Context: an optimization exercise on an open-source flow, tuned for small area. The choices shown serve that exercise and are no tape-out recipe.
In this exercise RTL edits were held to simulation tests only and were not proved equivalent to the original.
Not every run is shown, and edits may drop behaviour that the tests do not exercise.
No activity file was given, so power comes from the tool's default toggle rates.

`design.v`:
```
module clock(
    input clk,
    input rst,
    input adjust, up, up_ten,
    input h24, world_clock,
    input usa, england, spain,
    input sw_stopwatch,
    input sw_timer,
    input sw_alarm_set,
    input btn_stp_start,
    input btn_stp_reset,
    input btn_alarm_toggle,
    input btn_alarm_stop,
    output [7:0] seg_data, seg_com, seg7,
    output am, pm,
    output led4, led6, led8,
    output LCD_RS, LCD_RW, LCD_E,
    output [7:0] LCD_DATA,
    output [3:0] rgb_r,
    output piezo_out
    );
    reg [8:0] b;
    reg [2:0] d0, d1, d2;
    reg [1:0] t;             
    wire d0_4 = (d0 == 3'd4);
    wire d1_4 = (d1 == 3'd4);
    wire d2_4 = (d2 == 3'd4);
    always @(posedge clk or posedge rst) begin
        if (rst) begin
            b <= 0; d0 <= 0; d1 <= 0; d2 <= 0; t <= 0;
        end else begin
            b <= b + 1'b1;
            d0 <= d0_4 ? 3'd0 : d0 + 1'b1;
            if (d0_4) d1 <= d1_4 ? 3'd0 : d1 + 1'b1;
            if (d0_4 && d1_4) d2 <= d2_4 ? 3'd0 : d2 + 1'b1;
            t <= {t[1] ^ t[0], ~t[0] | t[1]};
        end
    end
    wire tick_999 = (b[2:0] == 3'd7) && d0_4 && d1_4 && d2_4;
    wire tick_1hz = (b[2:0] == 3'd0) && (d0 == 0) && (d1 == 0) && (d2 == 0) && (t != 2'b00);
    wire tick_10ms = b[0] && d0_4;
    wire lcd_tick = (t == 2'b10);
    assign LCD_E = (t == 2'b01);
    wire nomode = ~sw_stopwatch & ~sw_timer & ~sw_alarm_set;
    reg p_adj, p_up, p_upt, p_sst, p_srs, p_atg, p_ast, p_nm;
    always @(posedge clk) begin
        p_adj <= adjust; p_up <= up; p_upt <= up_ten;
        p_sst <= btn_stp_start; p_srs <= btn_stp_reset;
        p_atg <= btn_alarm_toggle; p_ast <= btn_alarm_stop;
        p_nm <= nomode;
    end
    wire adj_p = adjust & ~p_adj;
    wire up_p = up & ~p_up;
    wire upt_p = up_ten & ~p_upt;
    wire sst_p = btn_stp_start & ~p_sst;
    wire srs_p = btn_stp_reset & ~p_srs;
    wire atg_p = btn_alarm_toggle & ~p_atg;
    wire ast_p = btn_alarm_stop & ~p_ast;
    wire tc_adj_p = adjust & nomode & ~(p_adj & p_nm);
    wire tc_up_p = up & nomode & ~(p_up & p_nm);
    wire tc_upt_p = up_ten & nomode & ~(p_upt & p_nm);
    reg [1:0] adjust_mode;
    reg [1:0] h10; reg [3:0] h1;
    reg [2:0] m10; reg [3:0] m1;
    reg [2:0] s10; reg [3:0] s1;
    always @(posedge clk or posedge rst) begin
        if (rst) adjust_mode <= 0;
        else if (tc_adj_p) adjust_mode <= adjust_mode + 1'b1;
    end
    assign {led4, led6, led8} = (adjust_mode == 2'd1) ? 3'b001 :
                                (adjust_mode == 2'd2) ? 3'b010 :
                                (adjust_mode == 2'd3) ? 3'b100 : 3'b111;
    wire h_wrap = (h10 == 2'd2) && (h1 == 4'd3);
    always @(posedge clk or posedge rst) begin
        if (rst) begin
            h10 <= 0; h1 <= 0; m10 <= 0; m1 <= 0; s10 <= 0; s1 <= 0;
        end else begin
            if (adjust_mode == 0 && tick_1hz) begin
                if (s1 == 9) begin
                    s1 <= 0;
                    if (s10 == 5) begin
                        s10 <= 0;
                        if (m1 == 9) begin
                            m1 <= 0;
                            if (m10 == 5) begin
                                m10 <= 0;
                                if (h_wrap) begin h10 <= 0; h1 <= 0; end
                                else if (h1 == 9) begin h1 <= 0; h10 <= h10 + 1'b1; end
                                else h1 <= h1 + 1'b1;
                            end else m10 <= m10 + 1'b1;
                        end else m1 <= m1 + 1'b1;
                    end else s10 <= s10 + 1'b1;
                end else s1 <= s1 + 1'b1;
            end
            else if (tc_up_p) begin
                case (adjust_mode)
                    2'd1: begin
                        if (s1 == 9) begin
                            s1 <= 0;
                            if (s10 == 5) s10 <= 0; else s10 <= s10 + 1'b1;
                        end else s1 <= s1 + 1'b1;
                    end
                    2'd2: begin
                        if (m1 == 9) begin
                            m1 <= 0;
                            if (m10 == 5) m10 <= 0; else m10 <= m10 + 1'b1;
                        end else m1 <= m1 + 1'b1;
                    end
                    2'd3: begin
                        if (h_wrap) begin h10 <= 0; h1 <= 0; end
                        else if (h1 == 9) begin h1 <= 0; h10 <= h10 + 1'b1; end
                        else h1 <= h1 + 1'b1;
                    end
                    default: ;
                endcase
            end
            else if (tc_upt_p) begin
                case (adjust_mode)
                    2'd1: if (s10 >= 5) s10 <= 0; else s10 <= s10 + 1'b1;
                    2'd2: if (m10 >= 5) m10 <= 0; else m10 <= m10 + 1'b1;
                    2'd3: begin
                        if (h10 == 2'd2) begin h10 <= 0; h1 <= h1 + 4'd6; end
                        else if (h10 == 2'd1 && h1 >= 4) begin h10 <= 0; h1 <= h1 - 4'd4; end
                        else h10 <= h10 + 1'b1;
                    end
                    default: ;
                endcase
            end
        end
    end
    reg [4:0] w;
    reg [3:0] dh10, dh1;
    reg am_r, pm_r;
    always @(*) begin
        w = h10 * 5'd10 + h1;
        if (world_clock) begin
            if (usa) w = (w < 14) ? w + 5'd10 : w - 5'd14;
            else if (england) w = (w < 9) ? w + 5'd15 : w - 5'd9;
            else if (spain) w = (w < 8) ? w + 5'd16 : w - 5'd8;
        end
        am_r = 0; pm_r = 0;
        if (!(h24 || world_clock)) begin
            if (w < 12) begin
                am_r = 1;
                if (w == 0) w = 12;
            end else begin
                pm_r = 1;
                if (w > 12) w = w - 5'd12;
            end
        end
        dh10 = (w >= 20) ? 4'd2 : (w >= 10) ? 4'd1 : 4'd0;
        dh1 = (w >= 20) ? w - 5'd20 : (w >= 10) ? w - 5'd10 : w;
    end
    assign am = am_r;
    assign pm = pm_r;
    reg sw_run;
    reg [2:0] sm10; reg [3:0] sm1; reg [2:0] ss10; reg [3:0] ss1; reg [3:0] sc10, sc1;
    reg [2:0] lm10; reg [3:0] lm1; reg [2:0] ls10; reg [3:0] ls1; reg [3:0] lc10, lc1;
    always @(posedge clk or posedge rst) begin
        if (rst) begin
            {sm10, sm1, ss10, ss1, sc10, sc1} <= 0;
            {lm10, lm1, ls10, ls1, lc10, lc1} <= 0;
            sw_run <= 0;
        end else if (sw_stopwatch) begin
            if (sst_p) begin
                sw_run <= ~sw_run;
                if (sw_run) begin
                    lm10 <= sm10; lm1 <= sm1; ls10 <= ss10; ls1 <= ss1; lc10 <= sc10; lc1 <= sc1;
                end
            end
            if (srs_p) begin
                sw_run <= 0;
                {sm10, sm1, ss10, ss1, sc10, sc1} <= 0;
                {lm10, lm1, ls10, ls1, lc10, lc1} <= 0;
            end
            if (sw_run && tick_10ms) begin
                if (sc1 == 9) begin
                    sc1 <= 0;
                    if (sc10 == 9) begin
                        sc10 <= 0;
                        if (ss1 == 9) begin
                            ss1 <= 0;
                            if (ss10 == 5) begin
                                ss10 <= 0;
                                if (sm1 == 9) begin
                                    sm1 <= 0;
                                    if (sm10 == 5) sm10 <= 0; else sm10 <= sm10 + 1'b1;
                                end else sm1 <= sm1 + 1'b1;
                            end else ss10 <= ss10 + 1'b1;
                        end else ss1 <= ss1 + 1'b1;
                    end else sc10 <= sc10 + 1'b1;
                end else sc1 <= sc1 + 1'b1;
            end
        end
    end
    reg [3:0] tm_m10, tm_m1; reg [2:0] tm_s10; reg [3:0] tm_s1;
    reg [3:0] set_m10, set_m1, set_s10;
    reg tm_run, tm_alarm;
    wire tm_zero = (tm_m10 == 0) && (tm_m1 == 0) && (tm_s10 == 0) && (tm_s1 == 0);
    always @(posedge clk or posedge rst) begin
        if (rst) begin
            {tm_m10, tm_m1, tm_s10, tm_s1} <= 0;
            {set_m10, set_m1, set_s10} <= 0;
            tm_run <= 0; tm_alarm <= 0;
        end else if (sw_timer) begin
            if (tm_alarm && ast_p) begin
                tm_alarm <= 0; tm_run <= 0;
            end else if (srs_p) begin
                {tm_m10, tm_m1, tm_s10, tm_s1} <= 0;
                {set_m10, set_m1, set_s10} <= 0;
                tm_run <= 0; tm_alarm <= 0;
            end else if (!tm_run && !tm_alarm) begin
                if (upt_p) begin
                    if (tm_m1 == 9) begin
                        tm_m1 <= 0; tm_m10 <= tm_m10 + 1'b1;
                        set_m1 <= 0; set_m10 <= set_m10 + 1'b1;
                    end else begin
                        tm_m1 <= tm_m1 + 1'b1;
                        set_m1 <= set_m1 + 1'b1;
                    end
                end
                if (up_p) begin
                    if (tm_s10 == 5) begin
                        tm_s10 <= 0; set_s10 <= 0;
                    end else begin
                        tm_s10 <= tm_s10 + 1'b1; set_s10 <= set_s10 + 1'b1;
                    end
                    tm_s1 <= 0;
                end
            end
            if (adj_p && !tm_alarm && !tm_zero) tm_run <= ~tm_run;
            if (tm_run && tick_999) begin
                if (tm_zero) begin
                    tm_run <= 0; tm_alarm <= 1;
                end else begin
                    if (tm_s1 == 0) begin
                        tm_s1 <= 9;
                        if (tm_s10 == 0) begin
                            tm_s10 <= 5;
                            if (tm_m1 == 0) begin
                                tm_m1 <= 9;
                                if (tm_m10 != 0) tm_m10 <= tm_m10 - 1'b1;
                            end else tm_m1 <= tm_m1 - 1'b1;
                        end else tm_s10 <= tm_s10 - 1'b1;
                    end else tm_s1 <= tm_s1 - 1'b1;
                end
            end
        end else begin
            tm_alarm <= 0; tm_run <= 0;
        end
    end
    reg [1:0] ah10; reg [3:0] ah1; reg [2:0] am10; reg [3:0] am1;
    reg al_en, al_ring;
    always @(posedge clk or posedge rst) begin
        if (rst) begin
            {ah10, ah1, am10, am1} <= 0;
            al_en <= 0;
        end else begin
            if (atg_p) al_en <= ~al_en;
            if (sw_alarm_set) begin
                if (srs_p) {ah10, ah1, am10, am1} <= 0;
                if (up_p) begin
                    if (am1 == 9) begin
                        am1 <= 0;
                        if (am10 == 5) am10 <= 0; else am10 <= am10 + 1'b1;
                    end else am1 <= am1 + 1'b1;
                end
                if (upt_p) begin
                    if (ah10 == 2 && ah1 == 3) begin ah10 <= 0; ah1 <= 0; end
                    else if (ah1 == 9) begin ah1 <= 0; ah10 <= ah10 + 1'b1; end
                    else ah1 <= ah1 + 1'b1;
                end
            end
        end
    end
    always @(posedge clk or posedge rst) begin
        if (rst) al_ring <= 0;
        else begin
            if (!al_en || (al_ring && ast_p)) al_ring <= 0;
            else if (!sw_alarm_set && !al_ring) begin
                if (h10 == ah10 && h1 == ah1 && m10 == am10 && m1 == am1 && s10 == 0 && s1 == 0)
                    al_ring <= 1;
            end
        end
    end
    wire ringing = tm_alarm | al_ring;
    assign piezo_out = ringing & b[0];
    assign rgb_r = {4{ringing & b[8]}};
    reg [2:0] scan;
    always @(*) begin
        case ({t, b[2:0]})
            5'b00000: scan = 3'd0;
            5'b00001: scan = 3'd2;
            5'b00010: scan = 3'd5;
            5'b00011: scan = 3'd1;
            5'b00100: scan = 3'd3;
            5'b00101: scan = 3'd5;
            5'b00110: scan = 3'd2;
            5'b00111: scan = 3'd4;
            5'b01000: scan = 3'd4;
            5'b01001: scan = 3'd0;
            5'b01010: scan = 3'd3;
            5'b01011: scan = 3'd5;
            5'b01100: scan = 3'd1;
            5'b01101: scan = 3'd3;
            5'b01110: scan = 3'd0;
            5'b01111: scan = 3'd2;
            5'b10000: scan = 3'd2;
            5'b10001: scan = 3'd4;
            5'b10010: scan = 3'd1;
            5'b10011: scan = 3'd3;
            5'b10100: scan = 3'd5;
            5'b10101: scan = 3'd1;
            5'b10110: scan = 3'd4;
            5'b10111: scan = 3'd0;
            5'b11000: scan = 3'd0;
            5'b11001: scan = 3'd2;
            5'b11010: scan = 3'd5;
            5'b11011: scan = 3'd1;
            5'b11100: scan = 3'd3;
            5'b11101: scan = 3'd5;
            5'b11110: scan = 3'd2;
            5'b11111: scan = 3'd4;
            default: scan = 3'd0;
        endcase
    end
    reg [3:0] f_h10, f_h1, f_m10, f_m1, f_s10, f_s1;
    always @(*) begin
        if (sw_stopwatch) begin
            f_h10 = sm10; f_h1 = sm1; f_m10 = ss10; f_m1 = ss1; f_s10 = sc10; f_s1 = sc1;
        end else if (sw_timer) begin
            f_h10 = 0; f_h1 = 0; f_m10 = tm_m10; f_m1 = tm_m1; f_s10 = tm_s10; f_s1 = tm_s1;
        end else if (sw_alarm_set) begin
            f_h10 = ah10; f_h1 = ah1; f_m10 = am10; f_m1 = am1; f_s10 = 0; f_s1 = 0;
        end else begin
            f_h10 = dh10; f_h1 = dh1; f_m10 = m10; f_m1 = m1; f_s10 = s10; f_s1 = s1;
        end
    end
    reg [7:0] seg_com_r, seg_data_r;
    reg [3:0] digit;
    always @(*) begin
        case (scan)
            3'd0: begin seg_com_r = 8'b1101_1111; digit = f_h10; end
            3'd1: begin seg_com_r = 8'b1110_1111; digit = f_h1; end
            3'd2: begin seg_com_r = 8'b1111_0111; digit = f_m10; end
            3'd3: begin seg_com_r = 8'b1111_1011; digit = f_m1; end
            3'd4: begin seg_com_r = 8'b1111_1101; digit = f_s10; end
            default: begin seg_com_r = 8'b1111_1110; digit = f_s1; end
        endcase
        case (digit)
            4'h0: seg_data_r[6:0] = ~7'b100_0000;
            4'h1: seg_data_r[6:0] = ~7'b111_1001;
            4'h2: seg_data_r[6:0] = ~7'b010_0100;
            4'h3: seg_data_r[6:0] = ~7'b011_0000;
            4'h4: seg_data_r[6:0] = ~7'b001_1001;
            4'h5: seg_data_r[6:0] = ~7'b001_0010;
            4'h6: seg_data_r[6:0] = ~7'b000_0010;
            4'h7: seg_data_r[6:0] = ~7'b111_1000;
            4'h8: seg_data_r[6:0] = ~7'b000_0000;
            4'h9: seg_data_r[6:0] = ~7'b001_0000;
            default: seg_data_r[6:0] = 7'b000_0000;
        endcase
        seg_data_r[7] = (scan == 3'd1) || (scan == 3'd3);
    end
    assign seg_com = seg_com_r;
    assign seg_data = seg_data_r;
    reg [1:0] z;
    always @(posedge clk or posedge rst) begin
        if (rst) z <= 0;
        else if (!world_clock) z <= 0;
        else if (usa) z <= 2'b01;
        else if (england) z <= 2'b10;
        else if (spain) z <= 2'b11;
        else z <= 0;
    end
    assign seg7 = {1'b0, z[1], z[1] | z[0], z[1] ^ z[0], z[1] | z[0], z[0], z[0] & ~z[1], z[1]};
    reg [5:0] s;
    reg [5:0] dreg;      
    reg [5:0] ld;        
    reg [7:0] ch;        
    wire [3:0] idx = s[3:0];
    always @(*) begin
        ch = 8'h00;
        if (!s[5]) begin
            case (s[3:0])
                4'd0, 4'd2: ch = 8'h38;
                4'd4: ch = 8'h0C;
                4'd6: ch = 8'h01;
                4'd8: ch = 8'h06;
                4'd10: ch = 8'h80;
                4'd12: ch = 8'hC0;
                4'd14: ch = 8'h02;
                default: ch = 8'h00;
            endcase
        end else if (!s[4]) begin
            if (sw_stopwatch) begin
                case (idx)
                    0: ch = "M"; 1: ch = "O"; 2: ch = "D"; 3: ch = "E";
                    4: ch = " "; 5: ch = ":"; 6: ch = " ";
                    7: ch = "S"; 8: ch = "T"; 9: ch = "O"; 10: ch = "P";
                    11: ch = "W"; 12: ch = "A"; 13: ch = "T"; 14: ch = "C"; 15: ch = "H";
                endcase
            end else if (sw_timer) begin
                case (idx)
                    0: ch = "M"; 1: ch = "O"; 2: ch = "D"; 3: ch = "E";
                    4: ch = " "; 5: ch = ":"; 6: ch = " ";
                    7: ch = "T"; 8: ch = "I"; 9: ch = "M"; 10: ch = "E";
                    11: ch = "R"; 12: ch = " "; 13: ch = " "; 14: ch = " "; 15: ch = " ";
                endcase
            end else if (sw_alarm_set) begin
                case (idx)
                    0: ch = "A"; 1: ch = "L"; 2: ch = "A"; 3: ch = "R";
                    4: ch = "M"; 5: ch = " "; 6: ch = "S"; 7: ch = "E";
                    8: ch = "T"; 9: ch = " "; 10: ch = ":"; 11: ch = " ";
                    12: ch = "O";
                    13: ch = al_en ? "N" : "F";
                    14: ch = al_en ? " " : "F";
                    15: ch = " ";
                endcase
            end else begin
                case (idx)
                    0: ch = "M"; 1: ch = "O"; 2: ch = "D"; 3: ch = "E";
                    4: ch = " "; 5: ch = ":"; 6: ch = " ";
                    7: ch = h24 ? "2" : "1";
                    8: ch = h24 ? "4" : "2";
                    9: ch = "H";
                    10: ch = " "; 11: ch = "T"; 12: ch = "Y"; 13: ch = "P"; 14: ch = "E"; 15: ch = " ";
                endcase
            end
        end else begin
            if (sw_stopwatch) begin
                case (idx)
                    0: ch = "L"; 1: ch = "A"; 2: ch = "P";
                    3: ch = " "; 4: ch = ":"; 5: ch = " ";
                    6: ch = {5'b00110, lm10}; 7: ch = {4'b0011, lm1};
                    8: ch = ":";
                    9: ch = {5'b00110, ls10}; 10: ch = {4'b0011, ls1};
                    11: ch = ":";
                    12: ch = {4'b0011, lc10}; 13: ch = {4'b0011, lc1};
                    14: ch = " "; 15: ch = " ";
                endcase
            end else if (sw_timer) begin
                case (idx)
                    0: ch = "S"; 1: ch = "E"; 2: ch = "T";
                    3: ch = " "; 4: ch = ":"; 5: ch = " ";
                    6: ch = {4'b0011, set_m10}; 7: ch = {4'b0011, set_m1};
                    8: ch = ":";
                    9: ch = {4'b0011, set_s10}; 10: ch = "0";
                    default: ch = " ";
                endcase
            end else if (sw_alarm_set) begin
                case (idx)
                    0: ch = "T"; 1: ch = "I"; 2: ch = "M"; 3: ch = "E";
                    4: ch = " "; 5: ch = ":"; 6: ch = " ";
                    7: ch = {6'b001100, ah10}; 8: ch = {4'b0011, ah1};
                    9: ch = ":";
                    10: ch = {5'b00110, am10}; 11: ch = {4'b0011, am1};
                    default: ch = " ";
                endcase
            end else begin
                case (idx)
                    0: ch = "Z"; 1: ch = "O"; 2: ch = "N"; 3: ch = "E";
                    4: ch = " "; 5: ch = ":"; 6: ch = " ";
                    default: begin
                        if (world_clock && usa) begin
                            case (idx)
                                7: ch = "U"; 8: ch = "S"; 9: ch = "A"; 10: ch = " ";
                                11: ch = "("; 12: ch = "N"; 13: ch = "Y"; 14: ch = ")"; default: ch = " ";
                            endcase
                        end else if (world_clock && england) begin
                            case (idx)
                                7: ch = "U"; 8: ch = "K"; 9: ch = " "; 10: ch = "(";
                                11: ch = "L"; 12: ch = "O"; 13: ch = "N"; 14: ch = ")"; default: ch = " ";
                            endcase
                        end else if (world_clock && spain) begin
                            case (idx)
                                7: ch = "S"; 8: ch = "P"; 9: ch = "A"; 10: ch = "I";
                                11: ch = "N"; default: ch = " ";
                            endcase
                        end else begin
                            case (idx)
                                7: ch = "K"; 8: ch = "O"; 9: ch = "R"; 10: ch = "E";
                                11: ch = "A"; default: ch = " ";
                            endcase
                        end
                    end
                endcase
            end
        end
    end
    wire s_wr = s[5] | ~s[0];
    always @(posedge clk or posedge rst) begin
        if (rst) begin
            s <= 0; dreg <= 0; ld <= 0;
        end else if (lcd_tick) begin
            ld <= dreg;
            if (s_wr) dreg <= ch[5:0];
            if (s[5]) begin
                if (s[3:0] != 4'd15) s <= s + 1'b1;
                else s <= s[4] ? 6'd14 : 6'd12;
            end else if (s[3:0] == 4'd10) s <= 6'd32;
            else if (s[3:0] == 4'd12) s <= 6'd48;
            else if (s[3:0] == 4'd15) s <= 6'd10;
            else s <= s + 1'b1;
        end
    end
    wire cw2 = (s[5] && s[3:0] > 4'd1) || s == 6'd12 || s == 6'd14 || s == 6'd15 || s == 6'd48;
    assign LCD_DATA = {(s == 6'd33) || (s == 6'd49), (s == 6'd49) || (cw2 && !ld[5]), ld};
    assign LCD_RS = cw2;
    assign LCD_RW = 1'b0;
endmodule
```
`run.sh`:
```
#!/bin/bash
# synth_recipe.tcl (not shown) runs the flow's synth.tcl, then flattens the netlist and writes it again
# the make line also repeats each setting of config.mk as NAME=value (left out here)
make -C /OpenROAD-flow-scripts/flow DESIGN_CONFIG=/design/flow/config.mk WORK_HOME=/design/flow/orfs CLKGATE_MAP_FILE= SYNTH_SCRIPT=/design/flow/synth_recipe.tcl finish
```
`config.mk`:
```
export PLATFORM = sky130hd
export DESIGN_NAME = clock
export DESIGN_NICKNAME = clock
export VERILOG_FILES = /design/flow/design.v
export SDC_FILE = /design/flow/constraint.sdc
export NUM_CORES = 4
export LEC_CHECK = 0
export ABC_AREA = 1
export CAP_MARGIN = 20
export CORE_MARGIN = 2
export CORE_UTILIZATION = 65
export SLEW_MARGIN = 20
```
`constraint.sdc`:
```
create_clock -name core_clock -period 20.0 [get_ports {clk}]
set_input_delay 4.0000 -clock core_clock [delete_from_list [all_inputs] [get_ports {clk}]]
set_output_delay 4.0000 -clock core_clock [all_outputs]
set_load 0.01 [all_outputs]
```
**Run 1: cell classes on the final placement**

Fill, decap, tap and diode cells in gray.
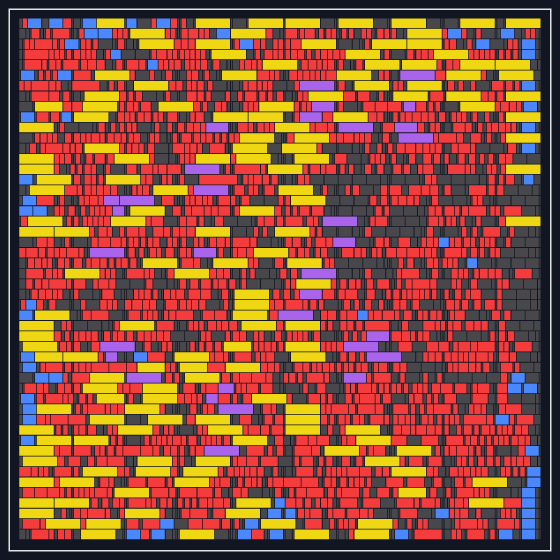
legend:
  red:
    class: all other logic
    cells: 1499
    share_of_their_area: 61%
  purple:
    class: clock drivers and dummy loads
    cells: 32
    share_of_their_area: 4.8%
  blue:
    class: other buffers and delay cells
    cells: 68
    share_of_their_area: 4.9%
  yellow:
    class: flip-flops
    cells: 159
    share_of_their_area: 30%

**Run 1: met3 routing**

Cells faint in the background.
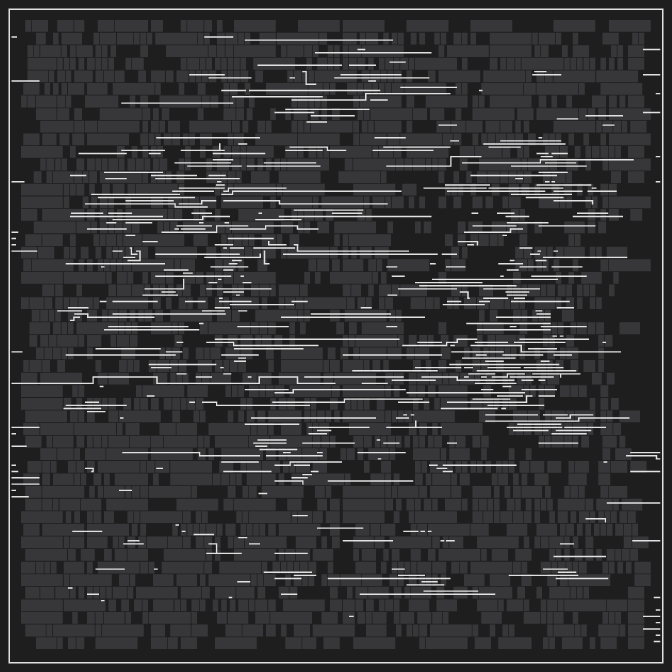
nets with wire on the layer: 282
wire length on this layer: 3550 um
main direction: horizontal
longest straight run: 39.6 um

**Run 1: routing view**

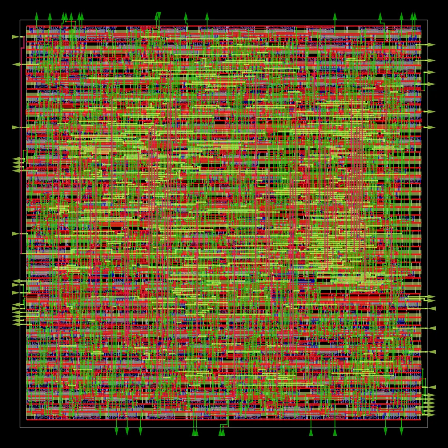
top layer in use: met4
total global-route track usage: 0.385
WL per Instance: 19.0 um
DRT Wirelength: 37900 um
DRT met1 WL: 15300 um

==> flow_summary.ini, run 1 <==
[global_routing]
grt_max_degree = 84
grt_pass1_wl_um = 60800
grt_overflow = 0
grt_pass1_vias = 11849
antenna_found_initial = 0

[clocking]
htreeDepth = 4
clockBufferDepth = 2
hold_buffers = 0
numCtsBuffers = 17
cts_root_buf = clkbuf_16
clk_pin_slew_worst_paths_ps = 80
clock-sinks = 159
cts_setup_buffers = 0
postCtsResizedCells = 0
clk_latency_ps = 450
cts_tree = yes

[worst_setup_path]
startpoint = england
slowest_stage = clkdlybuf4s50_1
worstSetupEndpointType = primary output
r2r_slack_ps = 15580
critical_path.startpoint_type = input port
crit_top_cell = nand2_1
crit_end = seg_data[0]
worst-r2r-cell-count = 16
crit-reg2reg-launch = s[3]
worst-path-max-fanout = 7
critPathKind = in -> out
slowest_delay_ps = 620
worstReg2RegEnd = dreg[0]
crit_arrival_ps = 8650
required_ps = 16000

[power_and_ir_drop]
power.density_nw_per_um2 = 102
totalPowerFinal_mw = 1.38
cellLeakagePower_nw = 6.49
vdd_ir_drop_max_mv = 0.0717

[timing]
slew_headroom = 0.289
worstMarginPinSlew_ps = 1060
finalHoldWorstSlack_ps = 473
fmax_mhz = 79.0
period_needed_ps = 12650
finalClockSkew_ps = 15.2
grt_setup_unrepaired = no
final-setup-viol-count = 0
final.setup.worst_slack_ps = 7350
finalHoldViolCount = 0
final.setup.tns_ps = 0
final_max_slew_viol_count = 0
finalCritPeriodShare = 0.633

[layout]
layout.nets = 1846
final_cell_mix = nand2_1, inv_1, nor2_1
finalNonFillerCells = 1992
final_common_cell = nand2_1
drive_above_1_share = 0.0552
diodes = 0
syn_to_final_growth_pct = 11.2
post-route-util = 0.730
final_area_um2 = 13500

[synth]
synth_area_leaders = dfrtp_1, nand2_1, ha_1
syn_avg_cell_area_um2 = 7.14
post-synth-top-count-cell = nand2_1
synth-seq-cells = 159
ys_warn_count = 1
yosys-top-cells-count = nand2_1, inv_1, nor2_1, dfrtp_1, o21ai_0
yosysTopAreaCell = dfrtp_1
ys_async_sr_fraction = 0.950
syn_area_um2 = 12200
synthCells = 1705
synthDistinctLibCells = 63
yosysTopAreaCellShare = 0.311
synth-main-ff-cell = dfrtp_1
ys_seq_area_frac = 0.324
synth-edff-count = 0

[detailed_routing]
ant_nets = 0
remaining_drc_errors = 0
vias = 12629
drtIter0Drc = 1496
viasPerCell = 6.34
dr.pass1.iters = 9

[min_path]
hp-class = reg -> reg
min_path_cells = 2

[place]
port_buffers = 57
dpl_worst_slack_ps = 7410
placed_area_um2 = 12900
dp_cells = 1960
hpwl_um = 27600
gp_congestion = 1.07

[floorplan]
core_um2 = 18500
row_count = 50
die_area_um2 = 19800
start_util = 0.657
die-width_um = 141
die_h_um = 141
ios = 62

[outcome]
status = timing/DRC/antenna clean

[flow_run]
drv_cap = 0
-- run 1: sequential cells by signal, indices dropped and copies added (netlist names), 4 cells and up --
| name | cells |
|---|---|
| ld | 6 |
| lm1 | 4 |
| ss1 | 4 |
| s1 | 4 |
| tm_m1 | 4 |
| h1 | 4 |
| am1 | 4 |
| set_s10 | 4 |
| lc10 | 4 |
| sm1 | 4 |
| sc10 | 4 |
| lc1 | 4 |
| dreg | 6 |
| ls1 | 4 |
| set_m1 | 4 |
| set_m10 | 4 |
| s | 6 |
| tm_s1 | 4 |
| tm_m10 | 4 |
| ah1 | 4 |
| m1 | 4 |
| sc1 | 4 |
| b | 9 |
-- run 1: per-layer routing --
| metal | GRT usage | vias up | routed length [um] |
|---|---|---|---|
| met5 | 0 | - | 0 |
| met3 | 0.0537 | 145 | 3550 |
| li1 | - | 5822 | - |
| met4 | 0.199 | 0 | 1940 |
| met1 | 0.517 | 5887 | 15300 |
| met2 | 0.612 | 775 | 17100 |
-- run 1: area by class of cell --
class                           instances  area (um2)
Clock inverter                         15         204
Clock buffer                           17         425
Sequential cell                       159        3940
Fill cell                            1513        4990
Inverter                              270        1020
Multi-Input combinational cell       1229        6990
Timing Repair Buffer                   68         653
Tap cell                              234         293
-- run 1: power by group --
| part | internal (mW) | switching, mW |
|---|---|---|
| Clock | 0.172 | 0.173 |
| Combinational | 0.220 | 0.383 |
| Sequential | 0.368 | 0.0651 |
-- run 1: how the worst min path moves through the flow --
stage | startpoint | slack, ps | end
final | ld[1] | 470 | ld[1]
after global routing | d0[0] | 490 | d0[0]
after CTS | ld[1] | 480 | ld[1]
after detailed placement | ld[1] | 460 | ld[1]
after global placement | d0[0] | 450 | d0[0]
after floorplan | d0[0] | 430 | d0[0]
-- run 1: critical path, delay by kind of cell --
kind	cells	cell delay (ps)
simple gates	23	1920
compound gates	3	550
fa+ha+maj	3	500
buf+inv	9	1670
-- run 1: cells by family after synthesis --
logic type	count (synthesis)	share of synthesized area
adders and majority gates	84	0.0870
AOI/OAI and AO/OA	439	0.219
muxes	1	0.000823
other	2	0.000617
and+or+nand+nor	662	0.238
xor gates and xnor gates	39	0.0281
DFF	159	0.324
buffers and inverters	319	0.102
==> run 2, diff against run 1 <==
==> flow/run.sh (new file) <==
#!/bin/bash
set -euo pipefail
W=$(pwd)
F="$W/flow"

# ORFS's synth.tcl with the ABC script of the logic mapping replaced
sed 's#log_cmd abc {\*}$abc_args#log_cmd abc {*}[lreplace $abc_args 1 1 $::env(MY_ABC_SCRIPT)]#' \
    "$FLOW_HOME/scripts/synth.tcl" > "$W/synth_mod.tcl"
grep -q MY_ABC_SCRIPT "$W/synth_mod.tcl"
sed "s#source \$::env(SCRIPTS_DIR)/synth.tcl#source $W/synth_mod.tcl#" \
    "$W/synth_recipe.tcl" > "$W/my_synth.tcl"
grep -q synth_mod "$W/my_synth.tcl"
# The standard flow's layout command with that synthesis script
sed "s#SYNTH_SCRIPT=[^ ]*#SYNTH_SCRIPT=$W/my_synth.tcl ADDER_MAP_FILE= 'BUFFER_PORTS_ARGS=-buffer_cell sky130_fd_sc_hd__buf_1'#" \
    "$W/standard.sh" > "$W/my_standard.sh"
grep -q my_synth "$W/my_standard.sh"

export MY_ABC_SCRIPT="$F/area.abc"
bash "$W/my_standard.sh" > "$W/flow_make.log" 2>&1
test -f "$W/out/final.def"
==> flow/area.abc (new file) <==
strash
ifraig
&get -n
&deepsyn -T 60
&put
dc2
dch -f
amap
topo
==> standard.sh (new file) <==
#!/bin/bash
# synth_recipe.tcl (not shown) runs the flow's synth.tcl, then flattens the netlist and writes it again
# the make line also repeats each setting of config.mk as NAME=value (left out here)
make -C /OpenROAD-flow-scripts/flow DESIGN_CONFIG=/design/flow/config.mk WORK_HOME=/design/flow/orfs CLKGATE_MAP_FILE= SYNTH_SCRIPT=/design/flow/synth_recipe.tcl "${@:-finish}"
--- a/config.mk
+++ b/config.mk
@@ -9,4 +9,6 @@
 export CAP_MARGIN = 20
 export CORE_MARGIN = 2
 export CORE_UTILIZATION = 65
+export CTS_BUF_LIST = sky130_fd_sc_hd__clkbuf_4 sky130_fd_sc_hd__clkbuf_8
+export CTS_CLUSTER_SIZE = 10
 export SLEW_MARGIN = 20
removed: run.sh
**Run 2: layout detail**

Scale bar: 10 um. Region (78, 16) to (108, 46) um. Cells in gray, sequential cells in the stronger gray; small squares are vias.
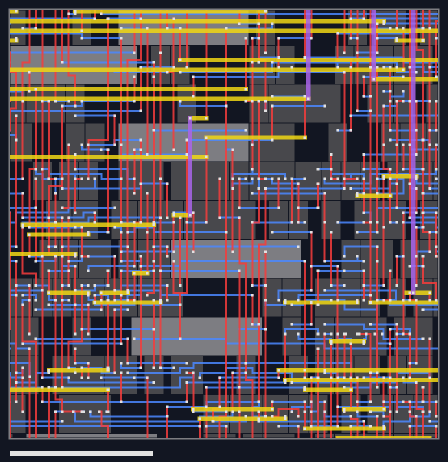
legend:
  blue:
    layer: met1
  purple:
    layer: met4
  yellow:
    layer: met3
  red:
    layer: met2
sequential cells in the window: 5
netlist names of flops here include: `ah1` (4), `ah10` (1)
cells with their middle in the window: 106
most frequent: nor2_1 (26), nand2_1 (16), clkinv_1 (14)

**Run 2: cell classes on the final placement**

Fill, decap, tap and diode cells in gray.
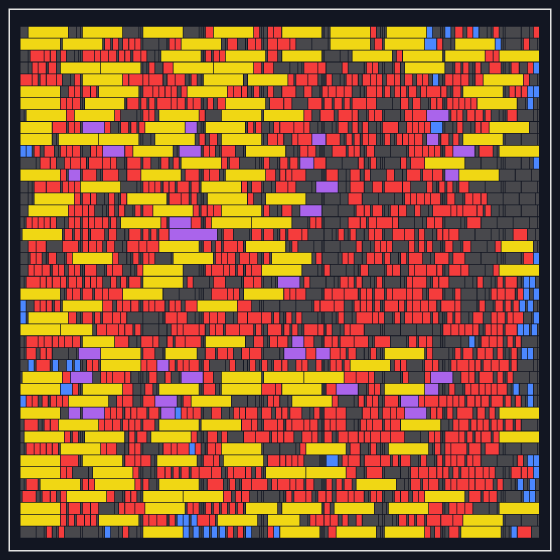
legend:
  blue:
    class: other buffers and delay cells
    cells: 61
    share_of_their_area: 2.5%
  purple:
    class: clock drivers and dummy loads
    cells: 32
    share_of_their_area: 3.9%
  red:
    class: all other logic
    cells: 1067
    share_of_their_area: 54%
  yellow:
    class: flip-flops
    cells: 159
    share_of_their_area: 40%

==> flow_summary.ini, run 2 <==
[detailed_routing]
dr.pass1.iters = 9
viasPerCell = 6.69
drtIter0Drc = 1714
finalWirelength_um = 30400
vias = 10030
ant_nets = 0
wl_per_cell_um = 20.3
remaining_drc_errors = 0

[clocking]
clockBufferDepth = 2
postCtsResizedCells = 0
clk_pin_slew_worst_paths_ps = 90
hold_buffers = 0
numCtsBuffers = 17
cts_root_buf = clkbuf_8
clock-sinks = 159
cts_tree = yes
htreeDepth = 4
cts_setup_buffers = 0
clk_latency_ps = 470

[synth]
synth-edff-count = 0
syn_avg_cell_area_um2 = 7.52
synthCells = 1233
ys_warn_count = 1
syn_area_um2 = 9270
post-synth-top-count-cell = nor2_1
synth-main-ff-cell = dfrtp_1
yosysTopAreaCell = dfrtp_1
synth-seq-cells = 159
ys_seq_area_frac = 0.425
ys_async_sr_fraction = 0.950
synthDistinctLibCells = 49
yosys-top-cells-count = nor2_1, clkinv_1, dfrtp_1, nand2_1, o21ai_0
yosysTopAreaCellShare = 0.408
synth_area_leaders = dfrtp_1, nor2_1, clkinv_1

[worst_setup_path]
critical_path.startpoint_type = input port
crit-reg2reg-launch = d0[0]
startpoint = world_clock
crit_arrival_ps = 9060
required_ps = 16000
critPathKind = in -> out
worst-path-max-fanout = 6
worstSetupEndpointType = primary output

[place]
port_buffers = 57
placed_area_um2 = 9680
gp_congestion = 1.08
dpl_worst_slack_ps = 7050
dp_cells = 1467
hpwl_um = 22900

[flow_run]
drv_cap = 0

[layout]
drive_above_1_share = 0.0281
syn_to_final_growth_pct = 8.64
diodes = 0
finalNonFillerCells = 1499
final_common_cell = nor2_1
regMostFlops = b
post-route-util = 0.725
largest_reg_flops = 9
final_cell_mix = nor2_1, clkinv_1, dfrtp_1
final_area_um2 = 10100
layout.nets = 1323

[timing]
slew_headroom = 0.257
final-setup-viol-count = 0
finalHoldViolCount = 0
fmax_mhz = 76.5
finalClockSkew_ps = 10.6
final.setup.tns_ps = 0
final_max_slew_viol_count = 0
worstMarginPinSlew_ps = 1110
finalCritPeriodShare = 0.653
final.setup.worst_slack_ps = 6940
period_needed_ps = 13060
finalHoldWorstSlack_ps = 460
grt_setup_unrepaired = no

[min_path]
hp-class = reg -> reg
holdCritStartpoint = b[8]

[global_routing]
grt_max_degree = 85
grt_pass1_wl_um = 47400
grt_pass1_vias = 9055
grt_overflow = 0
grt_usage = 0.412
antenna_found_initial = 0

[power_and_ir_drop]
vdd_ir_drop_max_mv = 0.0735
switching_share = 0.403
power.share.clock = 0.258
cellLeakagePower_nw = 3.98
p_int_mw = 0.561
pwr-share-comb = 0.299
power.density_nw_per_um2 = 93.3
p_seq_frac = 0.443
switching_power_mw = 0.378
totalPowerFinal_mw = 0.939

[outcome]
status = timing/DRC/antenna clean

[floorplan]
die_area_um2 = 15200
core_um2 = 13900
start_util = 0.668
die-width_um = 123
row_count = 43
ios = 62
die_h_um = 123
**Run 2: logic cells by family**

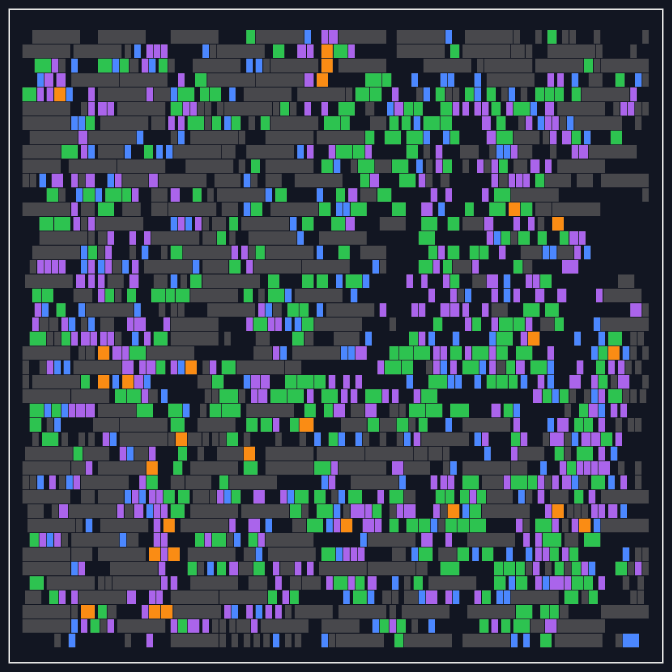
legend:
  blue:
    family: inverters
    cells: 194
    most_used: clkinv_1
    where: widely spread
  orange:
    family: AND and OR gates
    cells: 26
    most_used: and3_1
    where: widely spread
  green:
    family: inverting AOI/OAI gates
    cells: 300
    most_used: o21ai_0
    where: widely spread
  purple:
    family: NOR gates
    cells: 340
    most_used: nor2_1
    where: widely spread

## run 2: changes by cell type in the layout (fill, tap and decap cells not counted), sizes merged, moves of 30 or more
cell           delta
ha               -83
xor2             -30
a21oi            -67
nand3            -79
o21ai            -78
buf              +50
nor2            +101
nand2           -208
clkdlybuf4s50    -57
clkinv          +180
inv             -264
## run 2: final cells by class
class / instances / area [um2]
fillers: 1141 / 3810
repair buffers: 61 / 244
multi-input cells: 873 / 4540
clock buffers: 20 / 263
inverters: 194 / 733
flip-flops and latches: 159 / 3940
clock inverters: 12 / 124
well taps: 180 / 225
## run 2: cell families after synthesis
logic type | share of synthesized area
simple gates | 0.238
other cells | 0.000810
flops | 0.425
compound gates | 0.249
buf+inv | 0.0859
xor+xnor | 0.000945
## run 2: power by group through the flow
stage                     combinational [mW]  clock [mW]  sequential [mW]
final                                  0.280       0.242            0.416
after global routing                   0.314       0.254            0.421
after CTS                              0.274       0.241            0.414
after detailed placement               0.273           0            0.420
after global placement                 0.263           0            0.419
after floorplan                        0.210           0            0.402
## run 2: metal layers
layer  GRT usage  vias to the layer above  wire length (um)
met1       0.549                     4603             11800
met2       0.632                      744             13300
met3       0.107                      176              3660
met4       0.188                        0              1580
li1            -                     4507                 -
met5           0                        -                 0
## run 2: worst paths after layout
check	cells past startpoint	to	slack (ps)
worst min-delay path	1	b[8]	460
worst max-delay path	27	seg_data[3]	6940
worst max register to register	19	tm_m10[3]	15410
max in group asynchronous	3	sc10[3]	14950
min in group asynchronous	2	h1[1]	3680
worst min register to register	1	b[8]	460
## run 2: worst max-delay path, cell delays in order
cell	delay (ps)
buf_1	180
clkinv_1	110
nor3_1	280
clkinv_1	130
nor2_1	210
nor2_1	100
a221oi_1	380
and2_0	210
o32ai_1	120
nor2_1	150
a21oi_1	70
or2_0	250
o32ai_1	370
clkinv_1	200
a22oi_1	210
nor2_1	90
a221oi_1	320
o21ai_0	220
a222oi_1	280
o2111ai_1	140
o41ai_1	190
clkinv_1	220
nor2_1	190
o21ai_0	130
nand2_1	130
nor2_1	50
buf_1	140
==> run 3, diff against run 2 <==
--- a/config.mk
+++ b/config.mk
@@ -9,6 +9,5 @@
 export CAP_MARGIN = 20
 export CORE_MARGIN = 2
 export CORE_UTILIZATION = 65
-export CTS_BUF_LIST = sky130_fd_sc_hd__clkbuf_4 sky130_fd_sc_hd__clkbuf_8
-export CTS_CLUSTER_SIZE = 10
+export CTS_BUF_LIST = sky130_fd_sc_hd__clkbuf_8
 export SLEW_MARGIN = 20
**Run 3: layout detail**

Scale bar: 10 um. Region (78, 16) to (108, 46) um. Cells in gray, sequential cells in the stronger gray; small squares are vias.
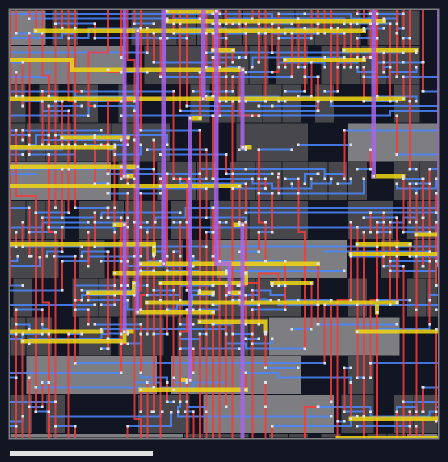
legend:
  blue:
    layer: met1
  red:
    layer: met2
  purple:
    layer: met4
  yellow:
    layer: met3
most frequent: clkinv_1 (16), nor2_1 (15), a21oi_1 (9)
netlist names of flops here include: `am10` (3), `ah10` (2), `ah1` (2)
sequential cells in the window: 8
cells with their middle in the window: 98

**Run 3: met3 routing**

Cells faint in the background.
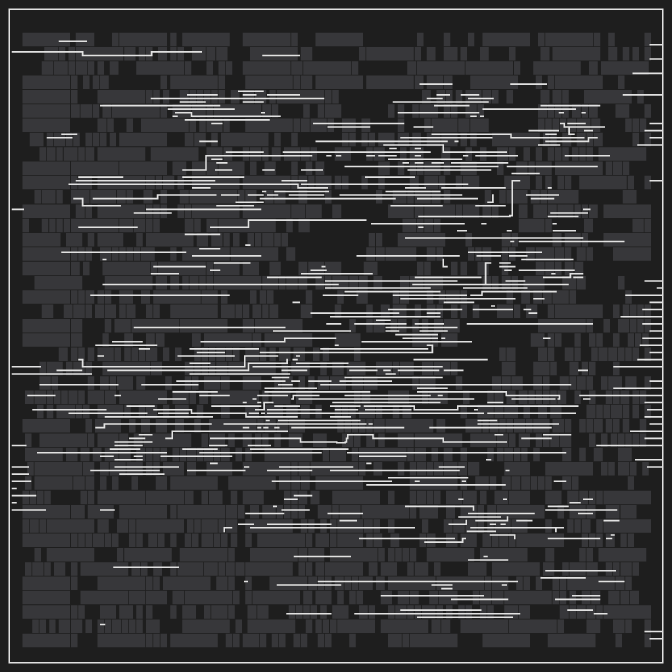
main direction: horizontal
longest straight run: 47.4 um

==> flow_summary.ini, run 3 <==
[clocking]
clk_latency_ps = 500
hold_buffers = 0
clock-sinks = 159
cts_root_buf = clkbuf_8
cts_tree = yes
postCtsResizedCells = 0
cts_setup_buffers = 0
htreeDepth = 4
numCtsBuffers = 17
clk_pin_slew_worst_paths_ps = 110
clockBufferDepth = 2

[worst_setup_path]
worstReg2RegEnd = sm10[1]
slowest_delay_ps = 630
slowest_stage = o21ai_0
required_ps = 16000
critPathKind = in -> out
crit-reg2reg-launch = d0[0]
r2r_slack_ps = 14980
worstSetupEndpointType = primary output
crit_arrival_ps = 9680
crit_end = seg_data[1]
worst-r2r-cell-count = 23
worst-path-max-fanout = 8
startpoint = world_clock
critical_path.startpoint_type = input port

[timing]
slew_headroom = 0.319
finalHoldViolCount = 0
finalClockSkew_ps = 16.7
period_needed_ps = 13680
grt_setup_unrepaired = no
final_max_slew_viol_count = 0
final.setup.tns_ps = 0
final.setup.worst_slack_ps = 6320
fmax_mhz = 73.1
finalCritPeriodShare = 0.684
final-setup-viol-count = 0
worstMarginPinSlew_ps = 995

[synth]
synthCells = 1254
yosys.area_share.xor_xnor = 0
post-synth-top-count-cell = nor2_1
yosysTopAreaCell = dfrtp_1
synth_top_family_by_area = compound AO/OA/AOI/OAI gates
ys_seq_area_frac = 0.421
yosys-top-cells-count = nor2_1, clkinv_1, dfrtp_1, nand2_1, o21ai_0
synth-main-ff-cell = dfrtp_1
synthDistinctLibCells = 52
syn_area_um2 = 9350
yosysTopAreaCellShare = 0.404
synth_adder_area_share = 0
ys_async_sr_fraction = 0.950
syn_avg_cell_area_um2 = 7.45
synthSimpleGateAreaFrac = 0.233
synth_compound_area_frac = 0.255
muxShareOfSynthArea = 0
ys_warn_count = 1
synth-edff-count = 0
synth-seq-cells = 159
synth_area_leaders = dfrtp_1, nor2_1, clkinv_1

[layout]
final_common_cell = nor2_1
final_area_um2 = 10200
regArea_um2 = 3940
final_cell_mix = nor2_1, clkinv_1, dfrtp_1
num-fill-cells = 1110
multiInputGateArea_um2 = 4580
regMostFlops = b
diodes = 0
layout.nets = 1346
drive_above_1_share = 0.0291
largest_reg_flops = 9
syn_to_final_growth_pct = 9.17

[floorplan]
row_count = 43
die_area_um2 = 15400
die-width_um = 124
ios = 62
die_h_um = 124
start_util = 0.668
core_um2 = 14000

[place]
gp_congestion = 1.07
placed_area_um2 = 9770
dpl_worst_slack_ps = 6470
hpwl_um = 22500
port_buffers = 57

[power_and_ir_drop]
cellLeakagePower_nw = 3.98
vdd_ir_drop_max_mv = 0.0740
totalPowerFinal_mw = 0.917
power.density_nw_per_um2 = 89.9

[detailed_routing]
vias = 10060
remaining_drc_errors = 0
wl_per_cell_um = 19.6
ant_nets = 0
viasPerCell = 6.61
finalWirelength_um = 29900
dr.pass1.iters = 10
drtIter0Drc = 1455

[outcome]
status = timing/DRC/antenna clean

[min_path]
hp-class = reg -> reg

[global_routing]
grt_usage = 0.406
grt_max_degree = 93
grt_overflow = 0
grt_pass1_vias = 8865
antenna_found_initial = 0
grt_pass1_wl_um = 46700

[flow_run]
drv_cap = 0
**Run 3: cell classes on the final placement**

Fill, decap, tap and diode cells in gray.
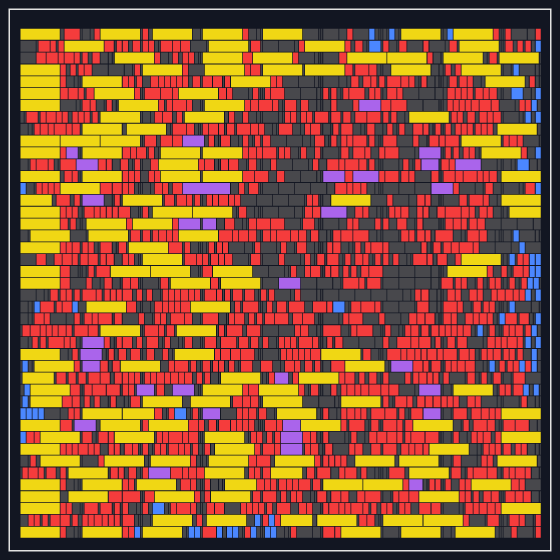
legend:
  yellow:
    class: flip-flops
    cells: 159
    share_of_their_area: 39%
  purple:
    class: clock drivers and dummy loads
    cells: 32
    share_of_their_area: 4.3%
  blue:
    class: other buffers and delay cells
    cells: 63
    share_of_their_area: 2.6%
  red:
    class: all other logic
    cells: 1088
    share_of_their_area: 54%

[run 3: cell types whose count changed after synthesis, sizes merged, moves of 6 or more]
cell    delta
o221ai     -6
clkinv    +10
a211oi     -9
a21oi     +11
o21ai      +8
[run 3: critical path: cells and delay by family]
kind,cells,cell delay (ps)
compound gates,11,2900
simple gates,11,1560
buf+inv,8,1200
[run 3: cell families (layout without fill, tap and decap cells)]
logic type	after synthesis	after routing
AND/OR/NAND/NOR	520	520
AO/OA/AOI/OAI	360	360
buffers and inverters	213	299
flip-flops	159	159
other	2	4
[run 3: power by group]
part           internal (mW)  leakage, nW  switching [mW]
combinational         0.0810         1.74           0.167
sequential             0.358         2.03          0.0526
clock                  0.111        0.214           0.148
[run 3: layout make-up]
cell class	count	area share
clock inverters	14	0.0177
well taps	180	0.0221
flip-flops and latches	159	0.386
inverters	204	0.0755
multi-input cells	884	0.449
repair buffers	63	0.0254
clock buffers	18	0.0243
[run 3: metrics by stage]
stage | hold slack [ps] | utilization | cells
global route | 472 | 0.729 | 1522
finish | 449 | 0.729 | 1522
CTS | 451 | 0.729 | 1522
floorplan | 418 | - | 1256
global placement | 428 | 0.699 | 1490
detailed placement | 437 | 0.699 | 1490
[run 3: how the worst min path moves through the flow]
stage	startpoint	endpoint	slack (ps)	cells after the start
CTS	d0[0]	d0[0]	450	1
finish	d0[0]	d0[0]	450	1
detailed placement	d0[0]	d0[0]	440	1
floorplan	d0[0]	d0[0]	420	1
global route	d0[0]	d0[0]	470	1
global placement	d0[0]	d0[0]	430	1
[run 3: per-layer routing]
layer / up-vias / GRT usage / wire length, um
met2: 746 / 0.597 / 12600
met4: 0 / 0.195 / 1590
met3: 148 / 0.111 / 3900
met1: 4582 / 0.559 / 11800
met5: - / 0 / 0
li1: 4584 / - / -
==> run 4, diff against run 3 <==
--- a/design.v
+++ b/design.v
@@ -60,7 +60,8 @@
     wire tc_up_p = up & nomode & ~(p_up & p_nm);
     wire tc_upt_p = up_ten & nomode & ~(p_upt & p_nm);
     reg [1:0] adjust_mode;
-    reg [1:0] h10; reg [3:0] h1;
+    reg [4:0] hr;            
+    reg [4:0] ahr;           
     reg [2:0] m10; reg [3:0] m1;
     reg [2:0] s10; reg [3:0] s1;
     always @(posedge clk or posedge rst) begin
@@ -70,10 +71,10 @@
     assign {led4, led6, led8} = (adjust_mode == 2'd1) ? 3'b001 :
                                 (adjust_mode == 2'd2) ? 3'b010 :
                                 (adjust_mode == 2'd3) ? 3'b100 : 3'b111;
-    wire h_wrap = (h10 == 2'd2) && (h1 == 4'd3);
+    wire [4:0] hr_inc = (hr == 5'd23) ? 5'd0 : hr + 5'd1;
     always @(posedge clk or posedge rst) begin
         if (rst) begin
-            h10 <= 0; h1 <= 0; m10 <= 0; m1 <= 0; s10 <= 0; s1 <= 0;
+            hr <= 0; m10 <= 0; m1 <= 0; s10 <= 0; s1 <= 0;
         end else begin
             if (adjust_mode == 0 && tick_1hz) begin
                 if (s1 == 9) begin
@@ -84,9 +85,7 @@
                             m1 <= 0;
                             if (m10 == 5) begin
                                 m10 <= 0;
-                                if (h_wrap) begin h10 <= 0; h1 <= 0; end
-                                else if (h1 == 9) begin h1 <= 0; h10 <= h10 + 1'b1; end
-                                else h1 <= h1 + 1'b1;
+                                hr <= hr_inc;
                             end else m10 <= m10 + 1'b1;
                         end else m1 <= m1 + 1'b1;
                     end else s10 <= s10 + 1'b1;
@@ -107,9 +106,7 @@
                         end else m1 <= m1 + 1'b1;
                     end
                     2'd3: begin
-                        if (h_wrap) begin h10 <= 0; h1 <= 0; end
-                        else if (h1 == 9) begin h1 <= 0; h10 <= h10 + 1'b1; end
-                        else h1 <= h1 + 1'b1;
+                        hr <= hr_inc;
                     end
                     default: ;
                 endcase
@@ -118,38 +115,32 @@
                 case (adjust_mode)
                     2'd1: if (s10 >= 5) s10 <= 0; else s10 <= s10 + 1'b1;
                     2'd2: if (m10 >= 5) m10 <= 0; else m10 <= m10 + 1'b1;
-                    2'd3: begin
-                        if (h10 == 2'd2) begin h10 <= 0; h1 <= h1 + 4'd6; end
-                        else if (h10 == 2'd1 && h1 >= 4) begin h10 <= 0; h1 <= h1 - 4'd4; end
-                        else h10 <= h10 + 1'b1;
-                    end
+                    2'd3: hr <= (hr >= 5'd14) ? hr - 5'd14 : hr + 5'd10;
                     default: ;
                 endcase
             end
         end
     end
+    wire al_disp = sw_alarm_set;
+    wire [4:0] hx = al_disp ? ahr : hr;
     reg [4:0] w;
     reg [3:0] dh10, dh1;
     reg am_r, pm_r;
     always @(*) begin
-        w = h10 * 5'd10 + h1;
-        if (world_clock) begin
-            if (usa) w = (w < 14) ? w + 5'd10 : w - 5'd14;
-            else if (england) w = (w < 9) ? w + 5'd15 : w - 5'd9;
-            else if (spain) w = (w < 8) ? w + 5'd16 : w - 5'd8;
+        w = hx;
+        if (world_clock && !al_disp) begin
+            if (usa) w = (hx < 14) ? hx + 5'd10 : hx - 5'd14;
+            else if (england) w = (hx < 9) ? hx + 5'd15 : hx - 5'd9;
+            else if (spain) w = (hx < 8) ? hx + 5'd16 : hx - 5'd8;
         end
-        am_r = 0; pm_r = 0;
-        if (!(h24 || world_clock)) begin
-            if (w < 12) begin
-                am_r = 1;
-                if (w == 0) w = 12;
-            end else begin
-                pm_r = 1;
-                if (w > 12) w = w - 5'd12;
-            end
+        if (!(h24 || world_clock || al_disp)) begin
+            if (hx == 0) w = 12;
+            else if (hx > 12) w = hx - 5'd12;
         end
         dh10 = (w >= 20) ? 4'd2 : (w >= 10) ? 4'd1 : 4'd0;
         dh1 = (w >= 20) ? w - 5'd20 : (w >= 10) ? w - 5'd10 : w;
+        am_r = !(h24 || world_clock) && (hr < 12);
+        pm_r = !(h24 || world_clock) && (hr >= 12);
     end
     assign am = am_r;
     assign pm = pm_r;
@@ -249,16 +240,16 @@
             tm_alarm <= 0; tm_run <= 0;
         end
     end
-    reg [1:0] ah10; reg [3:0] ah1; reg [2:0] am10; reg [3:0] am1;
+    reg [2:0] am10; reg [3:0] am1;
     reg al_en, al_ring;
     always @(posedge clk or posedge rst) begin
         if (rst) begin
-            {ah10, ah1, am10, am1} <= 0;
+            {ahr, am10, am1} <= 0;
             al_en <= 0;
         end else begin
             if (atg_p) al_en <= ~al_en;
             if (sw_alarm_set) begin
-                if (srs_p) {ah10, ah1, am10, am1} <= 0;
+                if (srs_p) {ahr, am10, am1} <= 0;
                 if (up_p) begin
                     if (am1 == 9) begin
                         am1 <= 0;
@@ -266,9 +257,9 @@
                     end else am1 <= am1 + 1'b1;
                 end
                 if (upt_p) begin
-                    if (ah10 == 2 && ah1 == 3) begin ah10 <= 0; ah1 <= 0; end
-                    else if (ah1 == 9) begin ah1 <= 0; ah10 <= ah10 + 1'b1; end
-                    else ah1 <= ah1 + 1'b1;
+                    if (ahr == 5'd23) ahr <= 5'd0;
+                    else if (srs_p && dh1 != 4'd9) ahr <= dh1[3:0] + 5'd1;
+                    else ahr <= ahr + 5'd1;
                 end
             end
         end
@@ -278,7 +269,7 @@
         else begin
             if (!al_en || (al_ring && ast_p)) al_ring <= 0;
             else if (!sw_alarm_set && !al_ring) begin
-                if (h10 == ah10 && h1 == ah1 && m10 == am10 && m1 == am1 && s10 == 0 && s1 == 0)
+                if (hr == ahr && m10 == am10 && m1 == am1 && s10 == 0 && s1 == 0)
                     al_ring <= 1;
             end
         end
@@ -331,7 +322,7 @@
         end else if (sw_timer) begin
             f_h10 = 0; f_h1 = 0; f_m10 = tm_m10; f_m1 = tm_m1; f_s10 = tm_s10; f_s1 = tm_s1;
         end else if (sw_alarm_set) begin
-            f_h10 = ah10; f_h1 = ah1; f_m10 = am10; f_m1 = am1; f_s10 = 0; f_s1 = 0;
+            f_h10 = dh10; f_h1 = dh1; f_m10 = am10; f_m1 = am1; f_s10 = 0; f_s1 = 0;
         end else begin
             f_h10 = dh10; f_h1 = dh1; f_m10 = m10; f_m1 = m1; f_s10 = s10; f_s1 = s1;
         end
@@ -382,15 +373,14 @@
     always @(*) begin
         ch = 8'h00;
         if (!s[5]) begin
-            case (s[3:0])
-                4'd0, 4'd2: ch = 8'h38;
-                4'd4: ch = 8'h0C;
-                4'd6: ch = 8'h01;
-                4'd8: ch = 8'h06;
-                4'd10: ch = 8'h80;
-                4'd12: ch = 8'hC0;
-                4'd14: ch = 8'h02;
-                default: ch = 8'h00;
+            case (s[3:1])
+                3'd0, 3'd1: ch = 8'h38;
+                3'd2: ch = 8'h0C;
+                3'd3: ch = 8'h01;
+                3'd4: ch = 8'h06;
+                3'd5: ch = 8'h80;
+                3'd6: ch = 8'hC0;
+                default: ch = 8'h02;
             endcase
         end else if (!s[4]) begin
             if (sw_stopwatch) begin
@@ -452,7 +442,7 @@
                 case (idx)
                     0: ch = "T"; 1: ch = "I"; 2: ch = "M"; 3: ch = "E";
                     4: ch = " "; 5: ch = ":"; 6: ch = " ";
-                    7: ch = {6'b001100, ah10}; 8: ch = {4'b0011, ah1};
+                    7: ch = {4'b0011, dh10}; 8: ch = {4'b0011, dh1};
                     9: ch = ":";
                     10: ch = {5'b00110, am10}; 11: ch = {4'b0011, am1};
                     default: ch = " ";
--- a/config.mk
+++ b/config.mk
@@ -9,5 +9,6 @@
 export CAP_MARGIN = 20
 export CORE_MARGIN = 2
 export CORE_UTILIZATION = 65
-export CTS_BUF_LIST = sky130_fd_sc_hd__clkbuf_8
+export CTS_BUF_LIST = sky130_fd_sc_hd__clkbuf_4 sky130_fd_sc_hd__clkbuf_8
+export CTS_CLUSTER_SIZE = 10
 export SLEW_MARGIN = 20
**Run 4: routing view**

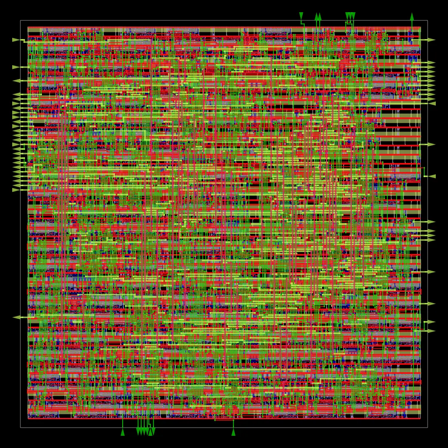
DRT Wirelength: 29300 um
DRT met1 WL: 11300 um
WL per Instance: 20.3 um
met3 WL: 3230 um

**Run 4: met3 routing**

Cells faint in the background.
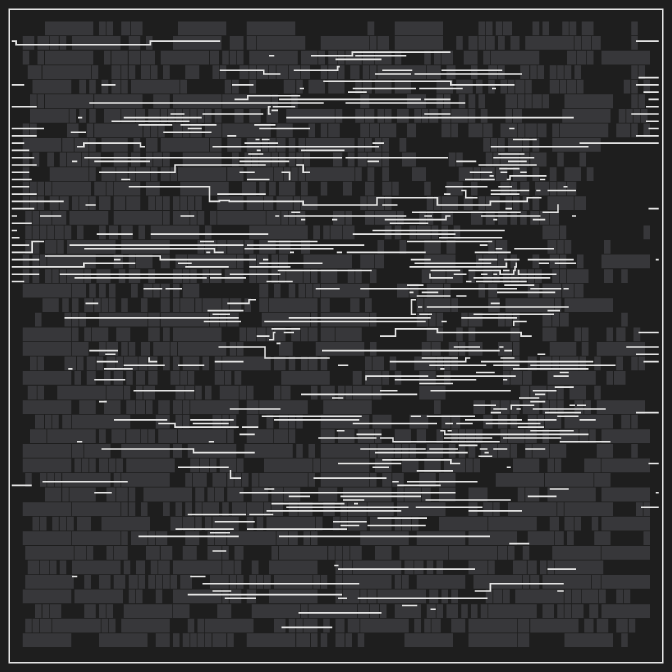
share of all routed wire: 11%
main direction: horizontal

==> flow_summary.ini, run 4 <==
[global_routing]
grt_overflow = 0
grt_max_degree = 77
grt_pass1_vias = 9041
antenna_found_initial = 0
grt_pass1_wl_um = 47100
grt_usage = 0.416

[layout]
syn_to_final_growth_pct = 9.51
diodes = 0
drive_above_1_share = 0.0324
multiInputGateArea_um2 = 4380
layout.nets = 1270
regMostFlops = b
final_cell_mix = nor2_1, clkinv_1, dfrtp_1
final_common_cell = nor2_1
largest_reg_flops = 9
regArea_um2 = 3890
final_area_um2 = 9870
num-fill-cells = 1101

[timing]
worstMarginPinSlew_ps = 1080
final.setup.tns_ps = 0
period_needed_ps = 13620
finalCritPeriodShare = 0.681
final_max_slew_viol_count = 0
final-setup-viol-count = 0
finalHoldViolCount = 0
fmax_mhz = 73.4
slew_headroom = 0.281
grt_setup_unrepaired = no
finalClockSkew_ps = 17.2

[synth]
ys_warn_count = 1
synth_area_leaders = dfrtp_1, nor2_1, clkinv_1
post-synth-top-count-cell = nor2_1
ys_async_sr_fraction = 0.949
synth-edff-count = 0
ys_seq_area_frac = 0.431
syn_area_um2 = 9010
yosys-top-cells-count = nor2_1, clkinv_1, dfrtp_1, nand2_1, o21ai_0
synthCells = 1177
syn_avg_cell_area_um2 = 7.66
yosysTopAreaCell = dfrtp_1
synthDistinctLibCells = 49
synth-seq-cells = 157
yosysTopAreaCellShare = 0.414
synth-main-ff-cell = dfrtp_1

[detailed_routing]
vias = 9656
ant_nets = 0
drtIter0Drc = 1696
viasPerCell = 6.68
dr.pass1.iters = 8
remaining_drc_errors = 0

[floorplan]
die_area_um2 = 14800
start_util = 0.657
core_um2 = 13700
ios = 62
die-width_um = 122
die_h_um = 122
row_count = 43

[outcome]
status = timing/DRC/antenna clean

[worst_setup_path]
critPathKind = in -> out
crit_arrival_ps = 9620
critical_path.startpoint_type = input port
slowest_stage = a222oi_1
crit_top_cell = nor2_1
required_ps = 16000
worstSetupEndpointType = primary output
slowest_delay_ps = 510
worst-path-max-fanout = 8
r2r_slack_ps = 14780

[clocking]
hold_buffers = 0
clockBufferDepth = 2
htreeDepth = 4
postCtsResizedCells = 0
clock-sinks = 157
numCtsBuffers = 17
cts_setup_buffers = 0
cts_tree = yes
clk_latency_ps = 500
clk_pin_slew_worst_paths_ps = 100
cts_root_buf = clkbuf_8

[place]
gp_congestion = 1.04
hpwl_um = 22000
placed_area_um2 = 9450
port_buffers = 57

[power_and_ir_drop]
cellLeakagePower_nw = 3.89
vdd_ir_drop_max_mv = 0.0745
power.density_nw_per_um2 = 89.5

[min_path]
hp-class = reg -> reg

[flow_run]
drv_cap = 0
**Run 4: logic cells by family**

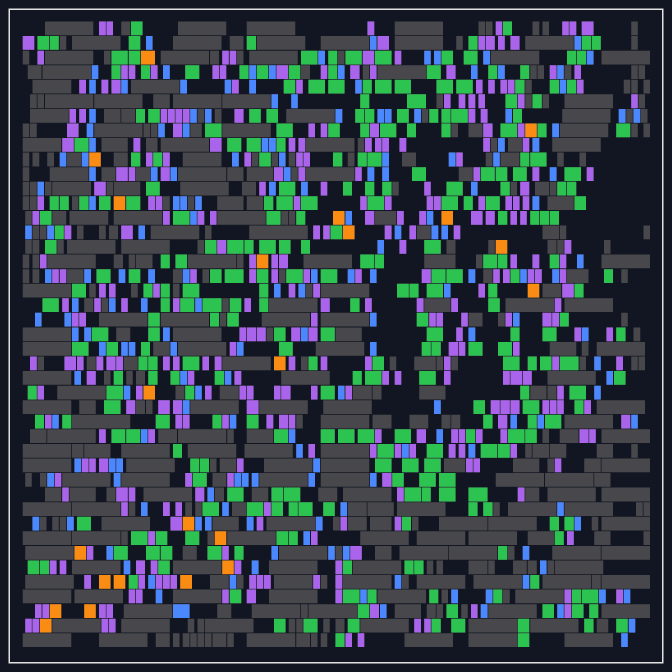
legend:
  blue:
    family: inverters
    cells: 182
    most_used: clkinv_1
    where: widely spread
  purple:
    family: NOR gates
    cells: 325
    most_used: nor2_1
    where: widely spread
  orange:
    family: AND and OR gates
    cells: 22
    where: widely spread
  green:
    family: inverting AOI/OAI gates
    cells: 299
    most_used: o21ai_0
    where: widely spread

-- run 4: changes by cell type in the layout (fill, tap and decap cells not counted), sizes merged, moves of 5 or more --
cell    before  now
nand2      130  106
o41ai        3   10
a211oi       9   15
o22a         5   10
o22ai       50   41
o311ai       1    6
a21oi       62   52
o21ai       88   73
clkinv     206  184
nor3        51   44
-- run 4: layer usage --
layer  global-route usage  wire (um)
met4                0.222       1740
met3               0.0978       3230
met5                    0          0
met2                0.632      13000
met1                0.555      11300
-- run 4: worst paths after layout --
path,startpoint,endpoint,depth (start not counted)
setup / recovery,world_clock,seg_data[1],30
hold / removal,d0[0],d0[0],1
setup reg to reg,hr[0],dreg[1],24
hold reg to reg,d0[0],d0[0],1
max in group asynchronous,rst,hr[4],3
min in group asynchronous,rst,sc10[1],2
-- run 4: worst max-delay path: cells and delay by family --
kind | cells | cell delay [ps]
compound gates | 14 | 3180
simple gates | 12 | 1820
buf+inv | 4 | 600
-- run 4: area by class of cell --
| class | instances | share of cell area |
|---|---|---|
| clock inverters | 14 | 0.0179 |
| clock buffers | 18 | 0.0245 |
| repair buffers | 64 | 0.0270 |
| well taps | 180 | 0.0228 |
| multi-input cells | 831 | 0.444 |
| flip-flops and latches | 157 | 0.394 |
| inverters | 182 | 0.0697 |
-- run 4: through the flow --
step	worst slack, ps	util	power (mW)	std cells	hold WS (ps)
global route	5910	0.719	0.926	1446	471
floorplan	7640	-	0.554	1179	418
global placement	7030	0.689	0.615	1414	435
detailed placement	6630	0.689	0.622	1414	445
CTS	6620	0.719	0.874	1446	456
finish	6380	0.719	0.884	1446	456
-- run 4: cell families after synthesis --
| logic type | Yosys count | synth area share |
|---|---|---|
| buf+inv | 191 | 0.0833 |
| other cells | 2 | 0.000833 |
| simple gates | 481 | 0.222 |
| flops | 157 | 0.431 |
| compound gates | 346 | 0.262 |
-- run 4: where the power goes --
group | internal (mW) | total (mW) | switching [mW]
clock network | 0.117 | 0.258 | 0.141
registers | 0.357 | 0.409 | 0.0524
logic | 0.0718 | 0.217 | 0.145
total | 0.545 | 0.884 | 0.338
==> run 5, diff against run 4 <==
--- a/design.v
+++ b/design.v
@@ -22,9 +22,9 @@
     reg [8:0] b;
     reg [2:0] d0, d1, d2;
     reg [1:0] t;             
-    wire d0_4 = (d0 == 3'd4);
-    wire d1_4 = (d1 == 3'd4);
-    wire d2_4 = (d2 == 3'd4);
+    wire d0_4 = d0[2];       
+    wire d1_4 = d1[2];
+    wire d2_4 = d2[2];
     always @(posedge clk or posedge rst) begin
         if (rst) begin
             b <= 0; d0 <= 0; d1 <= 0; d2 <= 0; t <= 0;
@@ -71,54 +71,31 @@
     assign {led4, led6, led8} = (adjust_mode == 2'd1) ? 3'b001 :
                                 (adjust_mode == 2'd2) ? 3'b010 :
                                 (adjust_mode == 2'd3) ? 3'b100 : 3'b111;
-    wire [4:0] hr_inc = (hr == 5'd23) ? 5'd0 : hr + 5'd1;
+    wire s1_9 = s1[3] & s1[0];
+    wire s10_5 = s10[2] & s10[0];
+    wire m1_9 = m1[3] & m1[0];
+    wire m10_5 = m10[2] & m10[0];
+    wire hr_23 = hr[4] & hr[2] & hr[1] & hr[0];
+    wire tk = (adjust_mode == 2'd0) & tick_1hz;
+    wire md1 = (adjust_mode == 2'd1), md2 = (adjust_mode == 2'd2), md3 = (adjust_mode == 2'd3);
+    wire u_one = tc_up_p;                  
+    wire u_ten = tc_upt_p & ~tc_up_p;      
+    wire inc_s1 = tk | (u_one & md1);
+    wire inc_s10 = (inc_s1 & s1_9) | (u_ten & md1);
+    wire inc_m1 = (tk & s1_9 & s10_5) | (u_one & md2);
+    wire inc_m10 = (inc_m1 & m1_9) | (u_ten & md2);
+    wire inc_hr = (tk & s1_9 & s10_5 & m1_9 & m10_5) | (u_one & md3);
+    wire add_hr = u_ten & md3;
     always @(posedge clk or posedge rst) begin
         if (rst) begin
             hr <= 0; m10 <= 0; m1 <= 0; s10 <= 0; s1 <= 0;
         end else begin
-            if (adjust_mode == 0 && tick_1hz) begin
-                if (s1 == 9) begin
-                    s1 <= 0;
-                    if (s10 == 5) begin
-                        s10 <= 0;
-                        if (m1 == 9) begin
-                            m1 <= 0;
-                            if (m10 == 5) begin
-                                m10 <= 0;
-                                hr <= hr_inc;
-                            end else m10 <= m10 + 1'b1;
-                        end else m1 <= m1 + 1'b1;
-                    end else s10 <= s10 + 1'b1;
-                end else s1 <= s1 + 1'b1;
-            end
-            else if (tc_up_p) begin
-                case (adjust_mode)
-                    2'd1: begin
-                        if (s1 == 9) begin
-                            s1 <= 0;
-                            if (s10 == 5) s10 <= 0; else s10 <= s10 + 1'b1;
-                        end else s1 <= s1 + 1'b1;
-                    end
-                    2'd2: begin
-                        if (m1 == 9) begin
-                            m1 <= 0;
-                            if (m10 == 5) m10 <= 0; else m10 <= m10 + 1'b1;
-                        end else m1 <= m1 + 1'b1;
-                    end
-                    2'd3: begin
-                        hr <= hr_inc;
-                    end
-                    default: ;
-                endcase
-            end
-            else if (tc_upt_p) begin
-                case (adjust_mode)
-                    2'd1: if (s10 >= 5) s10 <= 0; else s10 <= s10 + 1'b1;
-                    2'd2: if (m10 >= 5) m10 <= 0; else m10 <= m10 + 1'b1;
-                    2'd3: hr <= (hr >= 5'd14) ? hr - 5'd14 : hr + 5'd10;
-                    default: ;
-                endcase
-            end
+            if (inc_s1) s1 <= s1_9 ? 4'd0 : s1 + 1'b1;
+            if (inc_s10) s10 <= s10_5 ? 3'd0 : s10 + 1'b1;
+            if (inc_m1) m1 <= m1_9 ? 4'd0 : m1 + 1'b1;
+            if (inc_m10) m10 <= m10_5 ? 3'd0 : m10 + 1'b1;
+            if (inc_hr) hr <= hr_23 ? 5'd0 : hr + 5'd1;
+            else if (add_hr) hr <= (hr >= 5'd14) ? hr - 5'd14 : hr + 5'd10;
         end
     end
     wire al_disp = sw_alarm_set;
@@ -165,17 +142,17 @@
                 {lm10, lm1, ls10, ls1, lc10, lc1} <= 0;
             end
             if (sw_run && tick_10ms) begin
-                if (sc1 == 9) begin
+                if (sc1[3] & sc1[0]) begin
                     sc1 <= 0;
-                    if (sc10 == 9) begin
+                    if (sc10[3] & sc10[0]) begin
                         sc10 <= 0;
-                        if (ss1 == 9) begin
+                        if (ss1[3] & ss1[0]) begin
                             ss1 <= 0;
-                            if (ss10 == 5) begin
+                            if (ss10[2] & ss10[0]) begin
                                 ss10 <= 0;
-                                if (sm1 == 9) begin
+                                if (sm1[3] & sm1[0]) begin
                                     sm1 <= 0;
-                                    if (sm10 == 5) sm10 <= 0; else sm10 <= sm10 + 1'b1;
+                                    if (sm10[2] & sm10[0]) sm10 <= 0; else sm10 <= sm10 + 1'b1;
                                 end else sm1 <= sm1 + 1'b1;
                             end else ss10 <= ss10 + 1'b1;
                         end else ss1 <= ss1 + 1'b1;
@@ -202,7 +179,7 @@
                 tm_run <= 0; tm_alarm <= 0;
             end else if (!tm_run && !tm_alarm) begin
                 if (upt_p) begin
-                    if (tm_m1 == 9) begin
+                    if (tm_m1[3] & tm_m1[0]) begin
                         tm_m1 <= 0; tm_m10 <= tm_m10 + 1'b1;
                         set_m1 <= 0; set_m10 <= set_m10 + 1'b1;
                     end else begin
@@ -211,7 +188,7 @@
                     end
                 end
                 if (up_p) begin
-                    if (tm_s10 == 5) begin
+                    if (tm_s10[2] & tm_s10[0]) begin
                         tm_s10 <= 0; set_s10 <= 0;
                     end else begin
                         tm_s10 <= tm_s10 + 1'b1; set_s10 <= set_s10 + 1'b1;
@@ -230,7 +207,7 @@
                             tm_s10 <= 5;
                             if (tm_m1 == 0) begin
                                 tm_m1 <= 9;
-                                if (tm_m10 != 0) tm_m10 <= tm_m10 - 1'b1;
+                                tm_m10 <= tm_m10 - 1'b1;    
                             end else tm_m1 <= tm_m1 - 1'b1;
                         end else tm_s10 <= tm_s10 - 1'b1;
                     end else tm_s1 <= tm_s1 - 1'b1;
@@ -251,14 +228,14 @@
             if (sw_alarm_set) begin
                 if (srs_p) {ahr, am10, am1} <= 0;
                 if (up_p) begin
-                    if (am1 == 9) begin
+                    if (am1[3] & am1[0]) begin
                         am1 <= 0;
-                        if (am10 == 5) am10 <= 0; else am10 <= am10 + 1'b1;
+                        if (am10[2] & am10[0]) am10 <= 0; else am10 <= am10 + 1'b1;
                     end else am1 <= am1 + 1'b1;
                 end
                 if (upt_p) begin
-                    if (ahr == 5'd23) ahr <= 5'd0;
-                    else if (srs_p && dh1 != 4'd9) ahr <= dh1[3:0] + 5'd1;
+                    if (ahr[4] & ahr[2] & ahr[1] & ahr[0]) ahr <= 5'd0;
+                    else if (srs_p && !(dh1[3] & dh1[0])) ahr <= dh1[3:0] + 5'd1;
                     else ahr <= ahr + 5'd1;
                 end
             end
==> flow/run.sh (replaced) <==
#!/bin/bash
set -euo pipefail
W=$(pwd)
F="$W/flow"

# ORFS's synth.tcl with the logic mapping (abc) replaced by my_abc_best
sed 's#log_cmd abc {\*}$abc_args#my_abc_best $abc_args#' \
    "$FLOW_HOME/scripts/synth.tcl" > "$W/synth_mod.tcl"
grep -q my_abc_best "$W/synth_mod.tcl"
sed "s#source \$::env(SCRIPTS_DIR)/synth.tcl#source $F/abc_best.tcl\nsource $W/synth_mod.tcl#" \
    "$W/synth_recipe.tcl" > "$W/my_synth.tcl"
grep -q synth_mod "$W/my_synth.tcl"
# The standard flow's layout command with that synthesis script
sed "s#SYNTH_SCRIPT=[^ ]*#SYNTH_SCRIPT=$W/my_synth.tcl ADDER_MAP_FILE= 'BUFFER_PORTS_ARGS=-buffer_cell sky130_fd_sc_hd__buf_1' 'MIN_BUF_CELL_AND_PORTS=sky130_fd_sc_hd__buf_1 A X'#" \
    "$W/standard.sh" > "$W/my_standard.sh"
grep -q my_synth "$W/my_standard.sh"

# ABC scripts, one per seed
for s in 1 2 3 4 5; do
    sed "s/@SEED@/$s/" "$F/area.abc" > "$W/area_$s.abc"
done
export MY_ABC_DIR="$W"
export MY_ABC_SEEDS="1 2 3 4 5"
bash "$W/my_standard.sh" > "$W/flow_make.log" 2>&1
test -f "$W/out/final.def"
==> flow/abc_best.tcl (new file) <==
# Map the logic with ABC once per seed in MY_ABC_SEEDS and keep the smallest.
proc my_abc_best {abc_args} {
  global lib_args
  set best -1
  yosys design -save my_abc_pre
  foreach s $::env(MY_ABC_SEEDS) {
    yosys design -load my_abc_pre
    yosys abc {*}[lreplace $abc_args 1 1 "$::env(MY_ABC_DIR)/area_$s.abc"]
    set f "$::env(REPORTS_DIR)/abc_stat_$s.txt"
    yosys tee -q -o $f stat {*}$lib_args
    set fh [open $f r]
    set txt [read $fh]
    close $fh
    if {![regexp {Chip area for module '[^']*': ([0-9.]+)} $txt -> area]} {
      error "no area in $f"
    }
    puts "abc seed $s: area $area"
    if {$best < 0 || $area < $best} {
      set best $area
      yosys design -save my_abc_best
    }
  }
  yosys design -load my_abc_best
  puts "abc best area $best"
}
==> flow/area.abc (replaced) <==
strash
ifraig
&get -n
&deepsyn -T 40 -S @SEED@
&put
dc2
dch -f
amap
topo
**Run 5: cell classes on the final placement**

Fill, decap, tap and diode cells in gray.
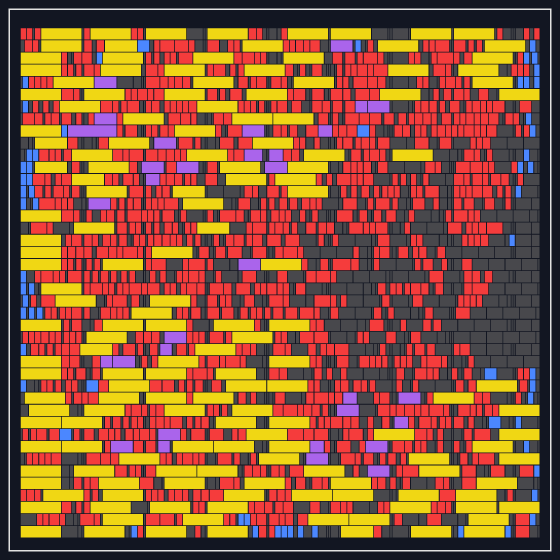
legend:
  red:
    class: all other logic
    cells: 994
    share_of_their_area: 52%
  blue:
    class: other buffers and delay cells
    cells: 63
    share_of_their_area: 2.7%
  purple:
    class: clock drivers and dummy loads
    cells: 32
    share_of_their_area: 4.2%
  yellow:
    class: flip-flops
    cells: 157
    share_of_their_area: 41%

**Run 5: routing view**

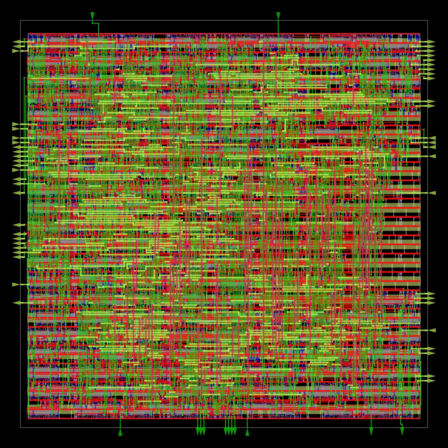
total global-route track usage: 0.426
DRT met1 WL: 11100 um
Detail Route met2 WL: 14100 um
total number of vias: 9871

==> flow_summary.ini, run 5 <==
[outcome]
status = timing/DRC/antenna clean

[global_routing]
grt_overflow = 0
grt_max_degree = 76
antenna_found_initial = 0
grt_pass1_vias = 9046
grt_pass1_wl_um = 47800

[timing]
final.setup.tns_ps = 0
grt_setup_unrepaired = no
finalHoldViolCount = 0
period_needed_ps = 12440
finalHoldWorstSlack_ps = 476
final_max_slew_viol_count = 0
finalClockSkew_ps = 13.9
final-setup-viol-count = 0
fmax_mhz = 80.4
worstMarginPinSlew_ps = 1120
slew_headroom = 0.246
final.setup.worst_slack_ps = 7560
finalCritPeriodShare = 0.622

[clocking]
cts_setup_buffers = 0
postCtsResizedCells = 0
clock-sinks = 157
numCtsBuffers = 17
clockBufferDepth = 2
hold_buffers = 0
clk_latency_ps = 470
cts_tree = yes
htreeDepth = 4
cts_root_buf = clkbuf_8
clk_pin_slew_worst_paths_ps = 90

[worst_setup_path]
critical_path.startpoint_type = input port
worst-path-max-fanout = 7
required_ps = 16000
r2r_slack_ps = 14790
worstReg2RegEnd = dreg[1]
critPathKind = in -> out
worst-r2r-cell-count = 13
worstSetupEndpointType = primary output
crit_arrival_ps = 8440
crit-reg2reg-launch = s[0]

[layout]
regMostFlops = b
layout.nets = 1250
diodes = 0
finalNonFillerCells = 1422
drive_above_1_share = 0.0321
syn_to_final_growth_pct = 9.67
final_common_cell = nor2_1
post-route-util = 0.733
largest_reg_flops = 9
num-fill-cells = 1015
final_cell_mix = nor2_1, clkinv_1, dfrtp_1

[place]
hpwl_um = 22300
dp_cells = 1390
gp_congestion = 1.01
port_buffers = 57
dpl_worst_slack_ps = 7690

[synth]
synth_area_leaders = dfrtp_1, nor2_1, clkinv_1
yosysTopAreaCell = dfrtp_1
ys_seq_area_frac = 0.438
ys_async_sr_fraction = 0.949
synth-edff-count = 0
synth-main-ff-cell = dfrtp_1
post-synth-top-count-cell = nor2_1
synthDistinctLibCells = 48
syn_avg_cell_area_um2 = 7.68
synth-seq-cells = 157
synthCells = 1158
ys_warn_count = 1
yosys-top-cells-count = nor2_1, clkinv_1, dfrtp_1, nand2_1, a21oi_1
syn_area_um2 = 8890
yosysTopAreaCellShare = 0.419

[floorplan]
die_area_um2 = 14600
row_count = 42
core_um2 = 13300
start_util = 0.669
ios = 62
die-width_um = 121
die_h_um = 121

[min_path]
min_path_cells = 1
holdCritStartpoint = sm10[1]
hp-class = reg -> reg
whs_endpoint = sm10[1]

[detailed_routing]
viasPerCell = 6.94
wl_per_cell_um = 21.5
dr.pass1.iters = 8
remaining_drc_errors = 0
drtIter0Drc = 1659
ant_nets = 0
finalWirelength_um = 30500

[power_and_ir_drop]
power.density_nw_per_um2 = 84.8
vdd_ir_drop_max_mv = 0.0728
cellLeakagePower_nw = 3.80

[flow_run]
drv_cap = 0
**Run 5: layout detail**

Scale bar: 10 um. Region (76, 15) to (106, 45) um. Cells in gray, sequential cells in the stronger gray; small squares are vias.
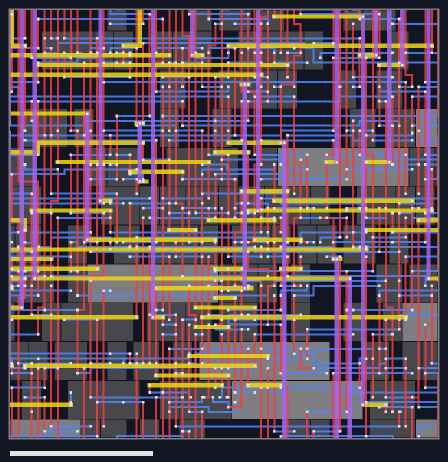
legend:
  yellow:
    layer: met3
  blue:
    layer: met1
  red:
    layer: met2
  purple:
    layer: met4
sequential cells in the window: 4
cells with their middle in the window: 90
most frequent: nor2_1 (21), clkinv_1 (19), nand2_1 (7)
netlist names of flops here include: `s` (4)

run 5: where the power goes:
group          internal [mW]  switching, mW
registers              0.350         0.0440
clock network          0.115          0.127
logic                 0.0607          0.130
run 5: worst max path at each step:
stage	start	endpoint	slack (ps)	cells after the start
final	world_clock	seg_data[3]	7560	20
after global routing	world_clock	seg_data[3]	7140	20
after CTS	world_clock	seg_data[3]	7650	20
after detailed placement	world_clock	seg_data[3]	7690	20
after global placement	world_clock	seg_data[3]	7940	20
after floorplan	england	seg_data[3]	8710	20
run 5: area by class of cell:
| type | instances | area (um2) | area share |
|---|---|---|---|
| Timing Repair Buffer | 63 | 259 | 0.0266 |
| Multi-Input combinational cell | 806 | 4270 | 0.438 |
| Clock inverter | 9 | 101 | 0.0104 |
| Clock buffer | 23 | 298 | 0.0305 |
| Tap cell | 176 | 220 | 0.0226 |
| Inverter | 188 | 711 | 0.0729 |
| Sequential cell | 157 | 3890 | 0.399 |
run 5: layer usage:
layer	track usage	part of all wire
met3	0.0865	0.12
met2	0.682	0.46
met5	0	0
met1	0.555	0.37
met4	0.205	0.056
run 5: kinds of logic after synthesis:
family,synth area share
and+or+nand+nor,0.228
AOI/OAI and AO/OA,0.250
buffers and inverters,0.0832
DFF,0.438
other,0.000845
run 5: critical path, cell delays in order:
cell and delay [ps]:
buf_1 110, nand2_1 140, clkinv_1 160, nor2_1 400, clkinv_1 170, nand4_1 120
a31oi_1 120, clkinv_1 60, a21oi_1 50, o21ai_0 230, o21ai_0 290, nor3_1 290
a21oi_1 130, o311ai_0 950, clkinv_1 320, a21oi_1 300, a21oi_1 90, a21oi_1 180
nor2b_1 150, buf_1 160
run 5: stage by stage:
step,total power [mW],area [um2]
2_1_floorplan,0.514,8900
3_3_place_gp,0.572,9350
3_5_place_dp,0.579,9350
4_1_cts,0.815,9750
5_1_grt,0.860,9750
6_report,0.827,9750
==> run 6, diff against run 5 <==
--- a/flow/run.sh
+++ b/flow/run.sh
@@ -15,11 +15,16 @@
     "$W/standard.sh" > "$W/my_standard.sh"
 grep -q my_synth "$W/my_standard.sh"
 
-# ABC scripts, one per seed
-for s in 1 2 3 4 5; do
-    sed "s/@SEED@/$s/" "$F/area.abc" > "$W/area_$s.abc"
+# ABC scripts: two variants (area_a.abc, area_b.abc), several seeds each
+RUNS=""
+for v in a b; do
+    for s in 1 2 3 4 5; do
+        [[ $v == b && $s -gt 3 ]] && continue
+        sed "s/@SEED@/$s/" "$F/area_$v.abc" > "$W/area_$v$s.abc"
+        RUNS="$RUNS $v$s"
+    done
 done
 export MY_ABC_DIR="$W"
-export MY_ABC_SEEDS="1 2 3 4 5"
+export MY_ABC_SEEDS="$RUNS"
 bash "$W/my_standard.sh" > "$W/flow_make.log" 2>&1
 test -f "$W/out/final.def"
==> flow/area_a.abc (new file) <==
strash
&get -n
&deepsyn -T 40 -S @SEED@
&put
dch -f
amap
topo
==> flow/area_b.abc (new file) <==
strash
ifraig
&get -n
&deepsyn -T 40 -S @SEED@
&put
dc2
dch -f
amap
topo
--- a/config.mk
+++ b/config.mk
@@ -6,9 +6,9 @@
 export NUM_CORES = 4
 export LEC_CHECK = 0
 export ABC_AREA = 1
-export CAP_MARGIN = 20
+export CAP_MARGIN = 0
 export CORE_MARGIN = 2
 export CORE_UTILIZATION = 65
 export CTS_BUF_LIST = sky130_fd_sc_hd__clkbuf_4 sky130_fd_sc_hd__clkbuf_8
 export CTS_CLUSTER_SIZE = 10
-export SLEW_MARGIN = 20
+export SLEW_MARGIN = 0
removed: flow/area.abc
**Run 6: cell classes on the final placement**

Fill, decap, tap and diode cells in gray.
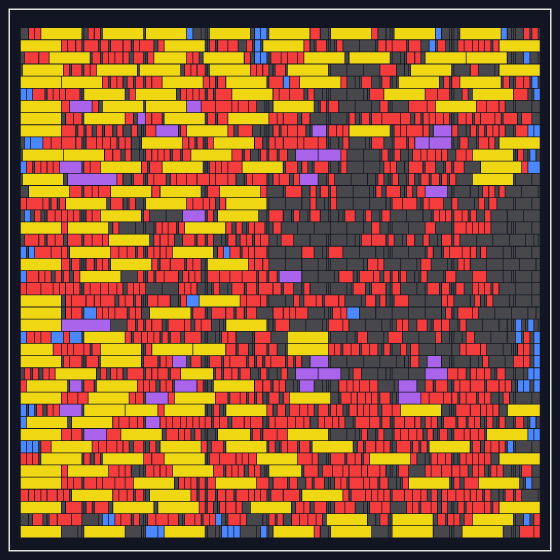
legend:
  purple:
    class: clock drivers and dummy loads
    cells: 32
    share_of_their_area: 4.3%
  yellow:
    class: flip-flops
    cells: 157
    share_of_their_area: 41%
  blue:
    class: other buffers and delay cells
    cells: 65
    share_of_their_area: 2.9%
  red:
    class: all other logic
    cells: 998
    share_of_their_area: 52%

**Run 6: logic cells by family**

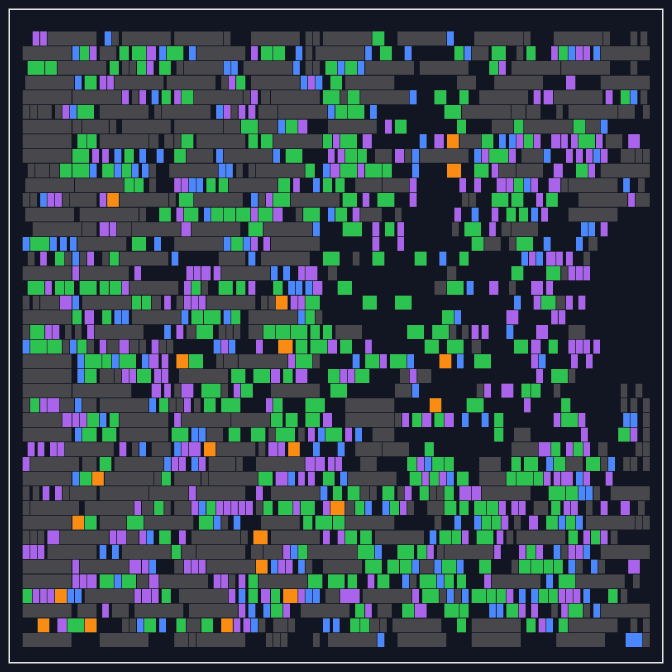
legend:
  purple:
    family: NOR gates
    cells: 313
    most_used: nor2_1
    where: widely spread
  orange:
    family: AND and OR gates
    cells: 20
  blue:
    family: inverters
    cells: 187
    most_used: clkinv_1
    where: widely spread
  green:
    family: inverting AOI/OAI gates
    cells: 311
    most_used: o21ai_0
    where: widely spread

==> flow_summary.ini, run 6 <==
[outcome]
status = timing/DRC/antenna clean

[timing]
final_max_slew_viol_count = 0
final.setup.tns_ps = 0
slew_headroom = 0.376
finalHoldViolCount = 0
fmax_mhz = 75.9
period_needed_ps = 13180
finalCritPeriodShare = 0.659
worstMarginPinSlew_ps = 935
finalClockSkew_ps = 12.8
final-setup-viol-count = 0
finalHoldWorstSlack_ps = 482
grt_setup_unrepaired = no

[detailed_routing]
dr.pass1.iters = 6
wl_per_cell_um = 22.4
remaining_drc_errors = 0
vias = 9969
viasPerCell = 6.98
drtIter0Drc = 1683
ant_nets = 0
finalWirelength_um = 32000

[min_path]
holdCritStartpoint = sm10[1]
hp-class = reg -> reg

[layout]
multiInputGateArea_um2 = 4270
final_common_cell = nor2_1
post-route-util = 0.735
final_cell_mix = nor2_1, clkinv_1, dfrtp_1
largest_reg_flops = 9
regMostFlops = b
num-fill-cells = 973
drive_above_1_share = 0.0327
diodes = 0
finalNonFillerCells = 1428
syn_to_final_growth_pct = 9.97
regArea_um2 = 3890
layout.nets = 1256

[clocking]
cts_tree = yes
clk_latency_ps = 470
postCtsResizedCells = 0
cts_setup_buffers = 0
clockBufferDepth = 2
htreeDepth = 4
clk_pin_slew_worst_paths_ps = 100
hold_buffers = 0
cts_root_buf = clkbuf_8
numCtsBuffers = 17
clock-sinks = 157

[worst_setup_path]
startpoint = sw_alarm_set
crit-reg2reg-launch = s[2]
slowest_delay_ps = 520
crit_path_cell_trace = buf_1 -> clkinv_1 -> o22ai_1 -> clkinv_1 -> nor2_1 -> a21oi_1 -> a31oi_1 -> clkinv_1 -> nor2_1 -> nand2_1 -> o21ai_0 -> nand2_1 -> a21oi_1 -> a21oi_1 -> a31oi_1 -> clkinv_1 -> o21ai_0 -> a21boi_0 -> o22ai_1 -> nor2b_1 -> buf_1
crit_arrival_ps = 9180
slowest_stage = buf_1
crit_top_cell = clkinv_1
critPathKind = in -> out
worst-path-max-fanout = 13
required_ps = 16000
worstSetupEndpointType = primary output
critical_path.startpoint_type = input port

[place]
port_buffers = 57
gp_congestion = 1.02
hpwl_um = 23800
dp_cells = 1396

[synth]
synth-main-ff-cell = dfrtp_1
synth_area_leaders = dfrtp_1, nor2_1, clkinv_1
yosys-top-cells-count = nor2_1, clkinv_1, dfrtp_1, nand2_1, o21ai_0
ys_seq_area_frac = 0.438
synthCells = 1162
ys_async_sr_fraction = 0.949
syn_avg_cell_area_um2 = 7.64
synth-edff-count = 0
yosysTopAreaCellShare = 0.420
synthDistinctLibCells = 48
ys_warn_count = 1
yosysTopAreaCell = dfrtp_1
post-synth-top-count-cell = nor2_1
syn_area_um2 = 8880
synth-seq-cells = 157

[global_routing]
grt_usage = 0.444
grt_pass1_wl_um = 49500
grt_overflow = 0
grt_max_degree = 77
grt_pass1_vias = 9255
antenna_found_initial = 0

[power_and_ir_drop]
cellLeakagePower_nw = 3.85
vdd_ir_drop_max_mv = 0.0745
power.density_nw_per_um2 = 85.1

[floorplan]
row_count = 42
die-width_um = 121
die_area_um2 = 14600
core_um2 = 13300
die_h_um = 121
start_util = 0.668
ios = 62

[flow_run]
drv_cap = 0
**Run 6: met3 routing**

Cells faint in the background.
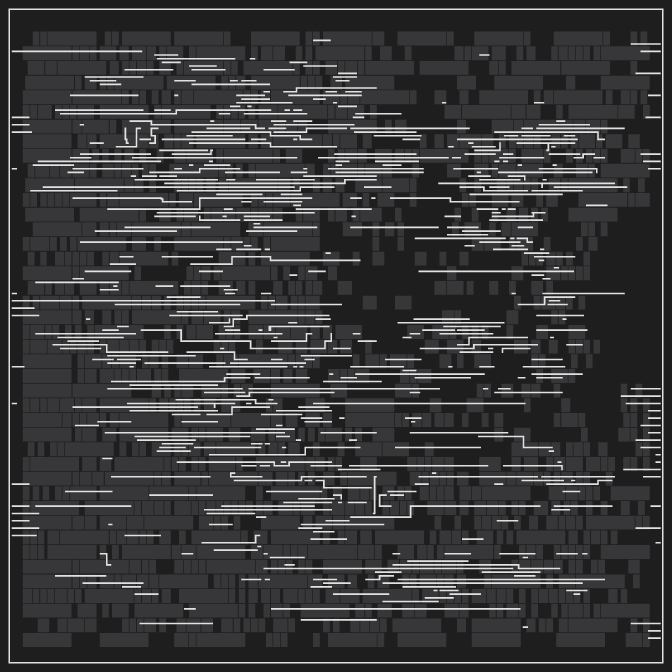
nets with wire on the layer: 315
share of all routed wire: 12%
main direction: horizontal
wire length on this layer: 3930 um

-- run 6: worst paths after layout --
path,to,slack [ps],cells after the start
max,seg_data[4],6820,21
min,sm10[1],480,1
max reg2reg,dreg[2],14870,12
min reg2reg,sm10[1],480,1
max in group asynchronous,set_m1[2],14930,3
min in group asynchronous,hr[4],3640,2
-- run 6: layout make-up --
type / instances / share of cell area
multi-input cells: 811 / 0.437
clock buffers: 18 / 0.0247
well taps: 176 / 0.0225
repair buffers: 65 / 0.0281
clock inverters: 14 / 0.0175
flip-flops and latches: 157 / 0.398
inverters: 187 / 0.0724
-- run 6: critical path: cells and delay by family --
family | cells | cell delay, ps
and+or+nand+nor | 5 | 710
AOI/OAI and AO/OA | 10 | 2810
buffers and inverters | 6 | 1650
-- run 6: per-layer routing --
layer	share of wire	vias to the layer above	wire (um)	global-route usage
met5	0	-	0	0
met4	0.064	0	2050	0.260
met3	0.12	201	3930	0.111
met2	0.46	837	14600	0.698
met1	0.36	4642	11400	0.557
li1	-	4289	-	-
-- run 6: stage by stage --
step / power [mW] / area [um2] / setup WS (ps)
after floorplan: 0.506 / 8890 / 8570
after global placement: 0.561 / 9360 / 7560
after detailed placement: 0.568 / 9360 / 7140
after CTS: 0.817 / 9770 / 7110
after global routing: 0.859 / 9770 / 6540
final: 0.831 / 9770 / 6820
-- run 6: cells by family after synthesis --
group           after synthesis  share of synthesized area
simple gates                462                      0.218
buf+inv                     196                     0.0828
compound gates              345                      0.260
other cells                   2                   0.000846
flops                       157                      0.438
-- run 6: where the power goes --
group          internal [mW]  switching (mW)
clock                  0.118           0.140
combinational         0.0580           0.126
sequential             0.349          0.0400
==> run 7, diff against run 6 <==
--- a/config.mk
+++ b/config.mk
@@ -6,9 +6,9 @@
 export NUM_CORES = 4
 export LEC_CHECK = 0
 export ABC_AREA = 1
-export CAP_MARGIN = 0
+export CAP_MARGIN = 20
 export CORE_MARGIN = 2
 export CORE_UTILIZATION = 65
 export CTS_BUF_LIST = sky130_fd_sc_hd__clkbuf_4 sky130_fd_sc_hd__clkbuf_8
 export CTS_CLUSTER_SIZE = 10
-export SLEW_MARGIN = 0
+export SLEW_MARGIN = 20
**Run 7: layout detail**

Scale bar: 10 um. Region (76, 15) to (106, 45) um. Cells in gray, sequential cells in the stronger gray; small squares are vias.
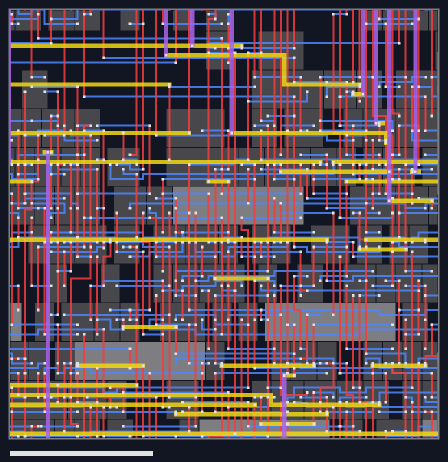
legend:
  blue:
    layer: met1
  yellow:
    layer: met3
  red:
    layer: met2
  purple:
    layer: met4
most frequent: nor2_1 (21), clkinv_1 (15), o21ai_0 (14)
cells with their middle in the window: 105
sequential cells in the window: 3
netlist names of flops here include: `ahr` (2), `hr` (1)

==> flow_summary.ini, run 7 <==
[timing]
final_max_slew_viol_count = 0
grt_setup_unrepaired = no
period_needed_ps = 13180
fmax_mhz = 75.9
finalClockSkew_ps = 12.8
final-setup-viol-count = 0
worstMarginPinSlew_ps = 935
finalHoldViolCount = 0
finalCritPeriodShare = 0.659
slew_headroom = 0.376
final.setup.tns_ps = 0

[layout]
diodes = 0
num-fill-cells = 973
final_common_cell = nor2_1
largest_reg_flops = 9
final_cell_mix = nor2_1, clkinv_1, dfrtp_1
regMostFlops = b
finalNonFillerCells = 1428
final_area_um2 = 9770
layout.nets = 1256
syn_to_final_growth_pct = 9.97
drive_above_1_share = 0.0327

[power_and_ir_drop]
vdd_ir_drop_max_mv = 0.0745
power.density_nw_per_um2 = 85.1
cellLeakagePower_nw = 3.85

[clocking]
postCtsResizedCells = 0
clk_pin_slew_worst_paths_ps = 100
clockBufferDepth = 2
cts_setup_buffers = 0
numCtsBuffers = 17
hold_buffers = 0
cts_root_buf = clkbuf_8
cts_tree = yes
htreeDepth = 4
clk_latency_ps = 470
clock-sinks = 157

[detailed_routing]
viasPerCell = 6.98
remaining_drc_errors = 0
wl_per_cell_um = 22.4
dr.pass1.iters = 6
ant_nets = 0
drtIter0Drc = 1683

[synth]
syn_area_um2 = 8880
synth_area_leaders = dfrtp_1, nor2_1, clkinv_1
synth-main-ff-cell = dfrtp_1
syn_avg_cell_area_um2 = 7.64
post-synth-top-count-cell = nor2_1
synthCells = 1162
synthDistinctLibCells = 48
synth-edff-count = 0
ys_async_sr_fraction = 0.949
yosysTopAreaCellShare = 0.420
ys_seq_area_frac = 0.438
ys_warn_count = 1
yosys-top-cells-count = nor2_1, clkinv_1, dfrtp_1, nand2_1, o21ai_0
yosysTopAreaCell = dfrtp_1
synth-seq-cells = 157

[worst_setup_path]
worst-r2r-cell-count = 12
worstReg2RegEnd = dreg[2]
crit_path_cell_trace = buf_1 -> clkinv_1 -> o22ai_1 -> clkinv_1 -> nor2_1 -> a21oi_1 -> a31oi_1 -> clkinv_1 -> nor2_1 -> nand2_1 -> o21ai_0 -> nand2_1 -> a21oi_1 -> a21oi_1 -> a31oi_1 -> clkinv_1 -> o21ai_0 -> a21boi_0 -> o22ai_1 -> nor2b_1 -> buf_1
critPathKind = in -> out
required_ps = 16000
crit_top_cell = clkinv_1
worstSetupEndpointType = primary output
r2r_slack_ps = 14870
startpoint = sw_alarm_set
crit_buf_inv = 6
worst-path-max-fanout = 13
slowest_delay_ps = 520
slowest_stage = buf_1
path_delay_family = compound AO/OA/AOI/OAI gates
critical_path.startpoint_type = input port
crit_arrival_ps = 9180
crit-reg2reg-launch = s[2]

[min_path]
holdCritStartpoint = sm10[1]
hp-class = reg -> reg
min_path_cells = 1
whs_endpoint = sm10[1]

[flow_run]
drv_cap = 0

[floorplan]
die_area_um2 = 14600
start_util = 0.668
die_h_um = 121
row_count = 42
ios = 62
die-width_um = 121
core_um2 = 13300

[place]
placed_area_um2 = 9360
hpwl_um = 23800
dp_cells = 1396
gp_congestion = 1.02
port_buffers = 57

[outcome]
status = timing/DRC/antenna clean

[global_routing]
grt_pass1_vias = 9255
grt_overflow = 0
grt_pass1_wl_um = 49500
grt_max_degree = 77
antenna_found_initial = 0
**Run 7: routing view**

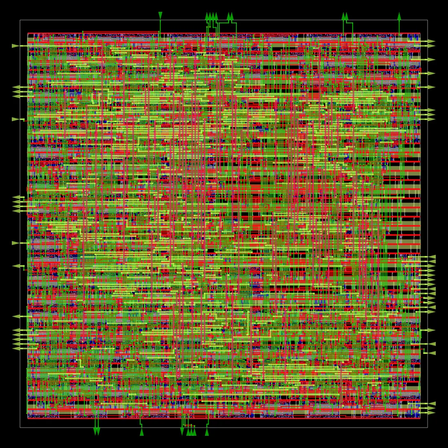
total number of vias: 9969
Detail Route met2 WL: 14600 um
DRT met1 WL: 11400 um
DRT Wirelength: 32000 um
total global-route track usage: 0.444

-- run 7: cell counts in the layout (fill, tap and decap cells not counted) --
Identical to the previous run, type by type.
-- run 7: cell type report --
| type | instances | area (um2) | area share |
|---|---|---|---|
| Timing Repair Buffer | 65 | 274 | 0.0281 |
| Sequential cell | 157 | 3890 | 0.398 |
| Inverter | 187 | 707 | 0.0724 |
| Clock inverter | 14 | 171 | 0.0175 |
| Multi-Input combinational cell | 811 | 4270 | 0.437 |
| Clock buffer | 18 | 241 | 0.0247 |
| Tap cell | 176 | 220 | 0.0225 |
-- run 7: kinds of logic after synthesis --
family                 synth area share
DFF                               0.438
AOI/OAI and AO/OA                 0.260
other                          0.000846
buffers and inverters            0.0828
and+or+nand+nor                   0.218
-- run 7: routing by layer --
layer  GRT usage  share of wire
met1       0.557           0.36
met2       0.698           0.46
met3       0.111           0.12
met4       0.260          0.064
met5           0              0
-- run 7: how the worst max path moves through the flow --
stage | to | cells after the start | slack [ps]
4_1_cts | seg_data[4] | 21 | 7110
3_3_place_gp | seg_data[4] | 21 | 7560
2_1_floorplan | seg_data[4] | 13 | 8570
6_report | seg_data[4] | 21 | 6820
3_5_place_dp | seg_data[4] | 21 | 7140
5_1_grt | seg_data[4] | 21 | 6540
-- run 7: stage by stage --
step | power, mW | hold slack (ps) | setup WS, ps | utilization
2_1_floorplan | 0.506 | 432 | 8570 | -
3_3_place_gp | 0.561 | 455 | 7560 | 0.704
3_5_place_dp | 0.568 | 469 | 7140 | 0.704
4_1_cts | 0.817 | 481 | 7110 | 0.735
5_1_grt | 0.859 | 490 | 6540 | 0.735
6_report | 0.831 | 482 | 6820 | 0.735
-- run 7: power breakdown --
part           internal (mW)  switching, mW
Sequential             0.349         0.0400
Combinational         0.0580          0.126
Clock                  0.118          0.140
Total                  0.525          0.306
==> run 8, diff against run 7 <==
--- a/flow/run.sh
+++ b/flow/run.sh
@@ -15,11 +15,11 @@
     "$W/standard.sh" > "$W/my_standard.sh"
 grep -q my_synth "$W/my_standard.sh"
 
-# ABC scripts: two variants (area_a.abc, area_b.abc), several seeds each
+# ABC scripts: three variants (area_a.abc, area_c.abc, area_d.abc), several seeds each
 RUNS=""
-for v in a b; do
-    for s in 1 2 3 4 5; do
-        [[ $v == b && $s -gt 3 ]] && continue
+for v in a c d; do
+    for s in 1 2 3 4; do
+        [[ $v == d && $s -gt 3 ]] && continue
         sed "s/@SEED@/$s/" "$F/area_$v.abc" > "$W/area_$v$s.abc"
         RUNS="$RUNS $v$s"
     done
==> flow/area_c.abc (new file) <==
strash
&get -n
&deepsyn -T 40 -S @SEED@
&put
dch -f
amap -A 20 -F 20
topo
==> flow/area_d.abc (new file) <==
strash
&get -n
&deepsyn -T 40 -S @SEED@
&dch -f
&nf -p -R 1000 -F 8 -A 8
&put
topo
removed: flow/area_b.abc
**Run 8: layout detail**

Scale bar: 10 um. Region (75, 15) to (105, 45) um. Cells in gray, sequential cells in the stronger gray; small squares are vias.
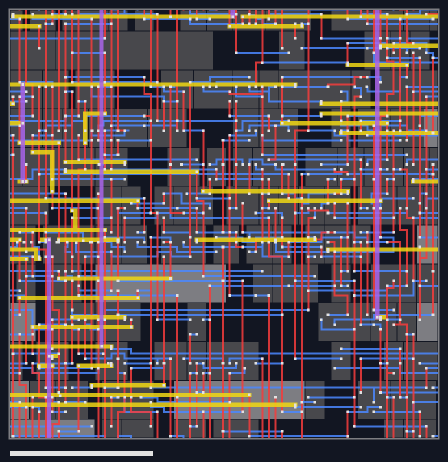
legend:
  blue:
    layer: met1
  red:
    layer: met2
  yellow:
    layer: met3
  purple:
    layer: met4
sequential cells in the window: 2
netlist names of flops here include: `ahr` (2)
most frequent: a21oi_1 (11)
cells with their middle in the window: 102

**Run 8: routing view**

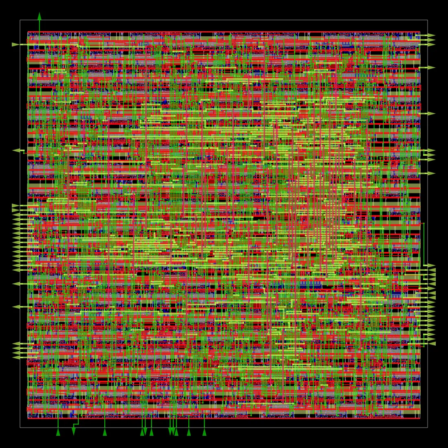
WL per Instance: 20.2 um
total global-route track usage: 0.377

==> flow_summary.ini, run 8 <==
[worst_setup_path]
worst-r2r-cell-count = 17
crit-reg2reg-launch = hr[1]
critPathKind = in -> out
required_ps = 16000
r2r_slack_ps = 15480
worstSetupEndpointType = primary output
worst-path-max-fanout = 10
worstReg2RegEnd = ahr[3]
crit_arrival_ps = 8270
critical_path.startpoint_type = input port

[synth]
yosysTopAreaCellShare = 0.423
ys_warn_count = 1
synth_adder_area_share = 0
muxShareOfSynthArea = 0.00865
syn_area_um2 = 8820
synth_compound_area_frac = 0.259
yosysTopAreaCell = dfrtp_1
yosys-top-cells-count = nor2_1, dfrtp_1, nand2_1, a21oi_1, o21ai_0
synthDistinctLibCells = 56
synth_area_leaders = dfrtp_1, nor2_1, a21oi_1
synthSimpleGateAreaFrac = 0.242
yosys.area_share.xor_xnor = 0.0268
ys_seq_area_frac = 0.441
synth-edff-count = 0
synthCells = 1050
ys_async_sr_fraction = 0.949
post-synth-top-count-cell = nor2_1
synth-main-ff-cell = dfrtp_1
synth-seq-cells = 157
synth_top_family_by_area = compound AO/OA/AOI/OAI gates
syn_avg_cell_area_um2 = 8.40

[power_and_ir_drop]
switching_share = 0.344
cellLeakagePower_nw = 4.03
pwr-share-comb = 0.205
totalPowerFinal_mw = 0.853
power.density_nw_per_um2 = 87.2
vdd_ir_drop_max_mv = 0.0881
p_seq_frac = 0.480
switching_power_mw = 0.294
power.share.clock = 0.315
p_int_mw = 0.560

[timing]
finalClockSkew_ps = 15.9
finalCritPeriodShare = 0.614
final_max_slew_viol_count = 0
final.setup.tns_ps = 0
finalHoldViolCount = 0
final-setup-viol-count = 0
finalHoldWorstSlack_ps = 484
fmax_mhz = 81.5
period_needed_ps = 12270
grt_setup_unrepaired = no
slew_headroom = 0.315
worstMarginPinSlew_ps = 1020

[layout]
largest_reg_flops = 9
drive_above_1_share = 0.0410
finalNonFillerCells = 1322
post-route-util = 0.739
diodes = 0
regArea_um2 = 3890
final_cell_mix = nor2_1, dfrtp_1, nand2_1
syn_to_final_growth_pct = 10.9
final_common_cell = nor2_1
layout.nets = 1150
regMostFlops = b
multiInputGateArea_um2 = 4750
num-fill-cells = 1043

[min_path]
holdCritStartpoint = d0[0]
hp-class = reg -> reg
min_path_cells = 1
whs_endpoint = d0[0]

[global_routing]
grt_pass1_wl_um = 42600
antenna_found_initial = 0
grt_overflow = 0
grt_max_degree = 98
grt_pass1_vias = 8176

[detailed_routing]
remaining_drc_errors = 0
drtIter0Drc = 1433
wl_met1_um = 10800
ant_nets = 0
wl_met2_um = 11900
finalWirelength_um = 26700
dr.max_layer_used = met4
dr.pass1.iters = 7
wl_met3_um = 2870
vias = 9017
viasPerCell = 6.82

[clocking]
postCtsResizedCells = 0
clk_latency_ps = 470
cts_tree = yes
hold_buffers = 0
cts_root_buf = clkbuf_8
htreeDepth = 4
numCtsBuffers = 17
cts_setup_buffers = 0
clockBufferDepth = 2
clk_pin_slew_worst_paths_ps = 90
clock-sinks = 157

[floorplan]
core_um2 = 13200
ios = 62
die_area_um2 = 14500
die_h_um = 120
die-width_um = 120
start_util = 0.666
row_count = 42

[outcome]
status = timing/DRC/antenna clean

[place]
port_buffers = 57
dp_cells = 1290
gp_congestion = 1.01
hpwl_um = 19000

[flow_run]
drv_cap = 0
**Run 8: met3 routing**

Cells faint in the background.
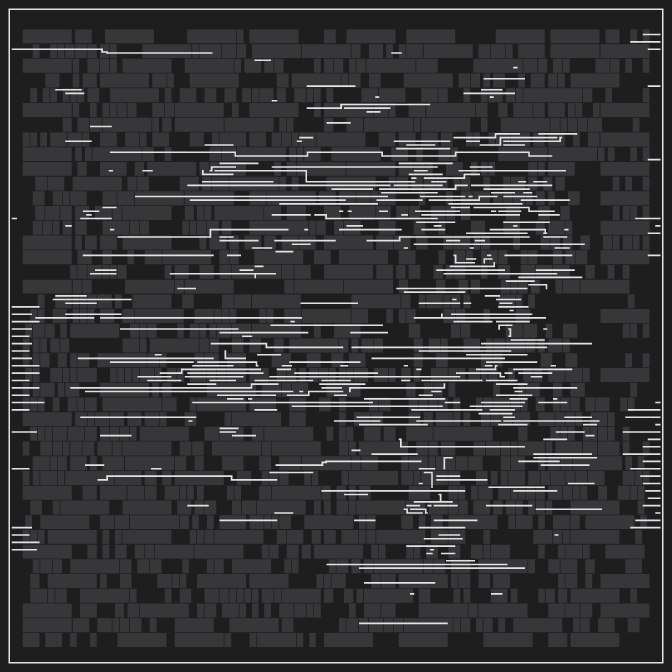
main direction: horizontal
longest straight run: 46.5 um
wire length on this layer: 2870 um
share of all routed wire: 11%

## run 8: layout make-up
type / instances / area share
multi-input combinational: 845 / 0.486
sequential: 157 / 0.398
timing repair buffer: 71 / 0.0326
clock buffer: 20 / 0.0262
tap: 176 / 0.0225
clock inverter: 12 / 0.0193
inverter: 41 / 0.0162
## run 8: metrics by stage
stage,worst slack (ps),area (um2)
2_1_floorplan,8760,8830
3_3_place_gp,8110,9340
3_5_place_dp,7950,9340
4_1_cts,7860,9780
5_1_grt,7380,9780
6_report,7730,9780
## run 8: worst max path at each step
stage,cells past startpoint,slack [ps],to,start
after floorplan,16,8760,seg_data[3],england
after global placement,18,8110,seg_data[3],england
after detailed placement,18,7950,seg_data[3],world_clock
after CTS,18,7860,seg_data[3],world_clock
after global routing,19,7380,seg_data[3],world_clock
final,18,7730,seg_data[3],world_clock
## run 8: worst max-delay path, stage by stage
cell and delay, ps:
buf_1 300, o21ai_0 270, nor2_1 280, a31oi_1 140
o21ai_0 180, a21oi_1 60, o41ai_1 560, clkinv_1 190
o21ai_0 530, xnor2_1 250, a21oi_1 150, o32a_1 360
o21ai_0 200, nor2_1 130, and2_0 180, a21oi_1 170
nor2b_1 150, buf_1 160
## run 8: logic make-up (layout without fill, tap and decap cells)
kind of cell | after synthesis | in the layout
buf+inv | 50 | 144
simple gates | 459 | 459
mux | 7 | 7
other cells | 2 | 4
flops | 157 | 157
compound gates | 348 | 348
xor+xnor | 27 | 27
## run 8: power by group through the flow
stage,clock network [mW],registers (mW),logic [mW]
2_1_floorplan,0,0.392,0.129
3_5_place_dp,0,0.413,0.170
4_1_cts,0.268,0.407,0.172
6_report,0.269,0.410,0.175
5_1_grt,0.280,0.414,0.194
3_3_place_gp,0,0.412,0.166
## run 8: metal layers
layer | global-route usage | vias up
li1 | - | 4071
met1 | 0.522 | 4219
met2 | 0.563 | 614
met3 | 0.0830 | 113
met4 | 0.184 | 0
met5 | 0 | -
==> run 9, diff against run 8 <==
--- a/flow/run.sh
+++ b/flow/run.sh
@@ -15,11 +15,13 @@
     "$W/standard.sh" > "$W/my_standard.sh"
 grep -q my_synth "$W/my_standard.sh"
 
-# ABC scripts: three variants (area_a.abc, area_c.abc, area_d.abc), several seeds each
+# ABC scripts: four variants (area_a.abc, area_c.abc, area_d.abc,
+# area_e.abc), several seeds each
 RUNS=""
-for v in a c d; do
+for v in a c d e; do
     for s in 1 2 3 4; do
-        [[ $v == d && $s -gt 3 ]] && continue
+        [[ $v == a && $s -gt 3 ]] && continue
+        [[ $v == d && $s -gt 2 ]] && continue
         sed "s/@SEED@/$s/" "$F/area_$v.abc" > "$W/area_$v$s.abc"
         RUNS="$RUNS $v$s"
     done
==> flow/area_e.abc (new file) <==
strash
&get -n
&deepsyn -T 40 -S @SEED@
&put
dch -f
amap -A 50 -F 50
strash
dch -f
amap -A 50 -F 50
strash
dch -f
amap -A 50 -F 50
strash
dch -f
amap -A 50 -F 50
strash
dch -f
amap -A 50 -F 50
topo
**Run 9: routing view**

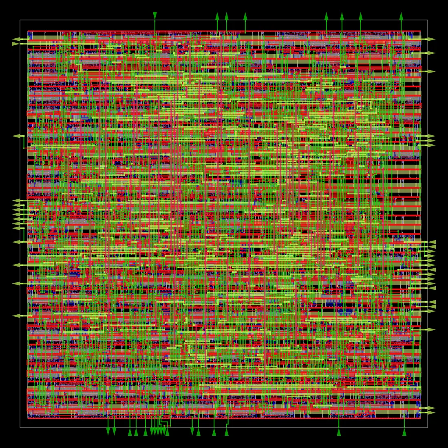
met3 WL: 3200 um
total global-route track usage: 0.408
Detail Route met2 WL: 12900 um
WL per Instance: 20.7 um
total number of vias: 9348

**Run 9: layout detail**

Scale bar: 10 um. Region (75, 15) to (105, 45) um. Cells in gray, sequential cells in the stronger gray; small squares are vias.
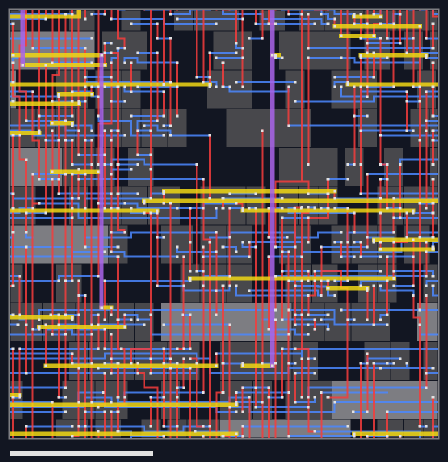
legend:
  purple:
    layer: met4
  red:
    layer: met2
  blue:
    layer: met1
  yellow:
    layer: met3
cells with their middle in the window: 95
most frequent: nor2_1 (17), clkinv_1 (15), o22ai_1 (12)
sequential cells in the window: 4

==> flow_summary.ini, run 9 <==
[floorplan]
ios = 62
die_area_um2 = 14500
start_util = 0.663
die_h_um = 120
row_count = 42
die-width_um = 120

[power_and_ir_drop]
power.share.clock = 0.302
pwr-share-comb = 0.225
totalPowerFinal_mw = 0.817
power.density_nw_per_um2 = 84.6
p_seq_frac = 0.472

[worst_setup_path]
critPathKind = in -> out
worst-path-max-fanout = 5
crit-reg2reg-launch = hr[1]
worstSetupEndpointType = primary output
critical_path.startpoint_type = input port
worst-r2r-cell-count = 22
startpoint = world_clock
crit_arrival_ps = 8390
required_ps = 16000

[global_routing]
grt_overflow = 0
grt_pass1_vias = 8803
antenna_found_initial = 0
grt_max_degree = 89
grt_pass1_wl_um = 45400

[timing]
grt_setup_unrepaired = no
final.setup.tns_ps = 0
period_needed_ps = 12390
worstMarginPinSlew_ps = 1090
final-setup-viol-count = 0
finalHoldViolCount = 0

[detailed_routing]
drtIter0Drc = 1438
dr.pass1.iters = 8
finalWirelength_um = 28600
ant_nets = 0

[synth]
synthDistinctLibCells = 49
syn_area_um2 = 8780
post-synth-top-count-cell = nor2_1
synth-main-ff-cell = dfrtp_1
yosysTopAreaCell = dfrtp_1
ys_warn_count = 1
ys_seq_area_frac = 0.443
yosys-top-cells-count = nor2_1, clkinv_1, dfrtp_1, o21ai_0, nand2_1
synth_area_leaders = dfrtp_1, nor2_1, clkinv_1
synthCells = 1120
syn_avg_cell_area_um2 = 7.84
yosysTopAreaCellShare = 0.424

[clocking]
htreeDepth = 4
numCtsBuffers = 17
cts_tree = yes
clk_pin_slew_worst_paths_ps = 90
cts_setup_buffers = 0

[min_path]
hp-class = reg -> reg
holdCritStartpoint = sm1[2]
min_path_cells = 1

[place]
port_buffers = 57
gp_congestion = 1.04
placed_area_um2 = 9250

[layout]
largest_reg_flops = 9
multiInputGateArea_um2 = 4140
regMostFlops = b
diodes = 0
syn_to_final_growth_pct = 9.90

[outcome]
status = timing/DRC/antenna clean
**Run 9: cell classes on the final placement**

Fill, decap, tap and diode cells in gray.
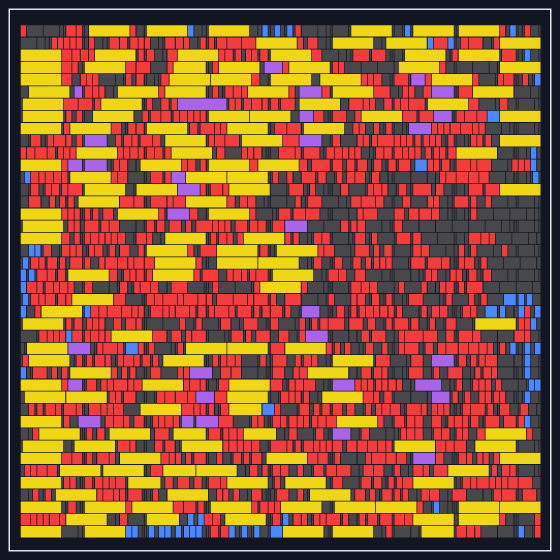
legend:
  purple:
    class: clock drivers and dummy loads
    cells: 32
    share_of_their_area: 4.3%
  blue:
    class: other buffers and delay cells
    cells: 64
    share_of_their_area: 2.8%
  red:
    class: all other logic
    cells: 956
    share_of_their_area: 52%
  yellow:
    class: flip-flops
    cells: 157
    share_of_their_area: 41%

-- run 9: cell types whose count changed after synthesis, sizes merged, moves of 10 or more --
cell	delta
a22o	-25
o21ai	+50
nor2	+42
o22ai	+48
a21oi	-50
nand2b	-19
nor2b	-14
and2	-11
xnor2	-17
clkinv	+153
nand2	-45
o32ai	+11
xor2	-10
-- run 9: power by group through the flow --
stage | Sequential [mW] | Clock [mW] | Combinational, mW
2_1_floorplan | 0.379 | 0 | 0.131
4_1_cts | 0.385 | 0.245 | 0.179
5_1_grt | 0.391 | 0.259 | 0.203
6_report | 0.386 | 0.247 | 0.184
3_5_place_dp | 0.391 | 0 | 0.178
3_3_place_gp | 0.389 | 0 | 0.175
-- run 9: area by class of cell --
type / count / share of cell area
multi-input combinational: 762 / 0.429
sequential: 157 / 0.403
inverter: 194 / 0.0759
timing repair buffer: 64 / 0.0276
clock buffer: 17 / 0.0242
tap: 176 / 0.0228
clock inverter: 15 / 0.0176
-- run 9: kinds of logic (layout without fill, tap and decap cells) --
group / Yosys count / in the layout / synth area share
AO/OA/AOI/OAI: 385 / 385 / 0.288
flip-flops: 157 / 157 / 0.443
AND/OR/NAND/NOR: 373 / 373 / 0.182
buffers and inverters: 203 / 290 / 0.0867
other: 2 / 4 / 0.000855
-- run 9: final timing paths --
path / end
max: seg_data[3]
min: sm1[2]
max reg2reg: dreg[2]
min reg2reg: sm1[2]
max in group asynchronous: ss10[2]
min in group asynchronous: ahr[4]
-- run 9: metrics by stage --
step | setup WS, ps | instances | hold slack [ps]
5_1_grt | 7100 | 1385 | 492
3_3_place_gp | 8020 | 1353 | 456
4_1_cts | 7780 | 1385 | 473
3_5_place_dp | 7820 | 1353 | 461
2_1_floorplan | 8760 | 1122 | 434
6_report | 7610 | 1385 | 475
-- run 9: worst max-delay path, stage by stage --
cell,delay (ps)
buf_1,180
clkinv_1,150
nor2_1,160
clkinv_1,120
nor2_1,150
clkinv_1,130
nor2_1,190
nor2_1,60
a21oi_1,120
nor2_1,70
o21ai_0,160
o22ai_1,120
nor2_1,210
clkinv_1,110
nor2_1,190
clkinv_1,130
o21ai_0,260
a21oi_1,240
o21ai_0,320
a22oi_1,140
o21ai_0,180
clkinv_1,210
a21oi_1,230
a21oi_1,80
a21oi_1,170
nor2b_1,140
buf_1,160
==> run 10, diff against run 9 <==
--- a/flow/run.sh
+++ b/flow/run.sh
@@ -15,13 +15,11 @@
     "$W/standard.sh" > "$W/my_standard.sh"
 grep -q my_synth "$W/my_standard.sh"
 
-# ABC scripts: four variants (area_a.abc, area_c.abc, area_d.abc,
-# area_e.abc), several seeds each
+# ABC scripts: two variants (area_e.abc, area_f.abc), several seeds each
 RUNS=""
-for v in a c d e; do
-    for s in 1 2 3 4; do
-        [[ $v == a && $s -gt 3 ]] && continue
-        [[ $v == d && $s -gt 2 ]] && continue
+for v in e f; do
+    for s in 1 2 3 4 5 6; do
+        [[ $v == f && $s -gt 4 ]] && continue
         sed "s/@SEED@/$s/" "$F/area_$v.abc" > "$W/area_$v$s.abc"
         RUNS="$RUNS $v$s"
     done
==> flow/area_f.abc (new file) <==
strash
&get -n
&deepsyn -T 60 -S @SEED@
&put
dch -f
amap -A 50 -F 50
strash
dch -f
amap -A 50 -F 50
strash
dch -f
amap -A 50 -F 50
strash
dch -f
amap -A 50 -F 50
strash
dch -f
amap -A 50 -F 50
strash
dch -f
amap -A 50 -F 50
strash
dch -f
amap -A 50 -F 50
strash
dch -f
amap -A 50 -F 50
topo
removed: flow/area_a.abc
removed: flow/area_c.abc
removed: flow/area_d.abc
**Run 10: met3 routing**

Cells faint in the background.
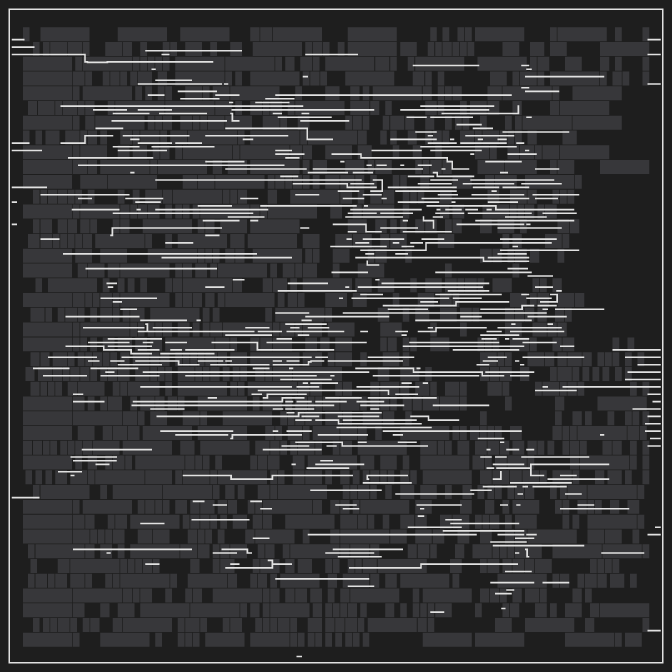
wire length on this layer: 3660 um
main direction: horizontal

**Run 10: logic cells by family**

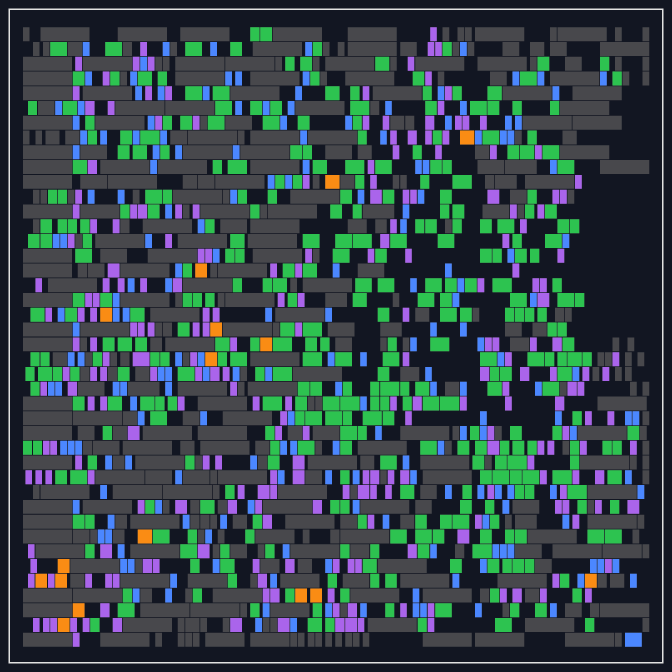
legend:
  green:
    family: inverting AOI/OAI gates
    cells: 350
    most_used: o21ai_0
    where: widely spread
  blue:
    family: inverters
    cells: 195
    most_used: clkinv_1
    where: widely spread
  orange:
    family: AND and OR gates
    cells: 16
    most_used: and2_0
  purple:
    family: NOR gates
    cells: 239
    most_used: nor2_1
    where: widely spread

==> flow_summary.ini, run 10 <==
[synth]
yosys-top-cells-count = clkinv_1, nor2_1, dfrtp_1, o21ai_0, nand2_1
yosysTopAreaCell = dfrtp_1
synthDistinctLibCells = 49
ys_seq_area_frac = 0.444
synth-edff-count = 0
yosysTopAreaCellShare = 0.426
ys_warn_count = 1
synth-seq-cells = 157
syn_area_um2 = 8750
synthCells = 1108
ys_async_sr_fraction = 0.949
syn_avg_cell_area_um2 = 7.90
synth_area_leaders = dfrtp_1, clkinv_1, nor2_1
synth-main-ff-cell = dfrtp_1
post-synth-top-count-cell = clkinv_1

[worst_setup_path]
crit_arrival_ps = 8740
path_delay_family = compound AO/OA/AOI/OAI gates
required_ps = 16000
worstSetupEndpointType = primary output
critPathKind = in -> out
critical_path.startpoint_type = input port
worst-path-max-fanout = 6
slowest_delay_ps = 600
crit_path_cell_trace = buf_1 -> nand2_1 -> nor2_1 -> clkinv_1 -> nor2_1 -> nand2_1 -> o21ai_0 -> a222oi_1 -> o32ai_1 -> clkinv_1 -> nand2_1 -> o22ai_1 -> nor2b_1 -> o22ai_1 -> o21ai_0 -> clkinv_1 -> o21ai_0 -> a222oi_1 -> nor2_1 -> nor2_1 -> clkinv_1 -> a21oi_1 -> o21bai_1 -> buf_1
slowest_stage = a222oi_1
crit_buf_inv = 6

[place]
dpl_worst_slack_ps = 7400
port_buffers = 57
hpwl_um = 21700
gp_congestion = 1.10

[timing]
fmax_mhz = 78.5
finalClockSkew_ps = 18.1
period_needed_ps = 12740
final-setup-viol-count = 0
finalHoldViolCount = 0
finalHoldWorstSlack_ps = 482
worstMarginPinSlew_ps = 1220
final_max_slew_viol_count = 0
grt_setup_unrepaired = no
final.setup.tns_ps = 0
final.setup.worst_slack_ps = 7260
slew_headroom = 0.182
finalCritPeriodShare = 0.637

[floorplan]
row_count = 42
die-width_um = 120
ios = 62
die_area_um2 = 14400
die_h_um = 120
core_um2 = 13200
start_util = 0.664

[global_routing]
grtUsageMet3 = 0.108
gr-usage-met2 = 0.611
grt_max_degree = 77
grtUsageMet1 = 0.566
grt_pass1_vias = 8693
antenna_found_initial = 0
grt-busiest-layer = met2
grt_usage = 0.419
grt_overflow = 0
grt_pass1_wl_um = 46500

[layout]
syn_to_final_growth_pct = 10.2
drive_above_1_share = 0.0366
final_cell_mix = clkinv_1, nor2_1, dfrtp_1
largest_reg_flops = 9
final_common_cell = clkinv_1
layout.nets = 1205
regMostFlops = b
diodes = 0

[power_and_ir_drop]
cellLeakagePower_nw = 3.74
vdd_ir_drop_max_mv = 0.0632
totalPowerFinal_mw = 0.793
power.density_nw_per_um2 = 82.2

[min_path]
hp-class = reg -> reg

[clocking]
clk_latency_ps = 490
cts_tree = yes
clockBufferDepth = 2
numCtsBuffers = 17
cts_setup_buffers = 0
hold_buffers = 0
cts_root_buf = clkbuf_8
clock-sinks = 157
htreeDepth = 4
clk_pin_slew_worst_paths_ps = 100
postCtsResizedCells = 0

[detailed_routing]
finalWirelength_um = 29600
ant_nets = 0
wl_per_cell_um = 21.5
dr.pass1.iters = 8
vias = 9555
drtIter0Drc = 1743
remaining_drc_errors = 0
viasPerCell = 6.94

[outcome]
status = timing/DRC/antenna clean

[flow_run]
drv_cap = 0
**Run 10: layout detail**

Scale bar: 10 um. Region (75, 15) to (105, 45) um. Cells in gray, sequential cells in the stronger gray; small squares are vias.
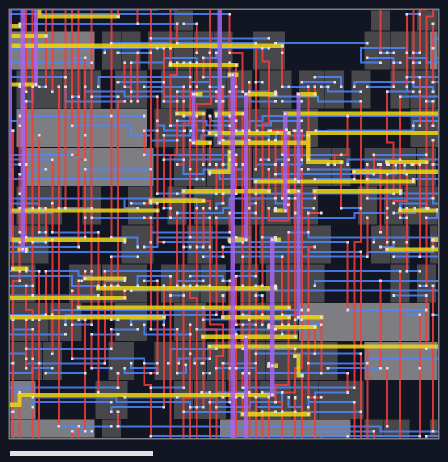
legend:
  yellow:
    layer: met3
  blue:
    layer: met1
  purple:
    layer: met4
  red:
    layer: met2
most frequent: clkinv_1 (19), o22ai_1 (16), nor2_1 (13)
netlist names of flops here include: `am10` (3)
cells with their middle in the window: 94
sequential cells in the window: 5

run 10: worst paths after layout:
| kind | start | to | slack, ps | cells after the start |
|---|---|---|---|---|
| worst max-delay path | world_clock | seg_data[2] | 7260 | 24 |
| worst min-delay path | ld[3] | ld[3] | 480 | 2 |
| worst max register to register | s[0] | dreg[1] | 15100 | 14 |
| worst min register to register | ld[3] | ld[3] | 480 | 2 |
| max in group asynchronous | rst | sc1[1] | 14960 | 3 |
| min in group asynchronous | rst | hr[2] | 3620 | 2 |
run 10: logic make-up (layout without fill, tap and decap cells):
| group | after synthesis | after routing | synth area share |
|---|---|---|---|
| buffers and inverters | 204 | 295 | 0.0875 |
| other | 2 | 4 | 0.000858 |
| AOI/OAI and AO/OA | 388 | 388 | 0.294 |
| DFF | 157 | 157 | 0.444 |
| and+or+nand+nor | 357 | 357 | 0.173 |
run 10: area by class of cell:
class	count	area, um2
clock buffers	18	248
well taps	176	220
flip-flops and latches	157	3890
inverters	195	737
fillers	1049	3550
multi-input cells	749	4110
clock inverters	14	148
repair buffers	68	297
run 10: through the flow:
step	cell area, um2	cells	util
global placement	9250	1345	0.701
global route	9640	1377	0.731
CTS	9640	1377	0.731
finish	9640	1377	0.731
detailed placement	9250	1345	0.701
floorplan	8760	1110	-
run 10: tightest hold or removal path: cells and delay by family (launching register included):
family / cells / cell delay (ps)
and+or+nand+nor: 1 / 40
DFF: 1 / 350
AOI/OAI and AO/OA: 1 / 50
run 10: report_power, final:
part | leakage, nW | switching (mW) | internal, mW | total [mW]
Combinational | 1.55 | 0.116 | 0.0553 | 0.172
Sequential | 2.00 | 0.0372 | 0.347 | 0.384
Clock | 0.198 | 0.141 | 0.0959 | 0.237
Total | 3.74 | 0.295 | 0.498 | 0.793
run 10: routing by layer:
metal	part of all wire	vias up	routed length, um
li1	-	4184	-
met1	0.38	4370	11300
met2	0.42	789	12500
met3	0.12	212	3660
met4	0.073	0	2170
met5	0	-	0

[what the ideal ports hide]
In the flow no input, the clock included, has a driving cell. The finished layouts below were timed again as built, in two steps. Step 1 assumes that a clkbuf_16 drives the clock port and a buf_2 every other input. Step 2, shift: input delay + t, output delay - t, t = (earliest + latest rising clock arrival at the registers) / 2. This alone moves slack from input paths to output paths. a / b / c = ideal ports / drivers / drivers and shift; a / b = the first two.
| run | shift t [ns] | slack for setup (ns) | worst slew at a driven data input, ns |
|---|---|---|---|
| run 1 | 0.493 | 7.350 / 7.323 / 7.323 | 0.05 |
| run 2 | 0.504 | 6.937 / 6.911 / 6.911 | 0.04 |
| run 3 | 0.534 | 6.316 / 6.292 / 6.292 | 0.03 |
| run 4 | 0.535 | 6.379 / 6.354 / 6.354 | 0.03 |
| run 5 | 0.499 | 7.564 / 7.543 / 7.543 | 0.03 |
| run 6 | 0.506 | 6.818 / 6.789 / 6.789 | 0.05 |
| run 7 | 0.506 | 6.818 / 6.789 / 6.789 | 0.05 |
| run 8 | 0.507 | 7.729 / 7.707 / 7.707 | 0.03 |
| run 9 | 0.510 | 7.615 / 7.592 / 7.592 | 0.03 |
| run 10 | 0.520 | 7.256 / 7.231 / 7.231 | 0.07 |
After both steps every run listed still meets setup and hold.
